From an optimization exercise on the open Yosys and OpenROAD flow, aimed at small area, a short achievable clock period and few clock cycles; shortcuts taken in it are not production practice.
In this exercise RTL edits were held to simulation tests only and were not proved equivalent to the original.
Not every run is shown, and edits may drop behaviour that the tests do not exercise.
Power is estimated from default activity; no workload was simulated.

File: flow/config.mk
export PLATFORM = sky130hd
export DESIGN_NAME = top_core
export DESIGN_NICKNAME = top_core
export VERILOG_FILES = /design/flow/design.v
export SDC_FILE = /design/flow/constraint.sdc
export NUM_CORES = 4
export LEC_CHECK = 0
export CAP_MARGIN = 20
export CELL_PAD_IN_SITES_DETAIL_PLACEMENT = 1
export CELL_PAD_IN_SITES_GLOBAL_PLACEMENT = 2
export CORE_MARGIN = 2
export CORE_UTILIZATION = 30
export PLACE_DENSITY = 0.5
export SLEW_MARGIN = 20
File: flow/constraint.sdc
create_clock -name core_clock -period 10.0 [get_ports {clk}]
set_input_delay 2.0000 -clock core_clock [delete_from_list [all_inputs] [get_ports {clk}]]
set_output_delay 2.0000 -clock core_clock [all_outputs]
set_load 0.01 [all_outputs]
File: flow/design.v
module fpu(
  input logic [31:0] data_a,
  input logic [31:0] data_b,
  input logic [5:0] data_op, 
  output logic [31:0] result
  );
  localparam FPU_FUNCT_MOV  = 6'b000110;
  localparam FPU_FUNCT_NEG  = 6'b000111;
  localparam FPU_FUNCT_ABS  = 6'b000101;
  localparam FPU_FUNCT_C_EQ = 6'b110001;
  localparam FPU_FUNCT_C_LT = 6'b110010;
  localparam FPU_FUNCT_C_LE = 6'b110011;
  logic a_nan, b_nan, unordered, both_zero;
  assign a_nan = (data_a[30:23] == 8'hff) && (data_a[22:0] != 23'b0);
  assign b_nan = (data_b[30:23] == 8'hff) && (data_b[22:0] != 23'b0);
  assign unordered = a_nan || b_nan;
  assign both_zero = (data_a[30:0] == 31'b0) && (data_b[30:0] == 31'b0);
  logic mag_lt, mag_eq, lt, eq;
  assign mag_lt = data_a[30:0] < data_b[30:0];
  assign mag_eq = data_a[30:0] == data_b[30:0];
  assign eq = !unordered && (both_zero || (data_a == data_b));
  assign lt = !unordered && !both_zero &&
              ((data_a[31] && !data_b[31]) ||
               (!data_a[31] && !data_b[31] && mag_lt) ||
               (data_a[31] && data_b[31] && !mag_lt && !mag_eq));
  always_comb begin
    case(data_op)
      FPU_FUNCT_NEG: result = {~data_a[31],data_a[30:0]};
      FPU_FUNCT_MOV: result = data_a[31:0];
      FPU_FUNCT_ABS: result = {1'b0,data_a[30:0]};
      FPU_FUNCT_C_EQ: result = {31'b0,eq};
      FPU_FUNCT_C_LT: result = {31'b0,lt};
      FPU_FUNCT_C_LE: result = {31'b0,lt|eq};
      default result = 32'b0;
    endcase
  end
endmodule
`timescale 1 ns / 100 ps
module top_core #(
	parameter MEM_WIDTH = 16,
	parameter INST_WIDTH = 16
)(
		input logic clk,
		input logic rst,
	output logic [INST_WIDTH-1:0] imem_addr,
	input logic [31:0] imem_rdata,
	output logic [MEM_WIDTH-1:0] dmem_addr,
	output logic [31:0] dmem_wdata,
	output logic dmem_we,
	input logic [31:0] dmem_rdata,
	input logic in_valid,
	input logic [31:0] in_data,
	output logic in_ready,
	output logic out_valid,
	output logic [31:0] out_data,
	output logic out_byte
);
	localparam OP_SPECIAL = 6'b000000;
	localparam OP_FPU     = 6'b010001;
	localparam OP_ADDI    = 6'b001000;
	localparam OP_ANDI    = 6'b001100;
	localparam OP_ORI     = 6'b001101;
	localparam OP_IN      = 6'b011010;
	localparam OP_OUT     = 6'b011011;
	localparam OP_LUI    = 6'b001111;
	localparam OP_BEQ     = 6'b000100;
	localparam OP_BNE     = 6'b000101;
	localparam OP_BGEZ     = 6'b000001;
	localparam OP_BGTZ     = 6'b000111;
	localparam OP_BLEZ  = 6'b000110;
	localparam OP_J       = 6'b000010;
	localparam OP_JAL     = 6'b000011;
	localparam OP_LW      = 6'b100011;
	localparam OP_SW      = 6'b101011;
	localparam OP_FSW      = 6'b110001;
	localparam OP_FLW      = 6'b111001;
	localparam OP_MTFC	  = 6'b010011;
	localparam OP_FBCT     = 6'b010101;
	localparam FPU_FUNCT_FTOI = 6'b011000;
	localparam FUNCT_ADD  = 6'b100000;
	localparam FUNCT_SUB  = 6'b100010;
	localparam FUNCT_AND  = 6'b100100;
	localparam FUNCT_OR   = 6'b100101;
	localparam FUNCT_SLL  = 6'b000000;
	localparam FUNCT_SRL  = 6'b000010;
	localparam FUNCT_JR   = 6'b001000;
	localparam FUNCT_JALR = 6'b001001;
	localparam FPU_FUNCT_C_EQ = 6'b110001;
	localparam FPU_FUNCT_C_LT = 6'b110010;
	localparam FPU_FUNCT_C_LE = 6'b110011;
	localparam FETCH = 2'b00;
	localparam DECODE = 2'b01;
	localparam EXECUTE = 2'b10;
	localparam WRITE = 2'b11;
	logic [31:0] instr;
	logic [1:0] stage;
	logic [31:0] [31:0] gpr;
	logic [31:0] [31:0] fpr;
	logic [0:0] cond_reg;
	logic [31:0] reg_ew;
	logic [INST_WIDTH-1:0] reg_pc;
 logic [MEM_WIDTH-1:0] addra;
 logic [31:0] din;
 logic [31:0] dout;
 logic wea;
 assign dmem_addr = addra;
 assign dmem_wdata = din;
 assign dmem_we = wea;
 assign dout = dmem_rdata;
 logic [0:0] latency;
	logic [INST_WIDTH-1:0] pc;
	logic [INST_WIDTH-1:0] pc_add_1;
	assign pc_add_1 = pc +1;
   logic [31:0] doutb;
   assign imem_addr = pc;
   assign doutb = imem_rdata;
 logic [31:0] res_fp;
 fpu fpu(.data_a(fpr[instr[15:11]]),.data_b(fpr[instr[20:16]]),.data_op(instr[5:0]),.result(res_fp));
	logic valid_rec;
	logic ready_rec;
	assign ready_rec = (instr[31:26] == OP_IN && stage == EXECUTE) ? 1:0;
	assign in_ready = ready_rec;
	assign valid_rec = in_valid;
	logic [31:0] data_rec;
	assign data_rec = in_data;
	logic valid_send;
	logic [31:0] data_send;
	logic [0:0] id;
	assign out_valid = valid_send;
	assign out_data = data_send;
	assign out_byte = id;
	logic gpr_we, fpr_we;
	logic [4:0] gpr_waddr, fpr_waddr;
	logic [31:0] gpr_wdata, fpr_wdata;
	always_comb begin
		gpr_we = 1'b0;
		gpr_waddr = instr[20:16];
		gpr_wdata = reg_ew;
		fpr_we = 1'b0;
		fpr_waddr = instr[20:16];
		fpr_wdata = reg_ew;
		case(instr[31:26])
			OP_SPECIAL:
				case(instr[5:0])
					FUNCT_ADD,FUNCT_SUB,FUNCT_AND,FUNCT_OR,FUNCT_JALR,FUNCT_SLL,FUNCT_SRL:begin
						gpr_we = 1'b1;
						gpr_waddr = instr[15:11];
					end
				endcase
			OP_FPU:
				case(instr[5:0])
					FPU_FUNCT_C_EQ,FPU_FUNCT_C_LE,FPU_FUNCT_C_LT:;
					FPU_FUNCT_FTOI:begin
						gpr_we = 1'b1;
						gpr_waddr = instr[10:6];
					end
					default begin
						fpr_we = 1'b1;
						fpr_waddr = instr[10:6];
					end
				endcase
			OP_LUI,OP_ADDI,OP_ANDI,OP_ORI,OP_IN:gpr_we = 1'b1;
			OP_JAL:begin
				gpr_we = 1'b1;
				gpr_waddr = 5'd31;
				gpr_wdata = {16'b0,reg_pc};
			end
			OP_MTFC:begin
				if(instr[25:21]==5'b0) begin
					gpr_we = 1'b1;
				end else begin
					fpr_we = 1'b1;
					fpr_waddr = instr[15:11];
				end
			end
			OP_LW:begin
				gpr_we = !latency;
				gpr_wdata = dout;
			end
			OP_FLW:begin
				fpr_we = !latency;
				fpr_wdata = dout;
			end
			default:;
		endcase
		if (stage != WRITE) begin
			gpr_we = 1'b0;
			fpr_we = 1'b0;
		end
	end
	always@(posedge clk) begin
	if (rst) begin
		stage <= FETCH;
		pc <= 0;
		cond_reg <= 0;
		wea <= 1'b0;
		latency <= 1'b0;
		valid_send <= 1'b0;
		gpr[0] <= 32'b0;
		addra <= 0;
	end else begin
		if(stage == FETCH) begin
			stage <= stage +1;
		end else if (stage == DECODE) begin 
			instr <= doutb;
			stage <= stage +1;
		end else if (stage == EXECUTE) begin 
			case(instr[31:26])
				OP_SPECIAL:
					case(instr[5:0])
						FUNCT_ADD:reg_ew <= gpr[instr[25:21]] + gpr[instr[20:16]];
						FUNCT_SUB:reg_ew <= gpr[instr[25:21]] - gpr[instr[20:16]];
						FUNCT_AND:reg_ew <= gpr[instr[25:21]] & gpr[instr[20:16]];
						FUNCT_OR:reg_ew <= gpr[instr[25:21]] | gpr[instr[20:16]];
						FUNCT_SLL:reg_ew <= gpr[instr[20:16]] << instr[10:6];
						FUNCT_SRL:reg_ew <= gpr[instr[20:16]] >> instr[10:6];
						FUNCT_JALR:begin
							reg_pc<=gpr[instr[25:21]][INST_WIDTH-1:0];
							reg_ew <= {16'b0,pc_add_1};
						end
						FUNCT_JR:reg_pc <= gpr[instr[25:21]][INST_WIDTH-1:0];
					endcase
				OP_ADDI:reg_ew <= gpr[instr[25:21]] + $signed({{16{instr[15]}},instr[15:0]});
				OP_ANDI:reg_ew <= gpr[instr[25:21]] & {16'b0,instr[15:0]};
				OP_ORI:reg_ew<= gpr[instr[25:21]] | {16'b0,instr[15:0]};
				OP_LUI:reg_ew<= {instr[15:0],16'b0};
				OP_J:reg_pc <= instr[INST_WIDTH-1:0];
				OP_JAL:reg_pc <= pc_add_1;
				OP_MTFC:begin
					if(instr[25:21]==5'b0) begin
						reg_ew<=fpr[instr[15:11]];
					end else begin
						reg_ew<=gpr[instr[20:16]];
					end
				end
				OP_LW:begin
					addra [MEM_WIDTH-1:0] <= gpr[instr[25:21]][MEM_WIDTH-1:0]+$signed({instr[15],instr[MEM_WIDTH-2:0]});
					latency <= 1'b1;
				end
				OP_SW:begin
					addra [MEM_WIDTH-1:0] <= gpr[instr[25:21]][MEM_WIDTH-1:0]+$signed({instr[15],instr[MEM_WIDTH-2:0]});
					din <= gpr[instr[20:16]];
					wea <= 1'b1;
				end
				OP_FLW:begin
					addra [MEM_WIDTH-1:0] <= gpr[instr[25:21]][MEM_WIDTH-1:0]+$signed({instr[15],instr[MEM_WIDTH-2:0]});
					latency <= 1'b1;
				end
				OP_FSW:begin
					addra [MEM_WIDTH-1:0] <= gpr[instr[25:21]][MEM_WIDTH-1:0]+$signed({instr[15],instr[MEM_WIDTH-2:0]});
					din <= fpr[instr[20:16]];
					wea <= 1'b1;
				end
				OP_BEQ:reg_pc <= pc+$signed({instr[15],instr[MEM_WIDTH-2:0]});
				OP_BNE:reg_pc <= pc+$signed({instr[15],instr[MEM_WIDTH-2:0]});
				OP_BGEZ:reg_pc <= pc+$signed({instr[15],instr[MEM_WIDTH-2:0]});
				OP_BGTZ:reg_pc <= pc+$signed({instr[15],instr[MEM_WIDTH-2:0]});
				OP_BLEZ:reg_pc <= pc+$signed({instr[15],instr[MEM_WIDTH-2:0]});
				OP_FBCT:reg_pc <= pc+$signed({instr[15],instr[MEM_WIDTH-2:0]});
			OP_FPU:reg_ew <= res_fp;
			OP_IN:begin
				if (valid_rec) begin
								reg_ew <= data_rec;
							end
			end
			OP_OUT:	begin
									id <= instr[21];
									data_send <= gpr[instr[20:16]];
									valid_send <= 1'b1;
							end
					default reg_ew <= reg_ew;
			endcase
	case(instr[31:26])
		OP_IN:begin
			if (valid_rec) begin
				stage <= stage +1;
			end else begin
					stage <= stage;
			end
		end
		OP_OUT:begin
						if (valid_send) begin
							stage <= stage + 1;
							valid_send <= 1'b0;
						end else begin
							stage <= stage;
						end
					end
		default stage <= stage + 1;
	endcase
		end else if (stage == WRITE) begin
			if (gpr_we) gpr[gpr_waddr] <= gpr_wdata;
			if (fpr_we) fpr[fpr_waddr] <= fpr_wdata;
			case(instr[31:26])
				OP_FPU:
					case(instr[5:0])
						FPU_FUNCT_C_EQ,FPU_FUNCT_C_LE,FPU_FUNCT_C_LT:cond_reg <= reg_ew[0];
					endcase
				OP_LW,OP_FLW:begin
					if(latency) begin
						latency <= 1'b0;
					end
				end
				OP_SW,OP_FSW:wea <= 1'b0;
			endcase
			case(instr[31:26])
				OP_SPECIAL:
					case(instr[5:0])
						FUNCT_JALR:pc <= reg_pc;
						FUNCT_JR:pc <= reg_pc;
						default  pc <= pc_add_1;
					endcase
				OP_BEQ:begin
					if (gpr[instr[25:21]] == gpr[instr[20:16]])	begin
						pc <= reg_pc;
					end else begin
						pc <= pc_add_1;
					end
				end
				OP_BNE:begin
					if (gpr[instr[25:21]] != gpr[instr[20:16]])	begin
						pc <= reg_pc;
					end else begin
						pc <= pc_add_1;
					end
				end
				OP_BGEZ:begin
					if (gpr[instr[25:21]] >= gpr[0])	begin
						pc <= reg_pc;
					end else begin
						pc <= pc_add_1;
					end
				end
				OP_BGTZ:begin
					if (gpr[instr[25:21]] > gpr[0])	begin
						pc <= reg_pc;
					end else begin
						pc <= pc_add_1;
					end
				end
				OP_BLEZ:begin
					if (gpr[instr[25:21]] <= gpr[0])	begin
						pc <= reg_pc;
					end else begin
						pc <= pc_add_1;
					end
				end
				OP_FBCT:begin
					if (cond_reg)	begin
						pc <= reg_pc;
					end else begin
						pc <= pc_add_1;
					end
				end
				OP_J:pc <= reg_pc;
				OP_JAL:pc <= pc+$signed({instr[15],instr[INST_WIDTH-2:0]});
				OP_LW,OP_FLW:begin
					if(latency) begin
						pc <= pc;
					end else begin
						pc <= pc_add_1;
					end
				end
				default : pc <= pc_add_1;
			endcase
			if(latency)begin
				stage <= stage;
			end else begin
		 		stage <= stage+1;
			end
		end
	end
	end
endmodule
File: flow/run.sh
#!/bin/bash
# synth_recipe.tcl (not shown) runs the flow's synth.tcl, then flattens the netlist and writes it again
# the make line also repeats each setting of config.mk as NAME=value (left out here)
make -C /OpenROAD-flow-scripts/flow DESIGN_CONFIG=/design/flow/config.mk WORK_HOME=/design/flow/orfs CLKGATE_MAP_FILE= SYNTH_SCRIPT=/design/flow/synth_recipe.tcl finish
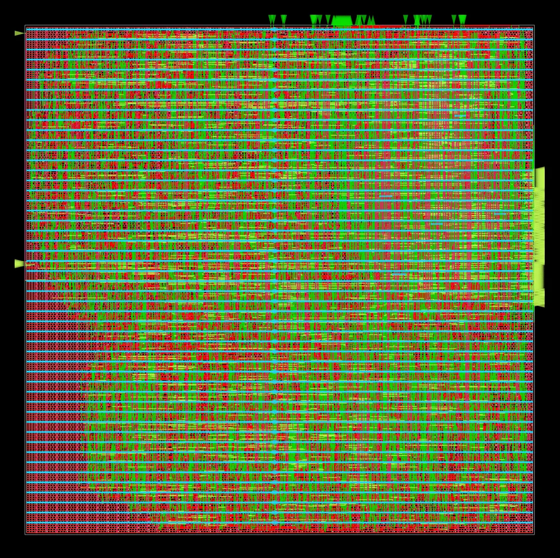
(run_1/layout.png)
Cell Rows: 251
final core utilization: 0.3444
DIE HEIGHT: 688.6 µm
I/O pin cnt: 199

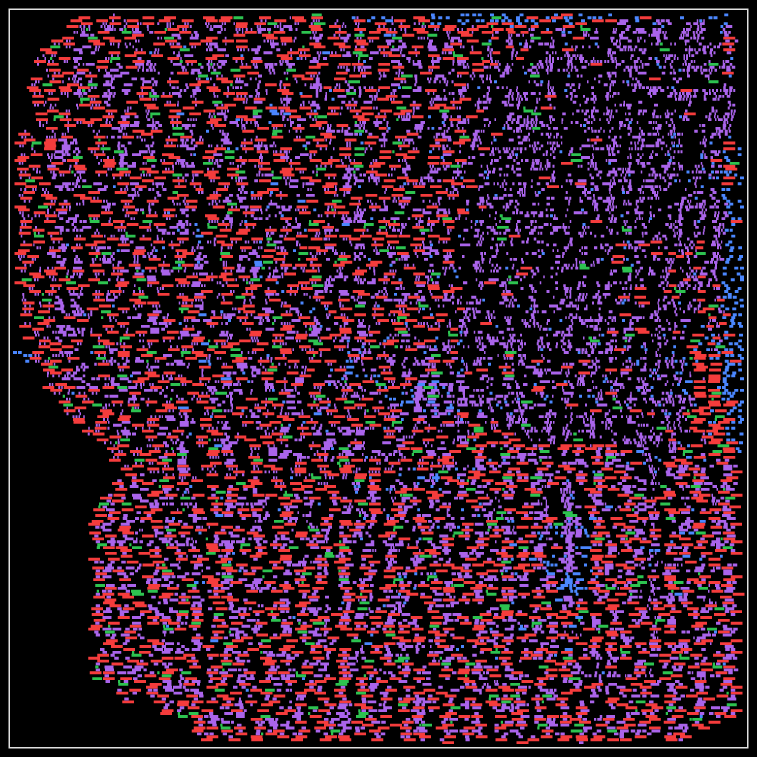
(run_1/placement_by_type.png)
Red is flops, cells 2231, share of their area 43%. Green is clock drivers and dummy loads, cells 541, share of their area 6.3%. Blue is other buffers and delay cells, cells 683, share of their area 4.2%. Purple is combinational and other logic, cells 7982, share of their area 46%.
Seq/total area: 0.4121
core box area: 467000 µm²

==> qor.txt, run 1 <==
Clk slew on worst S/H paths - 60 ps
Synthesis-to-layout area growth - 14.39%
TritonCTS clock tree - built
Top Registers - fpr: 1024 flops, gpr: 1024 flops
Total GRT Usage - 0.3005
Post-Route Setup TNS - 0 ps
Root Buffer - clkbuf_16
DP HPWL - 494500 µm
Worst Slack Setup Final - 1771 ps
Average routed wire per standard cell - 41.35 µm
Seq/Total Area, Yosys - 0.4715
Period utilization - 0.8229
Layout Nets - 11540
Leak - 53.61 nW
CP arrival - 9020 ps
Vias in the first global route - 107800
Status - timing/DRC/antenna clean
Synth area leader - edfxtp_1
Slew @ Worst Pin - 1257 ps
Reg-to-Reg End - pc[14]$_SDFFE_PP0P_
Clk sinks - 2231
Inst Count DP - 17090
# H-tree levels - 5
Startpoint types - flip-flop
Fmax - 0.1215 GHz
Testbench counts for the RTL of run 1, summed over its fixed seeds: cycles 138,437.
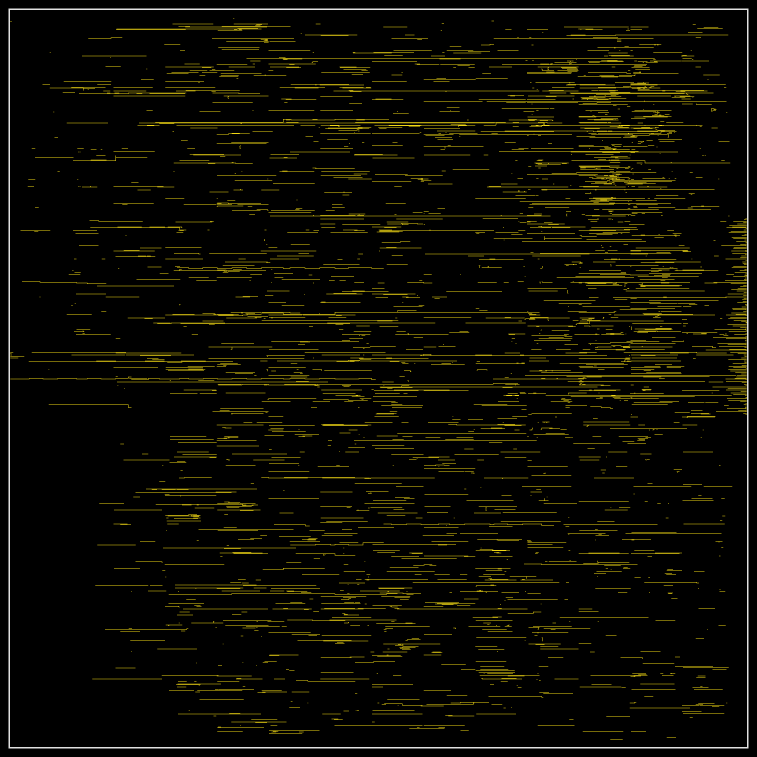
(run_1/layer_met3.png)
The layer holds 6.7% of the routed length. The longest straight run is 381 µm. The wires run mostly horizontal. 1215 nets have wire on it. The layer carries 48.8 mm of wire.

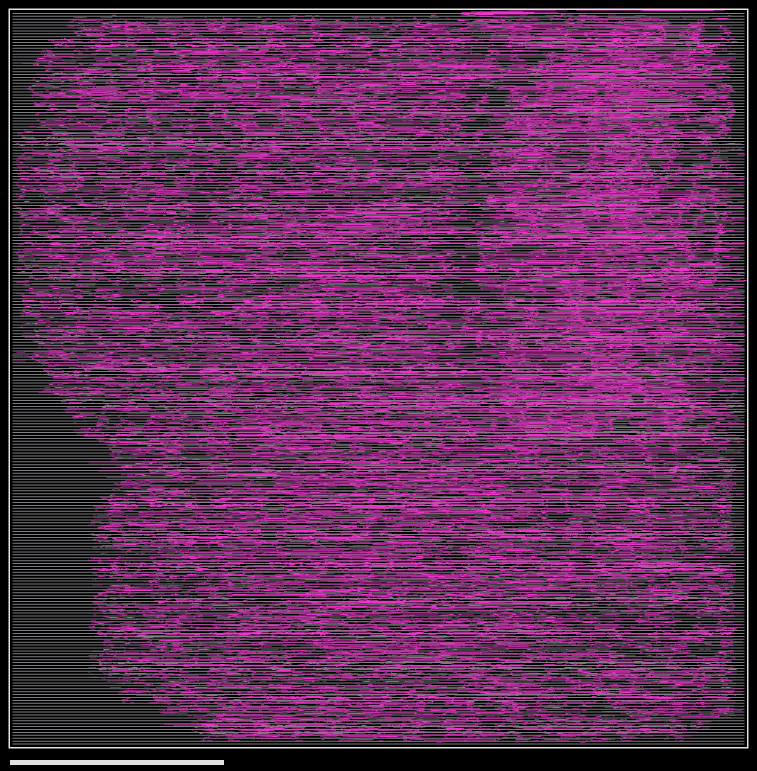
(run_1/layer_met1.png)
Bar = 200 µm. Supply wires on this layer in gray.
11139 nets have wire on it. The wires run mostly horizontal.
Detailed Route WL: 730100 µm
GRT met1 Usage: 0.4363
DR vias: 107900

[run 1: cells in the mapped netlist, drive strengths merged, types with 80 or more instances]
| cell type | count |
|---|---|
| a21oi | 1069 |
| a221oi | 102 |
| a22oi | 179 |
| buf | 463 |
| clkbuf | 589 |
| edfxtp | 2161 |
| ha | 232 |
| inv | 188 |
| mux2 | 1110 |
| mux2i | 625 |
| mux4 | 894 |
| nand2 | 624 |
| nand3 | 152 |
| nor2 | 1052 |
| nor3 | 118 |
| nor4 | 80 |
| o21ai | 451 |
| o22ai | 150 |
[run 1: layer usage]
layer | vias up | routed length, µm | share of wire
li1 | 44210 | - | -
met1 | 58220 | 332000 | 0.45
met2 | 4436 | 319300 | 0.44
met3 | 985 | 48840 | 0.067
met4 | 10 | 29870 | 0.041
met5 | - | 72 | 0.000099
[run 1: critical path, cell delays in order (launching register included)]
cell      delay [ps]
edfxtp_1         350
buf_4            720
nand4b_1         250
buf_4            570
buf_4            350
o22ai_1          120
nor4_2           970
nand3_2          780
inv_1            270
ha_1             360
nor3_1           240
buf_4            210
nand3_1          180
nor4_2           780
xnor2_1          270
a221oi_1         390
o211a_1          430
nand2_1          270
a221oi_1         310
a221oi_1         130
[run 1: report_power, final]
| part | switching (mW) | total (mW) | leakage, nW | internal (mW) |
|---|---|---|---|---|
| logic | 5.22 | 7.49 | 28.9 | 2.26 |
| registers | 0.0656 | 10.4 | 20.0 | 10.3 |
| clock network | 4.66 | 11.0 | 4.72 | 6.38 |
[run 1: worst max-delay path by stage]
stage                          end  slack (ps)  depth (start not counted)
2_1_floorplan     fpr[0]$_DFFE_PP_      -24990                          3
3_3_place_gp    pc[0]$_SDFFE_PP0P_        1540                         18
3_5_place_dp   pc[14]$_SDFFE_PP0P_        2060                         19
4_1_cts         pc[0]$_SDFFE_PP0P_        1990                         19
5_1_grt        pc[14]$_SDFFE_PP0P_        1550                         19
6_report       pc[14]$_SDFFE_PP0P_        1770                         19
[run 1: cells by family (layout without fill, tap and decap cells)]
logic type | after synthesis | count (layout) | synth area share
AOI/OAI and AO/OA | 2459 | 2459 | 0.1072
buffers and inverters | 1249 | 1421 | 0.03896
and+or+nand+nor | 2374 | 2374 | 0.07891
xor gates and xnor gates | 87 | 87 | 0.005659
muxes | 2629 | 2629 | 0.2766
adders and majority gates | 236 | 236 | 0.02121
other | 0 | 21 | 0
DFF | 2231 | 2231 | 0.4715
[run 1: cell usage in the layout (no fill, tap or decap), types with 37 or more instances in the layout]
cell type / n
edfxtp_1: 2161
a21oi_1: 1044
nor2_1: 1036
mux2_2: 900
mux4_2: 894
nand2_1: 623
mux2i_1: 617
o21ai_0: 434
buf_4: 418
clkbuf_16: 311
ha_1: 232
mux2_1: 210
clkdlybuf4s50_1: 197
inv_1: 183
a22oi_1: 179
o22ai_1: 149
nand3_1: 143
a221oi_1: 86
nor3_1: 73
dfxtp_1: 70
and3_1: 67
clkbuf_1: 65
clkinv_1: 64
a211oi_1: 58
xnor2_1: 54
buf_12: 52
clkinv_2: 51
o211ai_1: 46
nor4_1: 45
a31oi_1: 44
or2_2: 43
o221ai_1: 43
nand4_1: 42
a221o_1: 39
a21o_1: 37
[run 1: final cells by class]
type / count / area, µm² / share of cell area
antenna: 21 / 52.55 / 0.0003267
multi-input combinational: 7785 / 69970 / 0.4350
tap: 6198 / 7755 / 0.04821
clock buffer: 381 / 8095 / 0.05033
sequential: 2231 / 66290 / 0.4121
inverter: 197 / 744.5 / 0.004628
clock inverter: 160 / 1546 / 0.009614
timing repair buffer: 683 / 6390 / 0.03973
==> run_1/clk_routes.png <==
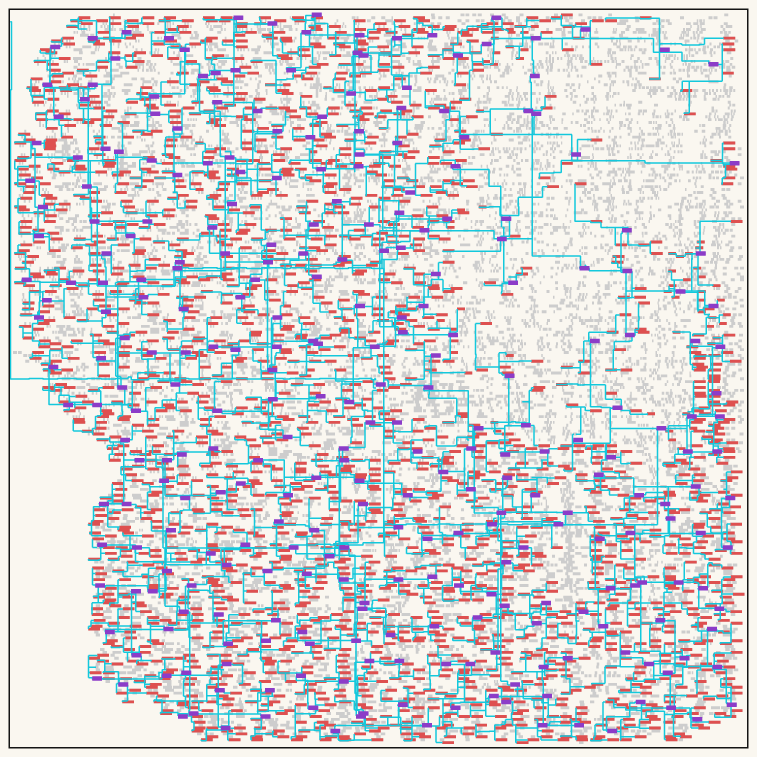

==> run 2: a larger rewrite; changed files in full <==
==> flow/design.v <==
module fpu(
  input logic [31:0] data_a,
  input logic [31:0] data_b,
  input logic mag_eq,    
  input logic mag_ge,    
  output logic eq,
  output logic lt
  );
  logic a_nan, b_nan, unordered, both_zero, mag_lt;
  assign a_nan = (data_a[30:23] == 8'hff) && (data_a[22:0] != 23'b0);
  assign b_nan = (data_b[30:23] == 8'hff) && (data_b[22:0] != 23'b0);
  assign unordered = a_nan || b_nan;
  assign both_zero = (data_a[30:0] == 31'b0) && (data_b[30:0] == 31'b0);
  assign mag_lt = !mag_ge;
  assign eq = !unordered && (both_zero || (mag_eq && data_a[31] == data_b[31]));
  assign lt = !unordered && !both_zero &&
              ((data_a[31] && !data_b[31]) ||
               (!data_a[31] && !data_b[31] && mag_lt) ||
               (data_a[31] && data_b[31] && !mag_lt && !mag_eq));
endmodule
`timescale 1 ns / 100 ps
module top_core #(
	parameter MEM_WIDTH = 16,
	parameter INST_WIDTH = 16
)(
		input logic clk,
		input logic rst,
	output logic [INST_WIDTH-1:0] imem_addr,
	input logic [31:0] imem_rdata,
	output logic [MEM_WIDTH-1:0] dmem_addr,
	output logic [31:0] dmem_wdata,
	output logic dmem_we,
	input logic [31:0] dmem_rdata,
	input logic in_valid,
	input logic [31:0] in_data,
	output logic in_ready,
	output logic out_valid,
	output logic [31:0] out_data,
	output logic out_byte
);
	localparam OP_SPECIAL = 6'b000000;
	localparam OP_FPU     = 6'b010001;
	localparam OP_ADDI    = 6'b001000;
	localparam OP_ANDI    = 6'b001100;
	localparam OP_ORI     = 6'b001101;
	localparam OP_IN      = 6'b011010;
	localparam OP_OUT     = 6'b011011;
	localparam OP_LUI     = 6'b001111;
	localparam OP_BEQ     = 6'b000100;
	localparam OP_BNE     = 6'b000101;
	localparam OP_BGEZ    = 6'b000001;
	localparam OP_BGTZ    = 6'b000111;
	localparam OP_BLEZ    = 6'b000110;
	localparam OP_J       = 6'b000010;
	localparam OP_JAL     = 6'b000011;
	localparam OP_LW      = 6'b100011;
	localparam OP_SW      = 6'b101011;
	localparam OP_FSW     = 6'b110001;
	localparam OP_FLW     = 6'b111001;
	localparam OP_MTFC    = 6'b010011;
	localparam OP_FBCT    = 6'b010101;
	localparam FUNCT_ADD  = 6'b100000;
	localparam FUNCT_SUB  = 6'b100010;
	localparam FUNCT_AND  = 6'b100100;
	localparam FUNCT_OR   = 6'b100101;
	localparam FUNCT_SLL  = 6'b000000;
	localparam FUNCT_SRL  = 6'b000010;
	localparam FUNCT_JR   = 6'b001000;
	localparam FUNCT_JALR = 6'b001001;
	localparam FPU_FUNCT_MOV  = 6'b000110;
	localparam FPU_FUNCT_NEG  = 6'b000111;
	localparam FPU_FUNCT_ABS  = 6'b000101;
	localparam FPU_FUNCT_C_EQ = 6'b110001;
	localparam FPU_FUNCT_C_LT = 6'b110010;
	localparam FPU_FUNCT_C_LE = 6'b110011;
	localparam FPU_FUNCT_FTOI = 6'b011000;
	logic [63:0][31:0] rf;
	logic flag;
	logic [15:0] pcF, pcF_prev;
	logic vfetch;
	assign imem_addr = pcF;
	logic vD2;
	logic [31:0] ir;
	logic [15:0] pcD2;
	logic [5:0] idA, idB;
	logic useA, useB;
	logic vE;
	logic [31:0] opA, opB;
	logic [15:0] immE, tgtE;
	logic [4:0] shE;
	logic cinE, selSumE, selAndE, selOrE, selBE, selAE, selShlE, selShrE, negE, absE;
	logic brEqE, brNeE, brGeE, brGtE, brLeE, brFcE, jrE, ldE, stE, inE, outE, outByteE;
	logic cmpEqE, cmpLtE, cmpLeE;
	logic wenE;
	logic [5:0] widE;
	logic vM, vW;
	logic [31:0] resM, resW;
	logic wenM, ldM, wenW, ldW;
	logic [5:0] widM, widW;
	logic [31:0] insD1;
	logic [15:0] pcD1;
	logic vD1;
	assign insD1 = imem_rdata;
	assign pcD1 = pcF_prev;
	assign vD1 = vfetch;
	logic [5:0] op1, fn1;
	logic fpA1, fpB1, zB1, useA1, useB1;
	logic [5:0] idA1, idB1;
	always_comb begin
		op1 = insD1[31:26];
		fn1 = insD1[5:0];
		fpA1 = (op1 == OP_FPU) || (op1 == OP_MTFC && insD1[25:21] == 5'd0);
		fpB1 = (op1 == OP_FPU) || (op1 == OP_FSW);
		zB1 = (op1 == OP_BGEZ) || (op1 == OP_BGTZ) || (op1 == OP_BLEZ);
		idA1 = fpA1 ? {1'b1, insD1[15:11]} : {1'b0, insD1[25:21]};
		idB1 = fpB1 ? {1'b1, insD1[20:16]} : (zB1 ? 6'd0 : {1'b0, insD1[20:16]});
		useA1 = 1'b0;
		useB1 = 1'b0;
		case (op1)
			OP_SPECIAL: begin
				useA1 = (fn1 == FUNCT_ADD) || (fn1 == FUNCT_SUB) || (fn1 == FUNCT_AND) ||
				        (fn1 == FUNCT_OR) || (fn1 == FUNCT_JR) || (fn1 == FUNCT_JALR);
				useB1 = (fn1 == FUNCT_ADD) || (fn1 == FUNCT_SUB) || (fn1 == FUNCT_AND) ||
				        (fn1 == FUNCT_OR) || (fn1 == FUNCT_SLL) || (fn1 == FUNCT_SRL);
			end
			OP_ADDI, OP_ANDI, OP_ORI, OP_LW, OP_FLW: useA1 = 1'b1;
			OP_BEQ, OP_BNE, OP_BGEZ, OP_BGTZ, OP_BLEZ, OP_SW, OP_FSW: begin
				useA1 = 1'b1;
				useB1 = 1'b1;
			end
			OP_MTFC: begin
				useA1 = (insD1[25:21] == 5'd0);
				useB1 = (insD1[25:21] != 5'd0);
			end
			OP_FPU: begin
				useA1 = 1'b1;
				useB1 = (fn1 == FPU_FUNCT_C_EQ) || (fn1 == FPU_FUNCT_C_LT) || (fn1 == FPU_FUNCT_C_LE);
			end
			OP_OUT: useB1 = 1'b1;
			default: ;
		endcase
	end
	logic [5:0] op2, fn2;
	logic [15:0] imm2;
	assign op2 = ir[31:26];
	assign fn2 = ir[5:0];
	assign imm2 = ir[15:0];
	logic wen2;
	logic [5:0] wid2;
	logic selSum2, selAnd2, selOr2, selB2, selA2, selShl2, selShr2, neg2, abs2;
	logic bImm2, invB2, rev2;
	logic [31:0] immVal2;
	logic brEq2, brNe2, brGe2, brGt2, brLe2, brFc2, jr2, ld2, st2, in2, out2, jmp2;
	logic cmpEq2, cmpLt2, cmpLe2;
	logic [15:0] pcInc2, pcOff2, tgtD2;
	assign pcInc2 = pcD2 + 16'd1;
	assign pcOff2 = pcD2 + imm2;
	assign tgtD2 = (op2 == OP_J) ? imm2 : pcOff2;
	always_comb begin
		wen2 = 1'b0;
		wid2 = {1'b0, ir[20:16]};
		selSum2 = 1'b0; selAnd2 = 1'b0; selOr2 = 1'b0; selB2 = 1'b0; selA2 = 1'b0;
		selShl2 = 1'b0; selShr2 = 1'b0; neg2 = 1'b0; abs2 = 1'b0;
		bImm2 = 1'b0; invB2 = 1'b0; rev2 = 1'b0; immVal2 = 32'd0;
		brEq2 = 1'b0; brNe2 = 1'b0; brGe2 = 1'b0; brGt2 = 1'b0; brLe2 = 1'b0; brFc2 = 1'b0;
		jr2 = 1'b0; ld2 = 1'b0; st2 = 1'b0; in2 = 1'b0; out2 = 1'b0; jmp2 = 1'b0;
		cmpEq2 = 1'b0; cmpLt2 = 1'b0; cmpLe2 = 1'b0;
		case (op2)
			OP_SPECIAL: begin
				case (fn2)
					FUNCT_ADD: begin wen2 = 1'b1; selSum2 = 1'b1; end
					FUNCT_SUB: begin wen2 = 1'b1; selSum2 = 1'b1; invB2 = 1'b1; end
					FUNCT_AND: begin wen2 = 1'b1; selAnd2 = 1'b1; end
					FUNCT_OR:  begin wen2 = 1'b1; selOr2 = 1'b1; end
					FUNCT_SLL: begin wen2 = 1'b1; selShl2 = 1'b1; end
					FUNCT_SRL: begin wen2 = 1'b1; selShr2 = 1'b1; rev2 = 1'b1; end
					FUNCT_JR:  jr2 = 1'b1;
					FUNCT_JALR: begin
						jr2 = 1'b1; wen2 = 1'b1; selB2 = 1'b1;
						bImm2 = 1'b1; immVal2 = {16'd0, pcInc2};
					end
					default: ;
				endcase
				wid2 = {1'b0, ir[15:11]};
			end
			OP_ADDI: begin wen2 = 1'b1; selSum2 = 1'b1; bImm2 = 1'b1; immVal2 = {{16{imm2[15]}}, imm2}; end
			OP_ANDI: begin wen2 = 1'b1; selAnd2 = 1'b1; bImm2 = 1'b1; immVal2 = {16'd0, imm2}; end
			OP_ORI:  begin wen2 = 1'b1; selOr2 = 1'b1; bImm2 = 1'b1; immVal2 = {16'd0, imm2}; end
			OP_LUI:  begin wen2 = 1'b1; selB2 = 1'b1; bImm2 = 1'b1; immVal2 = {imm2, 16'd0}; end
			OP_IN:   begin wen2 = 1'b1; in2 = 1'b1; end
			OP_OUT:  out2 = 1'b1;
			OP_LW:   begin wen2 = 1'b1; ld2 = 1'b1; end
			OP_FLW:  begin wen2 = 1'b1; ld2 = 1'b1; wid2 = {1'b1, ir[20:16]}; end
			OP_SW, OP_FSW: st2 = 1'b1;
			OP_BEQ:  brEq2 = 1'b1;
			OP_BNE:  brNe2 = 1'b1;
			OP_BGEZ: brGe2 = 1'b1;
			OP_BGTZ: brGt2 = 1'b1;
			OP_BLEZ: brLe2 = 1'b1;
			OP_FBCT: brFc2 = 1'b1;
			OP_J:    jmp2 = 1'b1;
			OP_JAL:  begin
				jmp2 = 1'b1; wen2 = 1'b1; wid2 = {1'b0, 5'd31};
				selB2 = 1'b1; bImm2 = 1'b1; immVal2 = {16'd0, pcInc2};
			end
			OP_MTFC: begin
				wen2 = 1'b1;
				if (ir[25:21] == 5'd0) begin
					selA2 = 1'b1;
				end else begin
					selB2 = 1'b1;
					wid2 = {1'b1, ir[15:11]};
				end
			end
			OP_FPU: begin
				case (fn2)
					FPU_FUNCT_C_EQ: cmpEq2 = 1'b1;
					FPU_FUNCT_C_LT: cmpLt2 = 1'b1;
					FPU_FUNCT_C_LE: cmpLe2 = 1'b1;
					FPU_FUNCT_FTOI: begin wen2 = 1'b1; wid2 = {1'b0, ir[10:6]}; end
					FPU_FUNCT_MOV: begin wen2 = 1'b1; wid2 = {1'b1, ir[10:6]}; selA2 = 1'b1; end
					FPU_FUNCT_NEG: begin wen2 = 1'b1; wid2 = {1'b1, ir[10:6]}; selA2 = 1'b1; neg2 = 1'b1; end
					FPU_FUNCT_ABS: begin wen2 = 1'b1; wid2 = {1'b1, ir[10:6]}; selA2 = 1'b1; abs2 = 1'b1; end
					default: begin wen2 = 1'b1; wid2 = {1'b1, ir[10:6]}; end
				endcase
			end
			default: ;
		endcase
	end
	logic [31:0] rfA, rfB;
	assign rfA = rf[idA];
	assign rfB = rf[idB];
	logic [31:0] resE;
	logic [31:0] wdW;
	assign wdW = ldW ? dmem_rdata : resW;
	logic hEA, hMA, hWA, hEB, hMB, hWB;
	assign hWA = vW & wenW & (widW == idA);
	assign hWB = vW & wenW & (widW == idB);
	assign hEA = vE & wenE & (widE == idA);
	assign hMA = vM & wenM & (widM == idA);
	assign hEB = vE & wenE & (widE == idB);
	assign hMB = vM & wenM & (widM == idB);
	logic [31:0] fwdA, fwdB;
	always_comb begin
		if (hEA) fwdA = resE;
		else if (hMA) fwdA = resM;
		else if (hWA) fwdA = resW;
		else fwdA = rfA;
		if (hEB) fwdB = resE;
		else if (hMB) fwdB = resM;
		else if (hWB) fwdB = resW;
		else fwdB = rfB;
	end
	logic stall;
	assign stall = vD2 & (((ldE | inE) & ((useA & hEA) | (useB & hEB))) |
	                      (ldM & ((useA & ~hEA & hMA) | (useB & ~hEB & hMB))) |
	                      (ldW & ((useA & ~hEA & ~hMA & hWA) | (useB & ~hEB & ~hMB & hWB))));
	logic [32:0] sumE;
	assign sumE = {1'b0, opA} + {1'b0, opB} + {32'd0, cinE};
	logic eq31, ge31, sgnEq, eqvE, geuE, takenE;
	assign eq31 = opA[30:0] == opB[30:0];
	assign ge31 = opA[30:0] >= opB[30:0];
	assign sgnEq = opA[31] == opB[31];
	assign eqvE = eq31 & sgnEq;
	assign geuE = (opA[31] & ~opB[31]) | (sgnEq & ge31);
	logic fcEq, fcLt;
	fpu fpu(.data_a(opA), .data_b(opB), .mag_eq(eq31), .mag_ge(ge31), .eq(fcEq), .lt(fcLt));
	assign takenE = (brEqE & eqvE) | (brNeE & ~eqvE) | (brGeE & geuE) | (brGtE & geuE & ~eqvE) |
	                (brLeE & (~geuE | eqvE)) | (brFcE & flag);
	logic [31:0] shlE, shrE;
	assign shlE = opB << shE;
	always_comb for (int i = 0; i < 32; i++) shrE[i] = shlE[31-i];
	assign resE = ({32{selSumE}} & sumE[31:0]) |
	              ({32{selAndE}} & (opA & opB)) |
	              ({32{selOrE}} & (opA | opB)) |
	              ({32{selBE}} & opB) |
	              ({32{selAE}} & {(opA[31] & ~absE) ^ negE, opA[30:0]}) |
	              ({32{selShlE}} & shlE) |
	              ({32{selShrE}} & shrE);
	logic inFail, jumpE, mD2, mD1, mF, eRedir, eKillD2, eKillD1;
	assign in_ready = vE & inE;
	assign inFail = vE & inE & ~in_valid;
	assign jumpE = vE & (jrE | ((brEqE | brNeE | brGeE | brGtE | brLeE | brFcE) & takenE));
	logic [15:0] tgtSelE;
	assign tgtSelE = jrE ? opA[15:0] : tgtE;
	assign mD2 = vD2 & (pcD2 == tgtSelE);
	assign mD1 = vD1 & (pcD1 == tgtSelE);
	assign mF = (pcF == tgtSelE);
	assign eRedir = inFail | (jumpE & ~mD2 & (stall | (~mD1 & ~mF)));
	assign eKillD2 = jumpE & ~mD2 & ~stall & (mD1 | mF);
	assign eKillD1 = jumpE & ~mD2 & ~stall & ~mD1 & mF;
	logic dJump, dmD1, dmF, dRedir, dKillD1;
	assign dJump = vD2 & jmp2 & ~eKillD2 & ~eRedir;
	assign dmD1 = vD1 & (pcD1 == tgtD2);
	assign dmF = (pcF == tgtD2);
	assign dRedir = dJump & ~dmD1 & ~dmF;
	assign dKillD1 = dJump & ~dmD1 & dmF;
	always_ff @(posedge clk) begin
		if (rst) pcF <= 16'd0;
		else if (eRedir) pcF <= tgtSelE;
		else if (dRedir) pcF <= tgtD2;
		else if (stall) pcF <= pcInc2;
		else pcF <= pcF + 16'd1;
		pcF_prev <= pcF;
		vfetch <= !rst && !eRedir && !dRedir && !stall;
		if (rst || eRedir || dRedir) vD2 <= 1'b0;
		else if (!stall) vD2 <= vD1 & ~eKillD1 & ~dKillD1;
		if (!stall) begin
			ir <= insD1;
			pcD2 <= pcD1;
			idA <= idA1;
			idB <= idB1;
			useA <= useA1;
			useB <= useB1;
		end
		vE <= !rst && !eRedir && !eKillD2 && vD2 && !stall;
		opA <= fwdA;
		if (bImm2) opB <= immVal2;
		else if (rev2) for (int i = 0; i < 32; i++) opB[i] <= fwdB[31-i];
		else opB <= fwdB ^ {32{invB2}};
		immE <= imm2;
		tgtE <= in2 ? pcD2 : pcOff2;
		shE <= ir[10:6];
		cinE <= invB2;
		selSumE <= selSum2; selAndE <= selAnd2; selOrE <= selOr2; selBE <= selB2; selAE <= selA2;
		selShlE <= selShl2; selShrE <= selShr2; negE <= neg2; absE <= abs2;
		brEqE <= brEq2; brNeE <= brNe2; brGeE <= brGe2; brGtE <= brGt2; brLeE <= brLe2; brFcE <= brFc2;
		jrE <= jr2; ldE <= ld2; stE <= st2; inE <= in2; outE <= out2; outByteE <= ir[21];
		cmpEqE <= cmpEq2; cmpLtE <= cmpLt2; cmpLeE <= cmpLe2;
		wenE <= wen2;
		widE <= wid2;
		if (rst) flag <= 1'b0;
		else if (vE & (cmpEqE | cmpLtE | cmpLeE))
			flag <= (cmpEqE & fcEq) | (cmpLtE & fcLt) | (cmpLeE & (fcLt | fcEq));
		dmem_we <= !rst && vE && stE;
		dmem_addr <= opA[15:0] + immE;
		dmem_wdata <= opB;
		out_valid <= !rst && vE && outE;
		out_data <= opB;
		out_byte <= outByteE;
		vM <= !rst && vE && !inFail;
		resM <= inE ? in_data : resE;
		wenM <= wenE; widM <= widE; ldM <= ldE;
		vW <= !rst && vM;
		resW <= resM;
		wenW <= wenM; widW <= widM; ldW <= ldM;
		for (int i = 0; i < 64; i++) begin
			if (rst && i == 0) rf[i] <= 32'd0;
			else if (vW && wenW && widW == 6'(i)) rf[i] <= wdW;
		end
	end
endmodule
==> flow/config.mk <==
export PLATFORM = sky130hd
export DESIGN_NAME = top_core
export DESIGN_NICKNAME = top_core
export VERILOG_FILES = /design/flow/design.v
export SDC_FILE = /design/flow/constraint.sdc
export NUM_CORES = 4
export LEC_CHECK = 0
export CAP_MARGIN = 20
export CELL_PAD_IN_SITES_DETAIL_PLACEMENT = 1
export CELL_PAD_IN_SITES_GLOBAL_PLACEMENT = 2
export CORE_MARGIN = 2
export CORE_UTILIZATION = 50
export CTS_CLUSTER_DIAMETER = 50
export CTS_CLUSTER_SIZE = 20
export PLACE_DENSITY = 0.7
export SETUP_SLACK_MARGIN = 5
export SLEW_MARGIN = 20
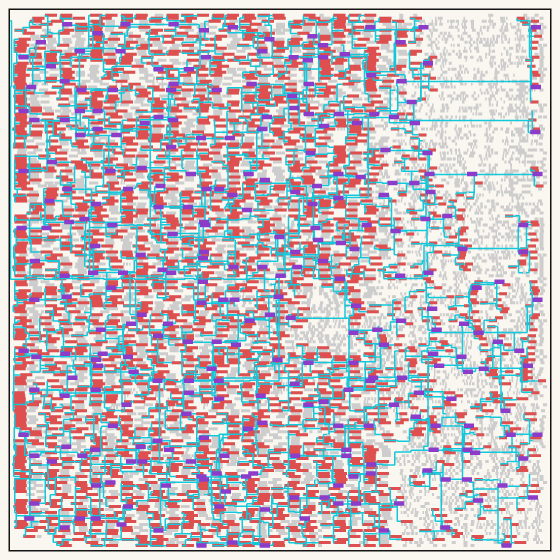
(run_2/clk_routes.png)
Purple is clock drivers, count 285. Cyan is clock wires, length 31.1 mm. Red is flip-flops, count 2407.
Position of the flops: spread over the die. There are 286 routed clock nets.
Final Skew: 58.77 ps
P_clk: 10.8 mW
Clk Latency, worst-skew pair: 980 ps
Clk network pwr share: 0.424

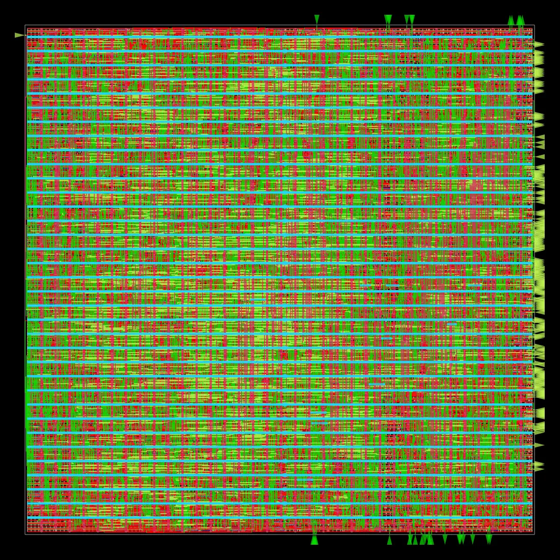
(run_2/layout.png)
Detailed Route WL: 458500 µm
Final Cell Area: 134700 µm²
fin cells: 10370
DIE HEIGHT: 490.3 µm
die extent in x: 490.3 µm

==> qor.txt, run 2 <==
Most frequent cells after synthesis - edfxtp_1 (2078), mux4_2 (1364), dfxtp_1 (329)
DP HPWL - 268200 µm
Multi-input gate area - 47130 µm²
Most common cell after layout, fill and taps aside - edfxtp_1
Synth area leader - edfxtp_1
# H-tree levels - 5
I/O pin cnt - 199
Post-Route Setup TNS - 0 ps
Cell Rows - 178
Reg area - 69000 µm²
Core box area - 235200 µm²
CP arrival - 5790 ps
Inst Count DP - 9847
Fmax - 0.2004 GHz
Average routed wire per standard cell - 44.20 µm
Startpoint types - flip-flop
DR vias - 75600
Top-count cell post-synth - edfxtp_1
Slew @ Worst Pin - 1338 ps
Synthesis-to-layout area growth - 13.94%
Root Buffer - clkbuf_16
Leak - 43.87 nW
Seq/Total Area, Yosys - 0.5835
Status - timing/DRC/antenna clean
Most frequent cells in the layout - edfxtp_1 (2078), mux4_2 (1364), dfxtp_1 (318)
Clk slew on worst S/H paths - 70 ps
TritonCTS clock tree - built
Testbench counts for the RTL of run 2, summed over its fixed seeds: cycles 38,788.
==> run 2: cell families (layout without fill, tap and decap cells) <==
group                      count (synthesis)  count (layout)  share of synthesized area
and+or+nand+nor                         1063            1063                    0.04274
DFF                                     2407            2407                     0.5835
AOI/OAI and AO/OA                        778             778                    0.04463
muxes                                   1557            1557                     0.2769
other                                      0               9                          0
buffers and inverters                    681            1091                    0.02402
adders and majority gates                132             132                    0.01422
xor gates and xnor gates                 185             185                    0.01394
==> run 2: final cells by class <==
class,instances,share of cell area
antenna,9,0.0001672
clock buffer,324,0.05574
clock inverter,175,0.01608
inverter,140,0.003901
multi-input combinational,3715,0.3499
sequential,2407,0.5122
tap,3150,0.02926
timing repair buffer,452,0.03275
==> run 2: through the flow <==
| step | instance area (µm²) | total power [mW] | setup WS (ps) | util |
|---|---|---|---|---|
| 2_1_floorplan | 118200 | 13.51 | 5981 | - |
| 3_3_place_gp | 124300 | 14.80 | 4282 | 0.5285 |
| 3_5_place_dp | 124300 | 14.83 | 4304 | 0.5287 |
| 4_1_cts | 134300 | 25.58 | 4938 | 0.5712 |
| 5_1_grt | 134700 | 26.19 | 4954 | 0.5727 |
| 6_report | 134700 | 25.57 | 5010 | 0.5728 |
==> run 2: worst paths after layout <==
path / start / cells after the start / slack (ps) / to
max: opB[3]$_DFF_P_ / 12 / 5010 / pcF[15]$_SDFF_PP0_
max reg2reg: opB[3]$_DFF_P_ / 12 / 5010 / pcF[15]$_SDFF_PP0_
min reg2reg: outByteE$_DFF_P_ / 0 / 340 / out_byte$_DFF_P_
min: outByteE$_DFF_P_ / 0 / 340 / out_byte$_DFF_P_
==> run 2: timing repair <==
action	CTS	global route
resized for setup	35	31
setup endpoints to repair	118	33
gates cloned	5	3
pin swaps	1	1
buffers inserted	4	5
==> run 2: critical path, stage by stage, from the launching register on <==
cell	delay, ps
dfxtp_1	570
inv_1	170
ha_1	410
nor4_4	480
nand3_1	190
or4_1	780
mux2_4	390
a211oi_2	220
nor3b_2	420
o211a_1	310
o21a_2	420
a211oi_1	160
a311o_1	290
==> run 2: report_power, final <==
group          internal (mW)  switching [mW]  total (mW)  leakage, nW
clock network           6.27            4.57        10.8         4.71
registers               11.1           0.211        11.3         22.0
logic                   1.41            2.02        3.42         17.2
total                   18.8            6.80        25.6         43.9
==> run 2: layer usage <==
metal	GRT usage	wire length, µm	vias to the layer above
met5	0	114	-
met4	0.1776	25690	20
met3	0.09065	51350	1053
met2	0.5858	212900	5133
met1	0.5125	168400	40590
li1	-	-	28810
==> inputs of run 3 (changes only) <==
--- a/flow/design.v
+++ b/flow/design.v
@@ -83,11 +83,14 @@
 	logic [31:0] ir;
 	logic [15:0] pcD2;
 	logic [5:0] idA, idB;
+	logic [7:0] loA, loB;    
+	logic [7:0] hiA, hiB;    
 	logic useA, useB;
 	logic vE;
 	logic [31:0] opA, opB;
 	logic [15:0] immE, tgtE;
 	logic [4:0] shE;
+	logic bImmE, immSxE, immHiE, revE;
 	logic cinE, selSumE, selAndE, selOrE, selBE, selAE, selShlE, selShrE, negE, absE;
 	logic brEqE, brNeE, brGeE, brGtE, brLeE, brFcE, jrE, ldE, stE, inE, outE, outByteE;
 	logic cmpEqE, cmpLtE, cmpLeE;
@@ -148,8 +151,7 @@
 	logic wen2;
 	logic [5:0] wid2;
 	logic selSum2, selAnd2, selOr2, selB2, selA2, selShl2, selShr2, neg2, abs2;
-	logic bImm2, invB2, rev2;
-	logic [31:0] immVal2;
+	logic bImm2, invB2, rev2, immSx2, immHi2, link2;
 	logic brEq2, brNe2, brGe2, brGt2, brLe2, brFc2, jr2, ld2, st2, in2, out2, jmp2;
 	logic cmpEq2, cmpLt2, cmpLe2;
 	logic [15:0] pcInc2, pcOff2, tgtD2;
@@ -161,7 +163,7 @@
 		wid2 = {1'b0, ir[20:16]};
 		selSum2 = 1'b0; selAnd2 = 1'b0; selOr2 = 1'b0; selB2 = 1'b0; selA2 = 1'b0;
 		selShl2 = 1'b0; selShr2 = 1'b0; neg2 = 1'b0; abs2 = 1'b0;
-		bImm2 = 1'b0; invB2 = 1'b0; rev2 = 1'b0; immVal2 = 32'd0;
+		bImm2 = 1'b0; invB2 = 1'b0; rev2 = 1'b0; immSx2 = 1'b0; immHi2 = 1'b0; link2 = 1'b0;
 		brEq2 = 1'b0; brNe2 = 1'b0; brGe2 = 1'b0; brGt2 = 1'b0; brLe2 = 1'b0; brFc2 = 1'b0;
 		jr2 = 1'b0; ld2 = 1'b0; st2 = 1'b0; in2 = 1'b0; out2 = 1'b0; jmp2 = 1'b0;
 		cmpEq2 = 1'b0; cmpLt2 = 1'b0; cmpLe2 = 1'b0;
@@ -177,16 +179,16 @@
 					FUNCT_JR:  jr2 = 1'b1;
 					FUNCT_JALR: begin
 						jr2 = 1'b1; wen2 = 1'b1; selB2 = 1'b1;
-						bImm2 = 1'b1; immVal2 = {16'd0, pcInc2};
+						bImm2 = 1'b1; link2 = 1'b1;
 					end
 					default: ;
 				endcase
 				wid2 = {1'b0, ir[15:11]};
 			end
-			OP_ADDI: begin wen2 = 1'b1; selSum2 = 1'b1; bImm2 = 1'b1; immVal2 = {{16{imm2[15]}}, imm2}; end
-			OP_ANDI: begin wen2 = 1'b1; selAnd2 = 1'b1; bImm2 = 1'b1; immVal2 = {16'd0, imm2}; end
-			OP_ORI:  begin wen2 = 1'b1; selOr2 = 1'b1; bImm2 = 1'b1; immVal2 = {16'd0, imm2}; end
-			OP_LUI:  begin wen2 = 1'b1; selB2 = 1'b1; bImm2 = 1'b1; immVal2 = {imm2, 16'd0}; end
+			OP_ADDI: begin wen2 = 1'b1; selSum2 = 1'b1; bImm2 = 1'b1; immSx2 = 1'b1; end
+			OP_ANDI: begin wen2 = 1'b1; selAnd2 = 1'b1; bImm2 = 1'b1; end
+			OP_ORI:  begin wen2 = 1'b1; selOr2 = 1'b1; bImm2 = 1'b1; end
+			OP_LUI:  begin wen2 = 1'b1; selB2 = 1'b1; bImm2 = 1'b1; immHi2 = 1'b1; end
 			OP_IN:   begin wen2 = 1'b1; in2 = 1'b1; end
 			OP_OUT:  out2 = 1'b1;
 			OP_LW:   begin wen2 = 1'b1; ld2 = 1'b1; end
@@ -201,7 +203,7 @@
 			OP_J:    jmp2 = 1'b1;
 			OP_JAL:  begin
 				jmp2 = 1'b1; wen2 = 1'b1; wid2 = {1'b0, 5'd31};
-				selB2 = 1'b1; bImm2 = 1'b1; immVal2 = {16'd0, pcInc2};
+				selB2 = 1'b1; bImm2 = 1'b1; link2 = 1'b1;
 			end
 			OP_MTFC: begin
 				wen2 = 1'b1;
@@ -228,8 +230,25 @@
 		endcase
 	end
 	logic [31:0] rfA, rfB;
-	assign rfA = rf[idA];
-	assign rfB = rf[idB];
+	logic [7:0][31:0] grpA, grpB;
+	always_comb begin
+		for (int k = 0; k < 8; k++) begin
+			grpA[k] = 32'd0;
+			grpB[k] = 32'd0;
+			for (int j = 0; j < 8; j++) begin
+				grpA[k] = grpA[k] | (rf[8*k+j] & {32{loA[j]}});
+				grpB[k] = grpB[k] | (rf[8*k+j] & {32{loB[j]}});
+			end
+		end
+	end
+	always_comb begin
+		rfA = 32'd0;
+		rfB = 32'd0;
+		for (int k = 0; k < 8; k++) begin
+			rfA = rfA | (grpA[k] & {32{hiA[k]}});
+			rfB = rfB | (grpB[k] & {32{hiB[k]}});
+		end
+	end
 	logic [31:0] resE;
 	logic [31:0] wdW;
 	assign wdW = ldW ? dmem_rdata : resW;
@@ -255,8 +274,11 @@
 	assign stall = vD2 & (((ldE | inE) & ((useA & hEA) | (useB & hEB))) |
 	                      (ldM & ((useA & ~hEA & hMA) | (useB & ~hEB & hMB))) |
 	                      (ldW & ((useA & ~hEA & ~hMA & hWA) | (useB & ~hEB & ~hMB & hWB))));
+	logic [31:0] bE, bAddE;
+	assign bE = bImmE ? (immHiE ? {immE, 16'd0} : {{16{immSxE & immE[15]}}, immE}) : opB;
+	assign bAddE = bE ^ {32{cinE}};
 	logic [32:0] sumE;
-	assign sumE = {1'b0, opA} + {1'b0, opB} + {32'd0, cinE};
+	assign sumE = {1'b0, opA} + {1'b0, bAddE} + {32'd0, cinE};
 	logic eq31, ge31, sgnEq, eqvE, geuE, takenE;
 	assign eq31 = opA[30:0] == opB[30:0];
 	assign ge31 = opA[30:0] >= opB[30:0];
@@ -267,13 +289,14 @@
 	fpu fpu(.data_a(opA), .data_b(opB), .mag_eq(eq31), .mag_ge(ge31), .eq(fcEq), .lt(fcLt));
 	assign takenE = (brEqE & eqvE) | (brNeE & ~eqvE) | (brGeE & geuE) | (brGtE & geuE & ~eqvE) |
 	                (brLeE & (~geuE | eqvE)) | (brFcE & flag);
-	logic [31:0] shlE, shrE;
-	assign shlE = opB << shE;
+	logic [31:0] shlE, shrE, shInE;
+	always_comb for (int i = 0; i < 32; i++) shInE[i] = revE ? opB[31-i] : opB[i];
+	assign shlE = shInE << shE;
 	always_comb for (int i = 0; i < 32; i++) shrE[i] = shlE[31-i];
 	assign resE = ({32{selSumE}} & sumE[31:0]) |
-	              ({32{selAndE}} & (opA & opB)) |
-	              ({32{selOrE}} & (opA | opB)) |
-	              ({32{selBE}} & opB) |
+	              ({32{selAndE}} & (opA & bE)) |
+	              ({32{selOrE}} & (opA | bE)) |
+	              ({32{selBE}} & bE) |
 	              ({32{selAE}} & {(opA[31] & ~absE) ^ negE, opA[30:0]}) |
 	              ({32{selShlE}} & shlE) |
 	              ({32{selShrE}} & shrE);
@@ -291,8 +314,13 @@
 	assign eKillD1 = jumpE & ~mD2 & ~stall & ~mD1 & mF;
 	logic dJump, dmD1, dmF, dRedir, dKillD1;
 	assign dJump = vD2 & jmp2 & ~eKillD2 & ~eRedir;
-	assign dmD1 = vD1 & (pcD1 == tgtD2);
-	assign dmF = (pcF == tgtD2);
+	logic [15:0] pcInc2b;
+	logic tgt1, tgt2;
+	assign pcInc2b = pcD2 + 16'd2;
+	assign tgt1 = (op2 == OP_J) ? (imm2 == pcInc2) : (imm2 == 16'd1);
+	assign tgt2 = (op2 == OP_J) ? (imm2 == pcInc2b) : (imm2 == 16'd2);
+	assign dmD1 = vD1 & (pcD1 == pcInc2) & tgt1;
+	assign dmF = (pcF == pcInc2b) & tgt2;
 	assign dRedir = dJump & ~dmD1 & ~dmF;
 	assign dKillD1 = dJump & ~dmD1 & dmF;
 	always_ff @(posedge clk) begin
@@ -310,15 +338,20 @@
 			pcD2 <= pcD1;
 			idA <= idA1;
 			idB <= idB1;
+			for (int j = 0; j < 8; j++) begin
+				loA[j] <= idA1[2:0] == 3'(j);
+				loB[j] <= idB1[2:0] == 3'(j);
+				hiA[j] <= idA1[5:3] == 3'(j);
+				hiB[j] <= idB1[5:3] == 3'(j);
+			end
 			useA <= useA1;
 			useB <= useB1;
 		end
 		vE <= !rst && !eRedir && !eKillD2 && vD2 && !stall;
 		opA <= fwdA;
-		if (bImm2) opB <= immVal2;
-		else if (rev2) for (int i = 0; i < 32; i++) opB[i] <= fwdB[31-i];
-		else opB <= fwdB ^ {32{invB2}};
-		immE <= imm2;
+		opB <= fwdB;
+		immE <= link2 ? pcInc2 : imm2;
+		bImmE <= bImm2; immSxE <= immSx2; immHiE <= immHi2; revE <= rev2;
 		tgtE <= in2 ? pcD2 : pcOff2;
 		shE <= ir[10:6];
 		cinE <= invB2;
==> flow/flow/run.sh (new file) <==
#!/bin/bash
export SETUP_SLACK_MARGIN=6.5
bash standard.sh > standard.log 2>&1
status=$?
exit $status
==> flow/standard.sh (new file) <==
#!/bin/bash
# synth_recipe.tcl (not shown) runs the flow's synth.tcl, then flattens the netlist and writes it again
# the make line also repeats each setting of config.mk as NAME=value (left out here)
make -C /OpenROAD-flow-scripts/flow DESIGN_CONFIG=/design/flow/config.mk WORK_HOME=/design/flow/orfs CLKGATE_MAP_FILE= SYNTH_SCRIPT=/design/flow/synth_recipe.tcl "${@:-finish}"
--- a/flow/config.mk
+++ b/flow/config.mk
@@ -10,8 +10,7 @@
 export CELL_PAD_IN_SITES_GLOBAL_PLACEMENT = 2
 export CORE_MARGIN = 2
 export CORE_UTILIZATION = 50
-export CTS_CLUSTER_DIAMETER = 50
-export CTS_CLUSTER_SIZE = 20
+export CTS_CLUSTER_DIAMETER = 80
+export CTS_CLUSTER_SIZE = 25
 export PLACE_DENSITY = 0.7
-export SETUP_SLACK_MARGIN = 5
 export SLEW_MARGIN = 20
removed: flow/run.sh
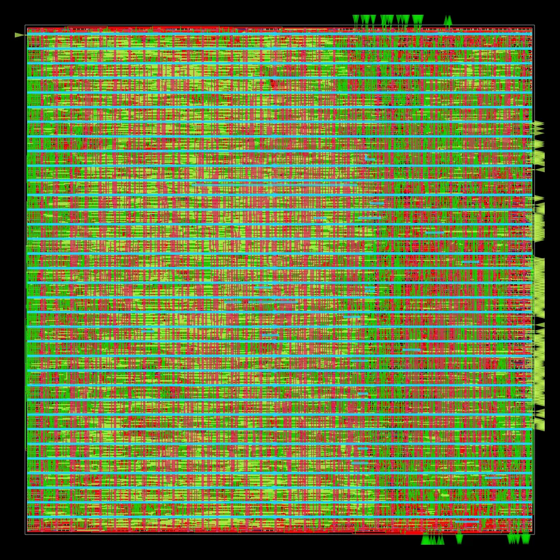
(run_3/layout.png)
Final Cell Area: 124900 µm²
DIE HEIGHT: 473.5 µm

==> qor.txt, run 3 <==
Core box area - 219300 µm²
Most frequent cells after synthesis - edfxtp_1 (2110), a22oi_1 (2079), nand4_1 (569)
Most common cell after layout, fill and taps aside - edfxtp_1
Most frequent cells in the layout - edfxtp_1 (2110), a22oi_1 (2065), nand4_1 (569)
Status - timing/DRC/antenna clean
Clock Path Buffers - 3
Max-Cap Viols - 0
Synthesis-to-layout area growth - 13.33%
Detailed Route WL - 542400 µm
Cell Rows - 172
DP HPWL - 312400 µm
Total grt overflow - 0
DRC violations left - 0
Root Buffer - clkbuf_16
Fin cells - 11630
CP cell instances - buf_4 > buf_12 > buf_6 > a22oi_1 > nand4_1 > a22o_1 > a221oi_1 > nand3_1 > o21ai_0 > o211ai_1 > o21a_1
Post-Route Setup TNS - 0 ps
Cell Area, Placed - 115900 µm²
Reg area - 70250 µm²
Crit path max-delay family - compound AO/OA/AOI/OAI gates
# H-tree levels - 4
Final antenna-violating net count - 0
Die extent in x - 473.5 µm
Worst Path Max Fanout - 84
Clk Latency, worst-skew pair - 880 ps
PD cells - 168.9 nW/µm²
Layout Nets - 8815
Top-count cell post-synth - edfxtp_1
Clk slew on worst S/H paths - 100 ps
DR vias - 93020
Worst slew margin - 0.1284
Multi-input gate area - 39090 µm²
Initial antenna violation count - 49
Average routed wire per standard cell - 46.65 µm
Fmax - 0.2593 GHz
Gpl congestion - 0.9894
Slew @ Worst Pin - 1304 ps
I/O pin cnt - 199
Synth area leader - edfxtp_1
Final Skew - 43.96 ps
Seq/Total Area, Yosys - 0.6362
Worst Path Buf+Inv - 3
First-pass GRT wire length - 726800 µm
Leak - 39.81 nW
TritonCTS clock tree - built
Vias in the first global route - 89220
CP max-delay cell - nand3_1
Syn Area/Cell - 12.91 µm²
Period utilization - 0.3856
Critical path's largest stage delay - 610 ps
Post-Syn Instances - 8535
Critical path required time - 10760 ps
Clk sinks - 2447
Total GRT Usage - 0.4643
Async S/R FF share, synth - 0
Final Hold Fails - 0
Startpoint types - flip-flop
CP arrival - 4620 ps
Inst Count DP - 11140
Max FFs per register - 2048
Testbench counts for the RTL of run 3, summed over its fixed seeds: cycles 38,788.
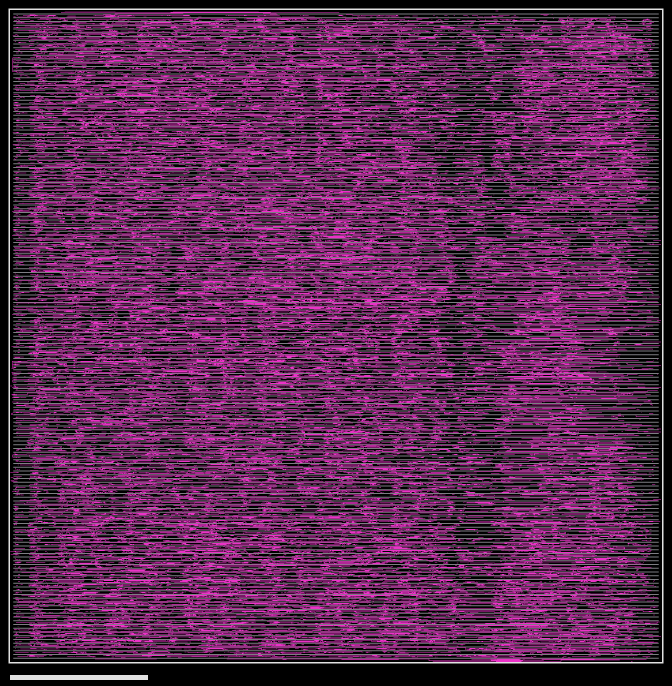
(run_3/layer_met1.png)
Bar = 100 µm. Supply wires on this layer in gray.
The wires run mostly horizontal. 8374 nets have wire on it. The longest straight run is 202 µm. The layer carries 184 mm of wire. The layer holds 34% of the routed length.

[run 3: cell types whose count changed after synthesis, sizes merged, moves of 83 or more]
cell,previous run,this run
mux4,1364,32
nand2,310,227
a22o,4,122
a221oi,47,139
nand4,40,569
a22oi,14,2079
clkbuf,315,566
[run 3: per-stage QoR]
| stage | setup slack, ps | power [mW] | utilization |
|---|---|---|---|
| after floorplan | 6217 | 12.98 | - |
| after global placement | 4482 | 14.25 | 0.5281 |
| after detailed placement | 4531 | 14.26 | 0.5287 |
| after CTS | 6228 | 20.78 | 0.5620 |
| after global routing | 6015 | 21.44 | 0.5692 |
| final | 6144 | 21.09 | 0.5695 |
[run 3: worst paths after layout]
kind | from | end | slack, ps | cells after the start
hold reg to reg | outByteE$_DFF_P_ | out_byte$_DFF_P_ | 340 | 0
setup reg to reg | loB[2]$_DFFE_PN_ | opB[27]$_DFF_P_ | 6140 | 11
setup / recovery | loB[2]$_DFFE_PN_ | opB[27]$_DFF_P_ | 6140 | 11
hold / removal | outByteE$_DFF_P_ | out_byte$_DFF_P_ | 340 | 0
[run 3: cells by family after synthesis]
group	count (synthesis)	share of synthesized area
muxes	201	0.02269
buffers and inverters	858	0.03068
DFF	2447	0.6362
and+or+nand+nor	1624	0.07683
AOI/OAI and AO/OA	3081	0.2039
adders and majority gates	100	0.01156
xor gates and xnor gates	224	0.01819
[run 3: where the power goes]
part | total, mW | internal (mW) | switching, mW
Combinational | 3.06 | 1.03 | 2.02
Clock | 6.65 | 2.96 | 3.68
Sequential | 11.4 | 11.2 | 0.204
Total | 21.1 | 15.2 | 5.91
[run 3: repair_timing]
item / 4_1_cts / 5_1_grt
pin swaps: 123 / 81
endpoints found under the hold margin: 0 / 0
setup endpoints to repair: 423 / 219
hold buffers: 0 / 0
cloned: 11 / 9
buffers inserted: 128 / 55
gates resized for setup: 501 / 207
[run 3: layout make-up]
type                    count  area share
multi-input cells        5231      0.3130
flip-flops and latches   2447      0.5625
clock buffers             193     0.03075
repair buffers            668     0.05438
inverters                 129    0.004118
well taps                2871     0.02876
repair inverters            1   0.0001302
clock inverters            57    0.005811
diodes                     29   0.0005811
[run 3: worst register-to-register path, delay by kind of cell (launching register included)]
| kind | cells | cell delay (ps) |
|---|---|---|
| buffers and inverters | 3 | 1190 |
| AND/OR/NAND/NOR | 2 | 810 |
| flip-flops | 1 | 380 |
| AO/OA/AOI/OAI | 6 | 1390 |
[run 3: layer usage]
metal,wire length (µm),global-route usage,vias up
met5,447,0.004975,-
met1,183700,0.5790,46670
met3,78390,0.1503,2229
met4,44540,0.3139,44
met2,235300,0.6887,8836
li1,-,-,35250
==> inputs of run 4 (changes only) <==
==> flow/flow/run.sh (replaced) <==
#!/bin/bash
export SETUP_SLACK_MARGIN=6.8
bash standard.sh > standard.log 2>&1
status=$?
exit $status
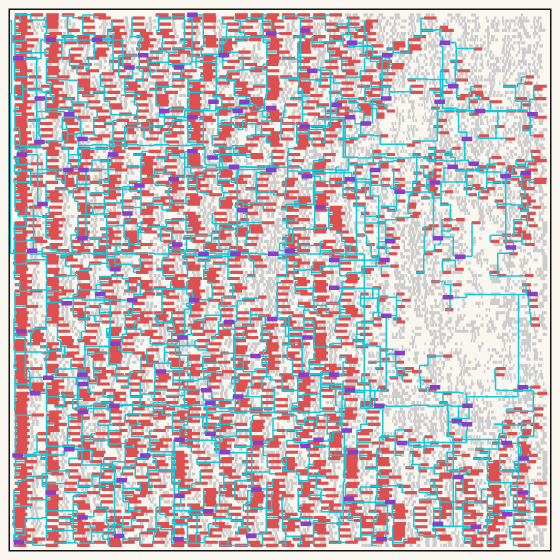
(run_4/clk_routes.png)
Purple is clock drivers, count 139. Red is flip-flops, count 2447. Cyan is clock wires, length 26.8 mm.
There are 140 routed clock nets.

==> qor.txt, run 4 <==
Reg-to-Reg End - opB[29]$_DFF_P_
Max FFs per register - 2048
Max-Cap Viols - 0
Crit path to - opB[29]$_DFF_P_
Final Skew - 89.32 ps
Initial antenna violation count - 43
Final Hold Fails - 0
Switching share of power - 0.2775
Top-count cell post-synth - edfxtp_1
Most common cell on crit path - buf_4
I/O pin cnt - 199
Critical path origin - loB[5]$_DFFE_PN_
Fmax - 0.2566 GHz
PD cells - 168.2 nW/µm²
Crit path max-delay family - compound AO/OA/AOI/OAI gates
Flop2flop setup slack - 6100 ps
DRC violations left - 0
Reg2Reg Depth - 12
Post-Syn Instances - 8535
Core box area - 219300 µm²
# H-tree levels - 4
DP HPWL - 311700 µm
Pint - 15.33 mW
DIE HEIGHT - 473.5 µm
DR vias - 93560
Clk slew on worst S/H paths - 90 ps
Seq pwr share - 0.538
Clk Latency, worst-skew pair - 900 ps
Most frequent cells after synthesis - edfxtp_1 (2110), a22oi_1 (2079), nand4_1 (569)
CP max-delay cell - nand3_1
Status - timing/DRC/antenna clean
Comb power frac - 0.145
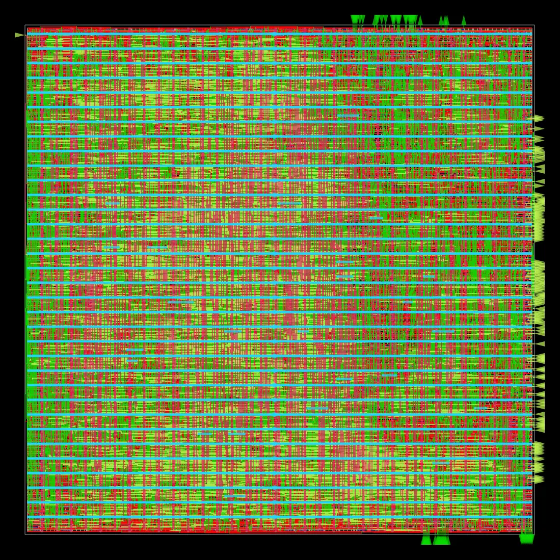
(run_4/layout.png)
Detailed Route WL: 551100 µm
die area: 224200 µm²

## run 4: changes by cell type in the layout (fill, tap and decap cells not counted), moves of 12 or more
cell,change
buf_6,+109
dlygate4sd2_1,-61
a21oi_2,+12
clkbuf_1,-14
dfxtp_2,+29
dfxtp_1,-40
clkdlybuf4s15_1,-21
a21oi_1,-15
o21ai_0,-12
## run 4: power groups by stage
stage | clock, mW | combinational [mW] | sequential (mW)
after floorplan | 0 | 1.47 | 11.5
after global placement | 0 | 2.54 | 11.6
after detailed placement | 0 | 2.56 | 11.6
after CTS | 6.69 | 2.76 | 11.4
after global routing | 7.01 | 3.15 | 11.4
final | 6.72 | 3.08 | 11.4
## run 4: layout make-up
class,instances,area (µm²),area share
Antenna cell,20,50.05,0.0003968
Clock buffer,185,3881,0.03077
Timing Repair inverter,1,16.27,0.0001290
Clock inverter,64,807.0,0.006399
Inverter,129,500.5,0.003968
Sequential cell,2447,70330,0.5576
Tap cell,2871,3592,0.02848
Multi-Input combinational cell,5233,39320,0.3117
Timing Repair Buffer,706,7629,0.06049
## run 4: worst min path at each step
| stage | endpoint | from | slack, ps | depth (start not counted) |
|---|---|---|---|---|
| 4_1_cts | resW[23]$_DFF_P_ | resM[23]$_DFF_P_ | 340 | 0 |
| 6_report | out_byte$_DFF_P_ | outByteE$_DFF_P_ | 340 | 0 |
| 3_3_place_gp | out_byte$_DFF_P_ | outByteE$_DFF_P_ | 320 | 0 |
| 2_1_floorplan | out_byte$_DFF_P_ | outByteE$_DFF_P_ | 310 | 0 |
| 3_5_place_dp | out_byte$_DFF_P_ | outByteE$_DFF_P_ | 330 | 0 |
| 5_1_grt | resW[23]$_DFF_P_ | resM[23]$_DFF_P_ | 350 | 0 |
## run 4: cells by family (layout without fill, tap and decap cells)
family | after synthesis | after routing | share of synthesized area
compound gates | 3081 | 3082 | 0.2039
xor+xnor | 224 | 224 | 0.01819
fa+ha+maj | 100 | 100 | 0.01156
buf+inv | 858 | 1085 | 0.03068
flops | 2447 | 2447 | 0.6362
mux | 201 | 201 | 0.02269
other cells | 0 | 20 | 0
simple gates | 1624 | 1626 | 0.07683
## run 4: layer usage
layer | track usage | up-vias | share of wire
met3 | 0.1587 | 2325 | 0.15
met5 | 0.001514 | - | 0.00059
met4 | 0.3192 | 48 | 0.083
met1 | 0.5836 | 47090 | 0.34
li1 | - | 35310 | -
met2 | 0.6908 | 8792 | 0.43
## run 4: what timing repair did
item / CTS / global route
cloned: 17 / 18
endpoints found under the setup margin: 1151 / 592
hold buffers: 0 / 0
resized for setup: 882 / 278
setup buffers: 166 / 59
pin swaps: 112 / 120
## run 4: per-stage QoR
| stage | worst slack, ps | instance area (µm²) | instances | total power, mW |
|---|---|---|---|---|
| after floorplan | 6217 | 110500 | 8535 | 13.00 |
| after global placement | 4989 | 115800 | 11120 | 14.18 |
| after detailed placement | 4981 | 115900 | 11130 | 14.21 |
| after CTS | 6243 | 124000 | 11560 | 20.86 |
| after global routing | 6006 | 126100 | 11640 | 21.59 |
| final | 6103 | 126100 | 11660 | 21.22 |
==> run_4/layer_met1.png <==
Bar = 100 µm. Supply wires on this layer in gray.
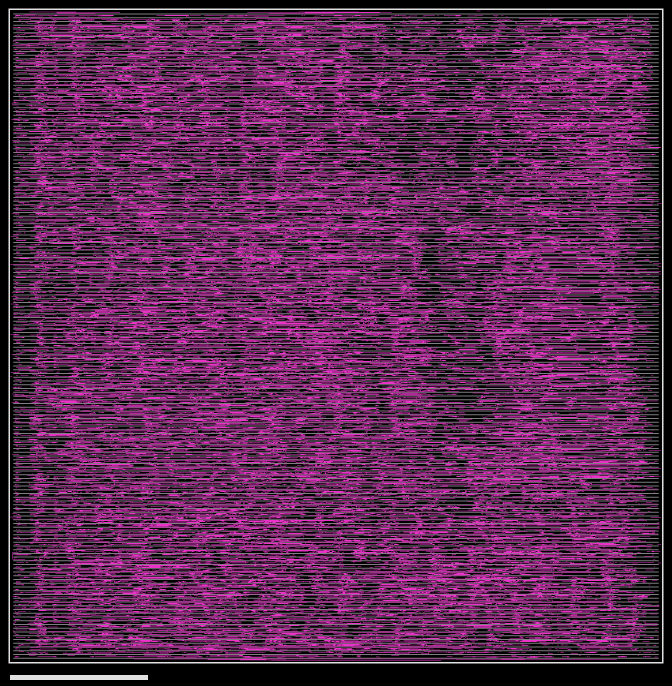

==> inputs of run 5 (changes only) <==
==> flow/run.sh (new file) <==
#!/bin/bash
# synth_recipe.tcl (not shown) runs the flow's synth.tcl, then flattens the netlist and writes it again
# the make line also repeats each setting of config.mk as NAME=value (left out here)
make -C /OpenROAD-flow-scripts/flow DESIGN_CONFIG=/design/flow/config.mk WORK_HOME=/design/flow/orfs CLKGATE_MAP_FILE= SYNTH_SCRIPT=/design/flow/synth_recipe.tcl finish
--- a/flow/config.mk
+++ b/flow/config.mk
@@ -13,4 +13,5 @@
 export CTS_CLUSTER_DIAMETER = 80
 export CTS_CLUSTER_SIZE = 25
 export PLACE_DENSITY = 0.7
+export SETUP_SLACK_MARGIN = 5
 export SLEW_MARGIN = 20
removed: flow/flow/run.sh
removed: flow/standard.sh
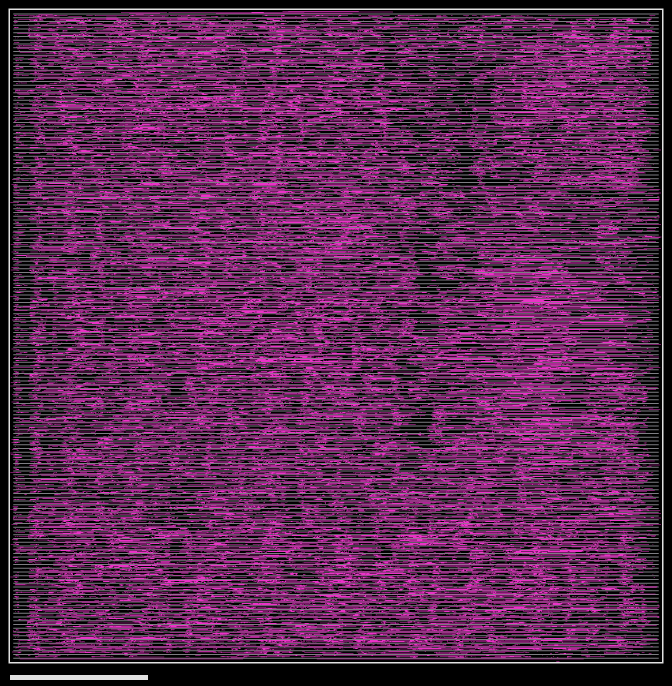
(run_5/layer_met1.png)
Bar = 100 µm. Supply wires on this layer in gray.
8140 nets have wire on it. The wires run mostly horizontal. The layer carries 186 mm of wire.
DR vias: 90930
GRT met1 Usage: 0.5788
Detailed Route WL: 521200 µm

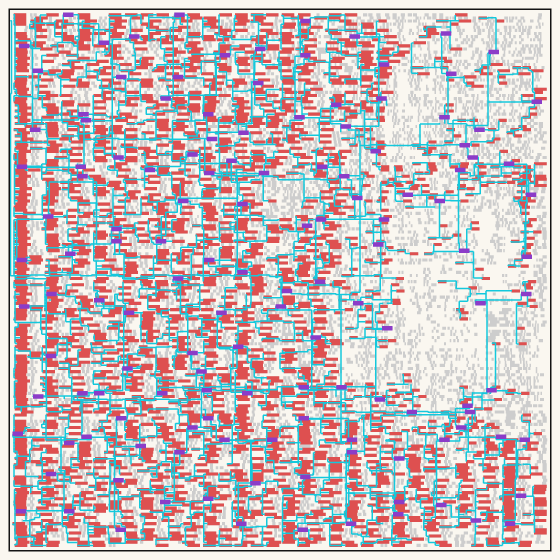
(run_5/clk_routes.png)
Red is flip-flops, count 2447. Purple is clock drivers, count 136. Cyan is clock wires, length 26.6 mm.
There are 137 routed clock nets. Position of the flops: spread over the die.
Clk network pwr share: 0.317
Clk Latency, worst-skew pair: 890 ps
Final Skew: 67.54 ps
P_clk: 6.53 mW

==> qor.txt, run 5 <==
Status - timing/DRC/antenna clean
Critical path required time - 10680 ps
Worst Slack Setup Final - 5237 ps
Period utilization - 0.4763
Average routed wire per standard cell - 45.72 µm
Root Buffer - clkbuf_16
Core box area - 219300 µm²
Layout Nets - 8603
Clk slew on worst S/H paths - 100 ps
Hold EP - out_byte$_DFF_P_
Leak - 37.66 nW
Total GRT Usage - 0.4516
Startpoint types - flip-flop
Reg-to-Reg End - pcF[15]$_SDFF_PP0_
Final antenna-violating net count - 0
Slew @ Worst Pin - 1304 ps
Die area - 224200 µm²
I/O pin cnt - 199
Cts hold-fix bufs - 0
# H-tree levels - 4
Post-cts resize count - 4
Dpl ws - 4260 ps
Vias in the first global route - 88940
Critical path's largest stage delay - 730 ps
Top-count cell post-synth - edfxtp_1
Synthesis-to-layout area growth - 9.388%
Initial antenna violation count - 54
CP max-delay cell - dfxtp_1
DP HPWL - 307400 µm
Min-delay src - outByteE$_DFF_P_
Fmax - 0.2099 GHz
Post-Syn Instances - 8535
==> run 5: cell counts after synthesis <==
No cell type changed its count.
==> run 5: layer usage <==
metal | up-vias | GRT usage | routed length (µm)
li1 | 34780 | - | -
met1 | 46030 | 0.5788 | 185700
met2 | 8112 | 0.6677 | 224300
met3 | 1963 | 0.1458 | 73750
met4 | 42 | 0.2730 | 37130
met5 | - | 0.001082 | 318
==> run 5: worst max-delay path by stage <==
| stage | from | endpoint | slack, ps | cells past startpoint |
|---|---|---|---|---|
| 2_1_floorplan | idA[1]$_DFFE_PN_ | vD2$_SDFFE_PP0N_ | 5360 | 10 |
| 3_3_place_gp | bImmE$_DFF_P_ | resM[30]$_DFF_P_ | 4220 | 15 |
| 3_5_place_dp | bImmE$_DFF_P_ | resM[30]$_DFF_P_ | 4260 | 15 |
| 4_1_cts | bImmE$_DFF_P_ | resM[30]$_DFF_P_ | 5120 | 15 |
| 5_1_grt | opB[27]$_DFF_P_ | pcF[15]$_SDFF_PP0_ | 5020 | 13 |
| 6_report | opB[27]$_DFF_P_ | pcF[15]$_SDFF_PP0_ | 5240 | 13 |
==> run 5: cell families after synthesis <==
kind of cell             count (synthesis)  share of synthesized area
AO/OA/AOI/OAI                         3081                     0.2039
XOR/XNOR                               224                    0.01819
adder cells (fa/ha/maj)                100                    0.01156
buffers and inverters                  858                    0.03068
flip-flops                            2447                     0.6362
multiplexers                           201                    0.02269
AND/OR/NAND/NOR                       1624                    0.07683
==> run 5: per-stage QoR <==
stage / utilization / area [µm²] / hold WS (ps)
4_1_cts: 0.5485 / 120300 / 354.2
3_5_place_dp: 0.5279 / 115800 / 334.1
6_report: 0.5497 / 120500 / 357.7
2_1_floorplan: - / 110200 / 309.6
3_3_place_gp: 0.5274 / 115700 / 312.9
5_1_grt: 0.5494 / 120500 / 367.0
==> run 5: critical path, delay by kind of cell, from the launching register on <==
family                     cells  cell delay [ps]
adders and majority gates      1              350
buffers and inverters          2              380
AOI/OAI and AO/OA              4             1420
DFF                            1              730
and+or+nand+nor                4             1350
muxes                          2              350
==> run 5: where the power goes <==
group          internal, mW  switching, mW
Sequential             11.2          0.249
Combinational         0.892           1.77
Clock                  2.90           3.63
==> run 5: final cells by class <==
cell class                 instances  area (µm²)  area share
sequential                      2447       70120      0.5817
multi-input combinational       5230       37370      0.3100
timing repair buffer             460        4397     0.03647
clock buffer                     174        3734     0.03097
tap                             2871        3592     0.02980
clock inverter                    62       775.7    0.006435
inverter                         129       486.7    0.004038
antenna                           28       70.07   0.0005813
==> run_5/layer_met3.png <==
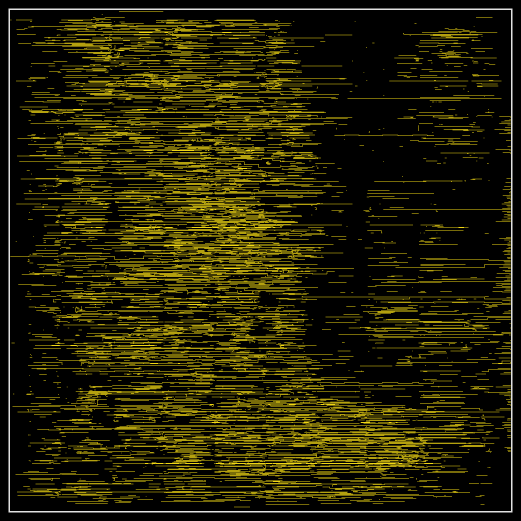

==> inputs of run 6 (changes only) <==
==> flow/flow/run.sh (new file) <==
#!/bin/bash
export SETUP_SLACK_MARGIN=6.5
bash standard.sh > standard.log 2>&1
status=$?
exit $status
==> flow/standard.sh (new file) <==
#!/bin/bash
# synth_recipe.tcl (not shown) runs the flow's synth.tcl, then flattens the netlist and writes it again
# the make line also repeats each setting of config.mk as NAME=value (left out here)
make -C /OpenROAD-flow-scripts/flow DESIGN_CONFIG=/design/flow/config.mk WORK_HOME=/design/flow/orfs CLKGATE_MAP_FILE= SYNTH_SCRIPT=/design/flow/synth_recipe.tcl "${@:-finish}"
--- a/flow/config.mk
+++ b/flow/config.mk
@@ -9,9 +9,8 @@
 export CELL_PAD_IN_SITES_DETAIL_PLACEMENT = 1
 export CELL_PAD_IN_SITES_GLOBAL_PLACEMENT = 2
 export CORE_MARGIN = 2
-export CORE_UTILIZATION = 50
+export CORE_UTILIZATION = 58
 export CTS_CLUSTER_DIAMETER = 80
 export CTS_CLUSTER_SIZE = 25
-export PLACE_DENSITY = 0.7
-export SETUP_SLACK_MARGIN = 5
+export PLACE_DENSITY = 0.78
 export SLEW_MARGIN = 20
removed: flow/run.sh
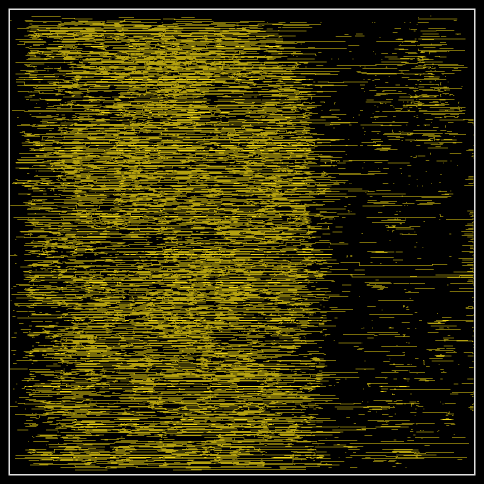
(run_6/layer_met3.png)
The longest straight run is 271 µm. 2032 nets have wire on it. The layer carries 95.8 mm of wire.

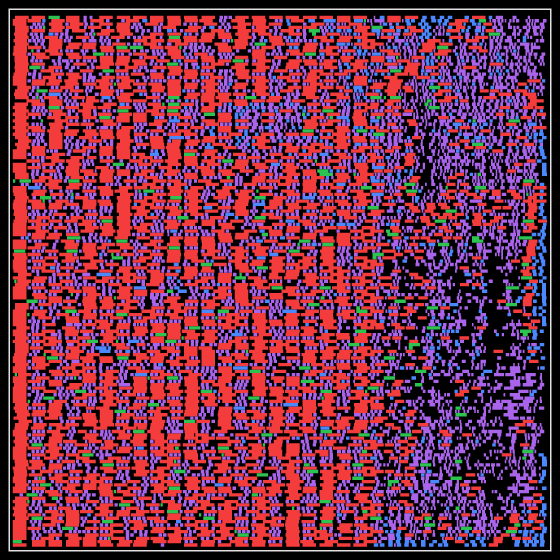
(run_6/placement_by_type.png)
Red is flops, cells 2447, share of their area 58%. Green is clock drivers and dummy loads, cells 238, share of their area 3.7%. Purple is combinational and other logic, cells 5360, share of their area 33%. Blue is other buffers and delay cells, cells 618, share of their area 5.1%.
final core utilization: 0.6555
Cell Rows: 159
core box area: 188200 µm²
Final Cell Area: 123400 µm²

==> qor.txt, run 6 <==
Mux cell area share after synthesis - 0.02269
TritonCTS clock tree - built
M1 WL - 162100 µm
Synthesis-to-layout area growth - 11.95%
Leak - 39.27 nW
DRC violations left - 0
Period utilization - 0.3969
Simple-gate share of the synthesized area - 0.07683
Fmax - 0.2519 GHz
Synth Area in Compound Gates - 0.2039
Layout Nets - 8762
Startpoint types - flip-flop
Status - timing/DRC/antenna clean
Total grt overflow - 0
Reg2Reg Depth - 12
Max-Cap Viols - 0
Async S/R FF share, synth - 0
Flop2flop setup slack - 6030 ps
Gpl congestion - 1.014
Clk sinks - 2447
CP max-delay cell - buf_16
Max FFs per register - 2048
Clk Latency, worst-skew pair - 890 ps
CP arrival - 4670 ps
Seq/Total Area, Yosys - 0.6362
Clk slew on worst S/H paths - 100 ps
Average routed wire per standard cell - 48.48 µm
Crit path max-delay family - compound AO/OA/AOI/OAI gates
Uppermost layer routed - met5
Most frequent cells after synthesis - edfxtp_1 (2110), a22oi_1 (2079), nand4_1 (569)
Initial antenna violation count - 44
PD cells - 169.0 nW/µm²
Die extent in x - 439.9 µm
Worst Path Buf+Inv - 3
Synth Area in XOR/XNOR - 0.01819
First-pass GRT wire length - 730400 µm
Total GRT Usage - 0.5401
Worst Hold Path Cells - 0
Synth area leader - edfxtp_1
Cts hold-fix bufs - 0
Adder-cell share of the synthesized area - 0.01156
DR vias - 97130
Combinational family with the most area after synthesis - compound AO/OA/AOI/OAI gates
WL met2 - 224200 µm
Top-count cell post-synth - edfxtp_1
Vias in the first global route - 94630
DP HPWL - 305600 µm
Critical path required time - 10700 ps
Die area - 193500 µm²
Post-Syn Instances - 8535
Post-Route Setup TNS - 0 ps
Slew @ Worst Pin - 1398 ps
Final antenna-violating net count - 0
Fin cells - 11200
run 6: cell counts after synthesis:
Identical to the previous run, type by type.
run 6: path summary, 6_finish.rpt:
kind | startpoint | endpoint
max reg2reg | loB[2]$_DFFE_PN_ | opB[22]$_DFF_P_
max | loB[2]$_DFFE_PN_ | opB[22]$_DFF_P_
min reg2reg | resM[27]$_DFF_P_ | resW[27]$_DFF_P_
min | resM[27]$_DFF_P_ | resW[27]$_DFF_P_
run 6: logic make-up (layout without fill, tap and decap cells):
kind of cell,after synthesis,after routing
compound gates,3081,3081
flops,2447,2447
simple gates,1624,1624
buf+inv,858,986
xor+xnor,224,224
mux,201,201
fa+ha+maj,100,100
other cells,0,38
run 6: routing by layer:
layer,track usage,up-vias
li1,-,35130
met1,0.6195,46470
met2,0.7680,11650
met3,0.2471,3831
met4,0.4565,44
met5,0.002978,-
run 6: cell type report:
type,instances,area (µm²)
sequential,2447,70250
antenna,38,95.09
multi-input combinational,5230,38830
fill,17450,64840
timing repair inverter,1,16.27
timing repair buffer,618,6145
clock buffer,193,3826
inverter,129,514.2
tap,2495,3122
clock inverter,45,566.8
run 6: worst reg2reg max path: stages (launching register included):
cell,delay [ps]
edfxtp_1,430
buf_12,220
buf_16,980
buf_4,180
a22oi_1,160
nand4_1,180
a22o_1,290
a221oi_1,410
nand3_4,330
o21ai_0,200
nor2_1,70
a211oi_2,300
a21oi_1,70
run 6: where the power goes:
part           switching (mW)  internal (mW)
clock network            3.55           2.93
registers               0.216           11.2
logic                    1.97          0.982
total                    5.74           15.1
run 6: per-stage QoR:
stage	hold WS, ps	utilization	setup WS (ps)	total power [mW]
CTS	344.4	0.6474	6239	20.44
detailed placement	318.4	0.6118	4764	14.18
floorplan	309.6	-	6217	12.98
global placement	312.2	0.6115	4696	14.12
global route	347.0	0.6550	6030	21.09
finish	315.9	0.6555	6031	20.84
run 6: repair_timing:
action	CTS	global route
setup endpoints to repair	321	224
resized for setup	486	195
cloned	7	8
buffers inserted	116	32
pin swaps	72	59

==> gallery <==
Cells colored by class.
(a)
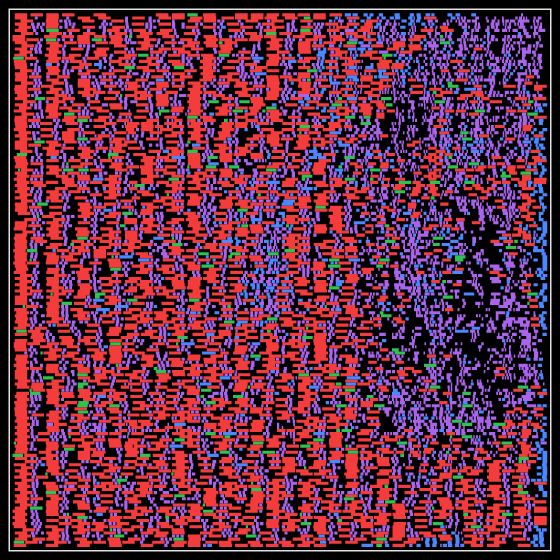
(b)
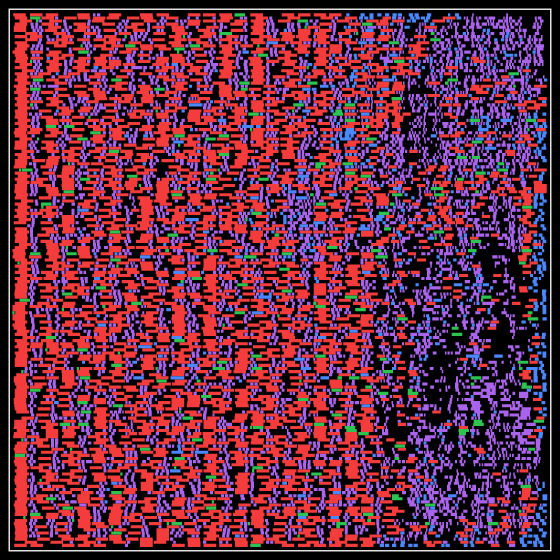
(c)
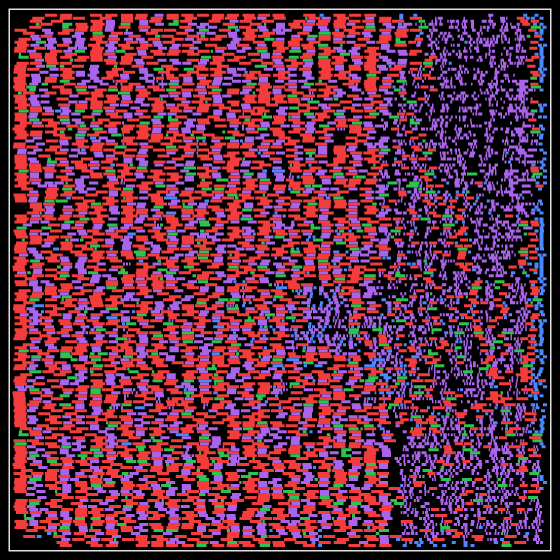
- run 2 = (c)
- run 3 = (b)
- run 4 = (a)


==> gallery <==
Met3 routing.
picture 1
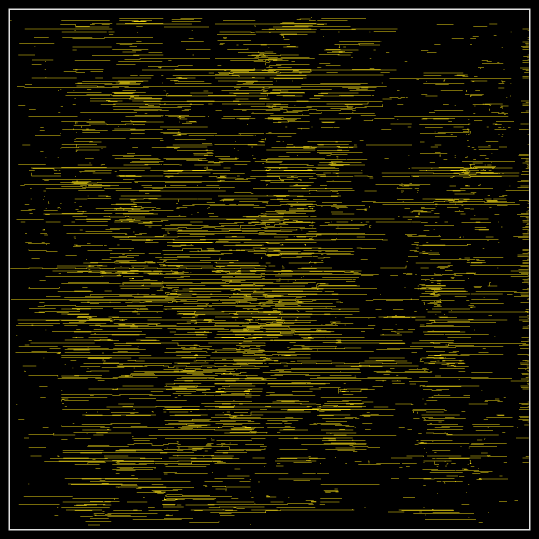
picture 2
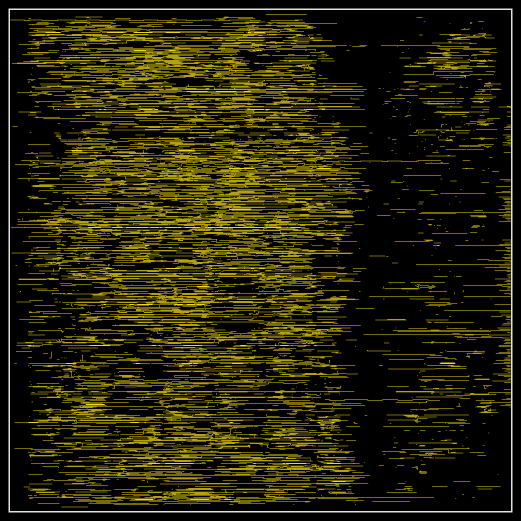
- run 2 = picture 1
- run 3 = picture 2

-- what the ideal ports hide --
No port has a modelled driver above. Below, the same layouts with a new extraction and two added sets of constraints.
Step 1 (the two cells are an assumption about what drives the block):
set clk [get_ports {clk}]
set_driving_cell -lib_cell sky130_fd_sc_hd__clkbuf_16 $clk
set_driving_cell -lib_cell sky130_fd_sc_hd__buf_2 [delete_from_list [all_inputs] $clk]
Step 2, shift: input delay + t, output delay - t, t = (earliest + latest rising clock arrival at the registers) / 2. This alone moves slack from input paths to output paths.
Slacks: no drivers / after step 1 / after step 2; pairs: no drivers / after step 1.
run | t (ns) | setup WS [ns] | worst setup path after step 2 | slew at the worst register clock pin (ns)
run 1 | 1.056 | 1.771 / 1.771 / 1.771 | register to register | 0.07 / 0.07
run 2 | 1.046 | 5.010 / 5.010 / 5.010 | register to register | 0.08 / 0.08
run 3 | 0.970 | 6.144 / 6.144 / 5.768 | input to register | 0.11 / 0.11
run 4 | 0.957 | 6.103 / 6.103 / 5.913 | input to register | 0.11 / 0.11
run 5 | 0.965 | 5.237 / 5.237 / 4.980 | input to register | 0.11 / 0.11
run 6 | 0.958 | 6.031 / 6.031 / 5.655 | input to register | 0.12 / 0.12
After both steps setup and hold are still met in every run listed.
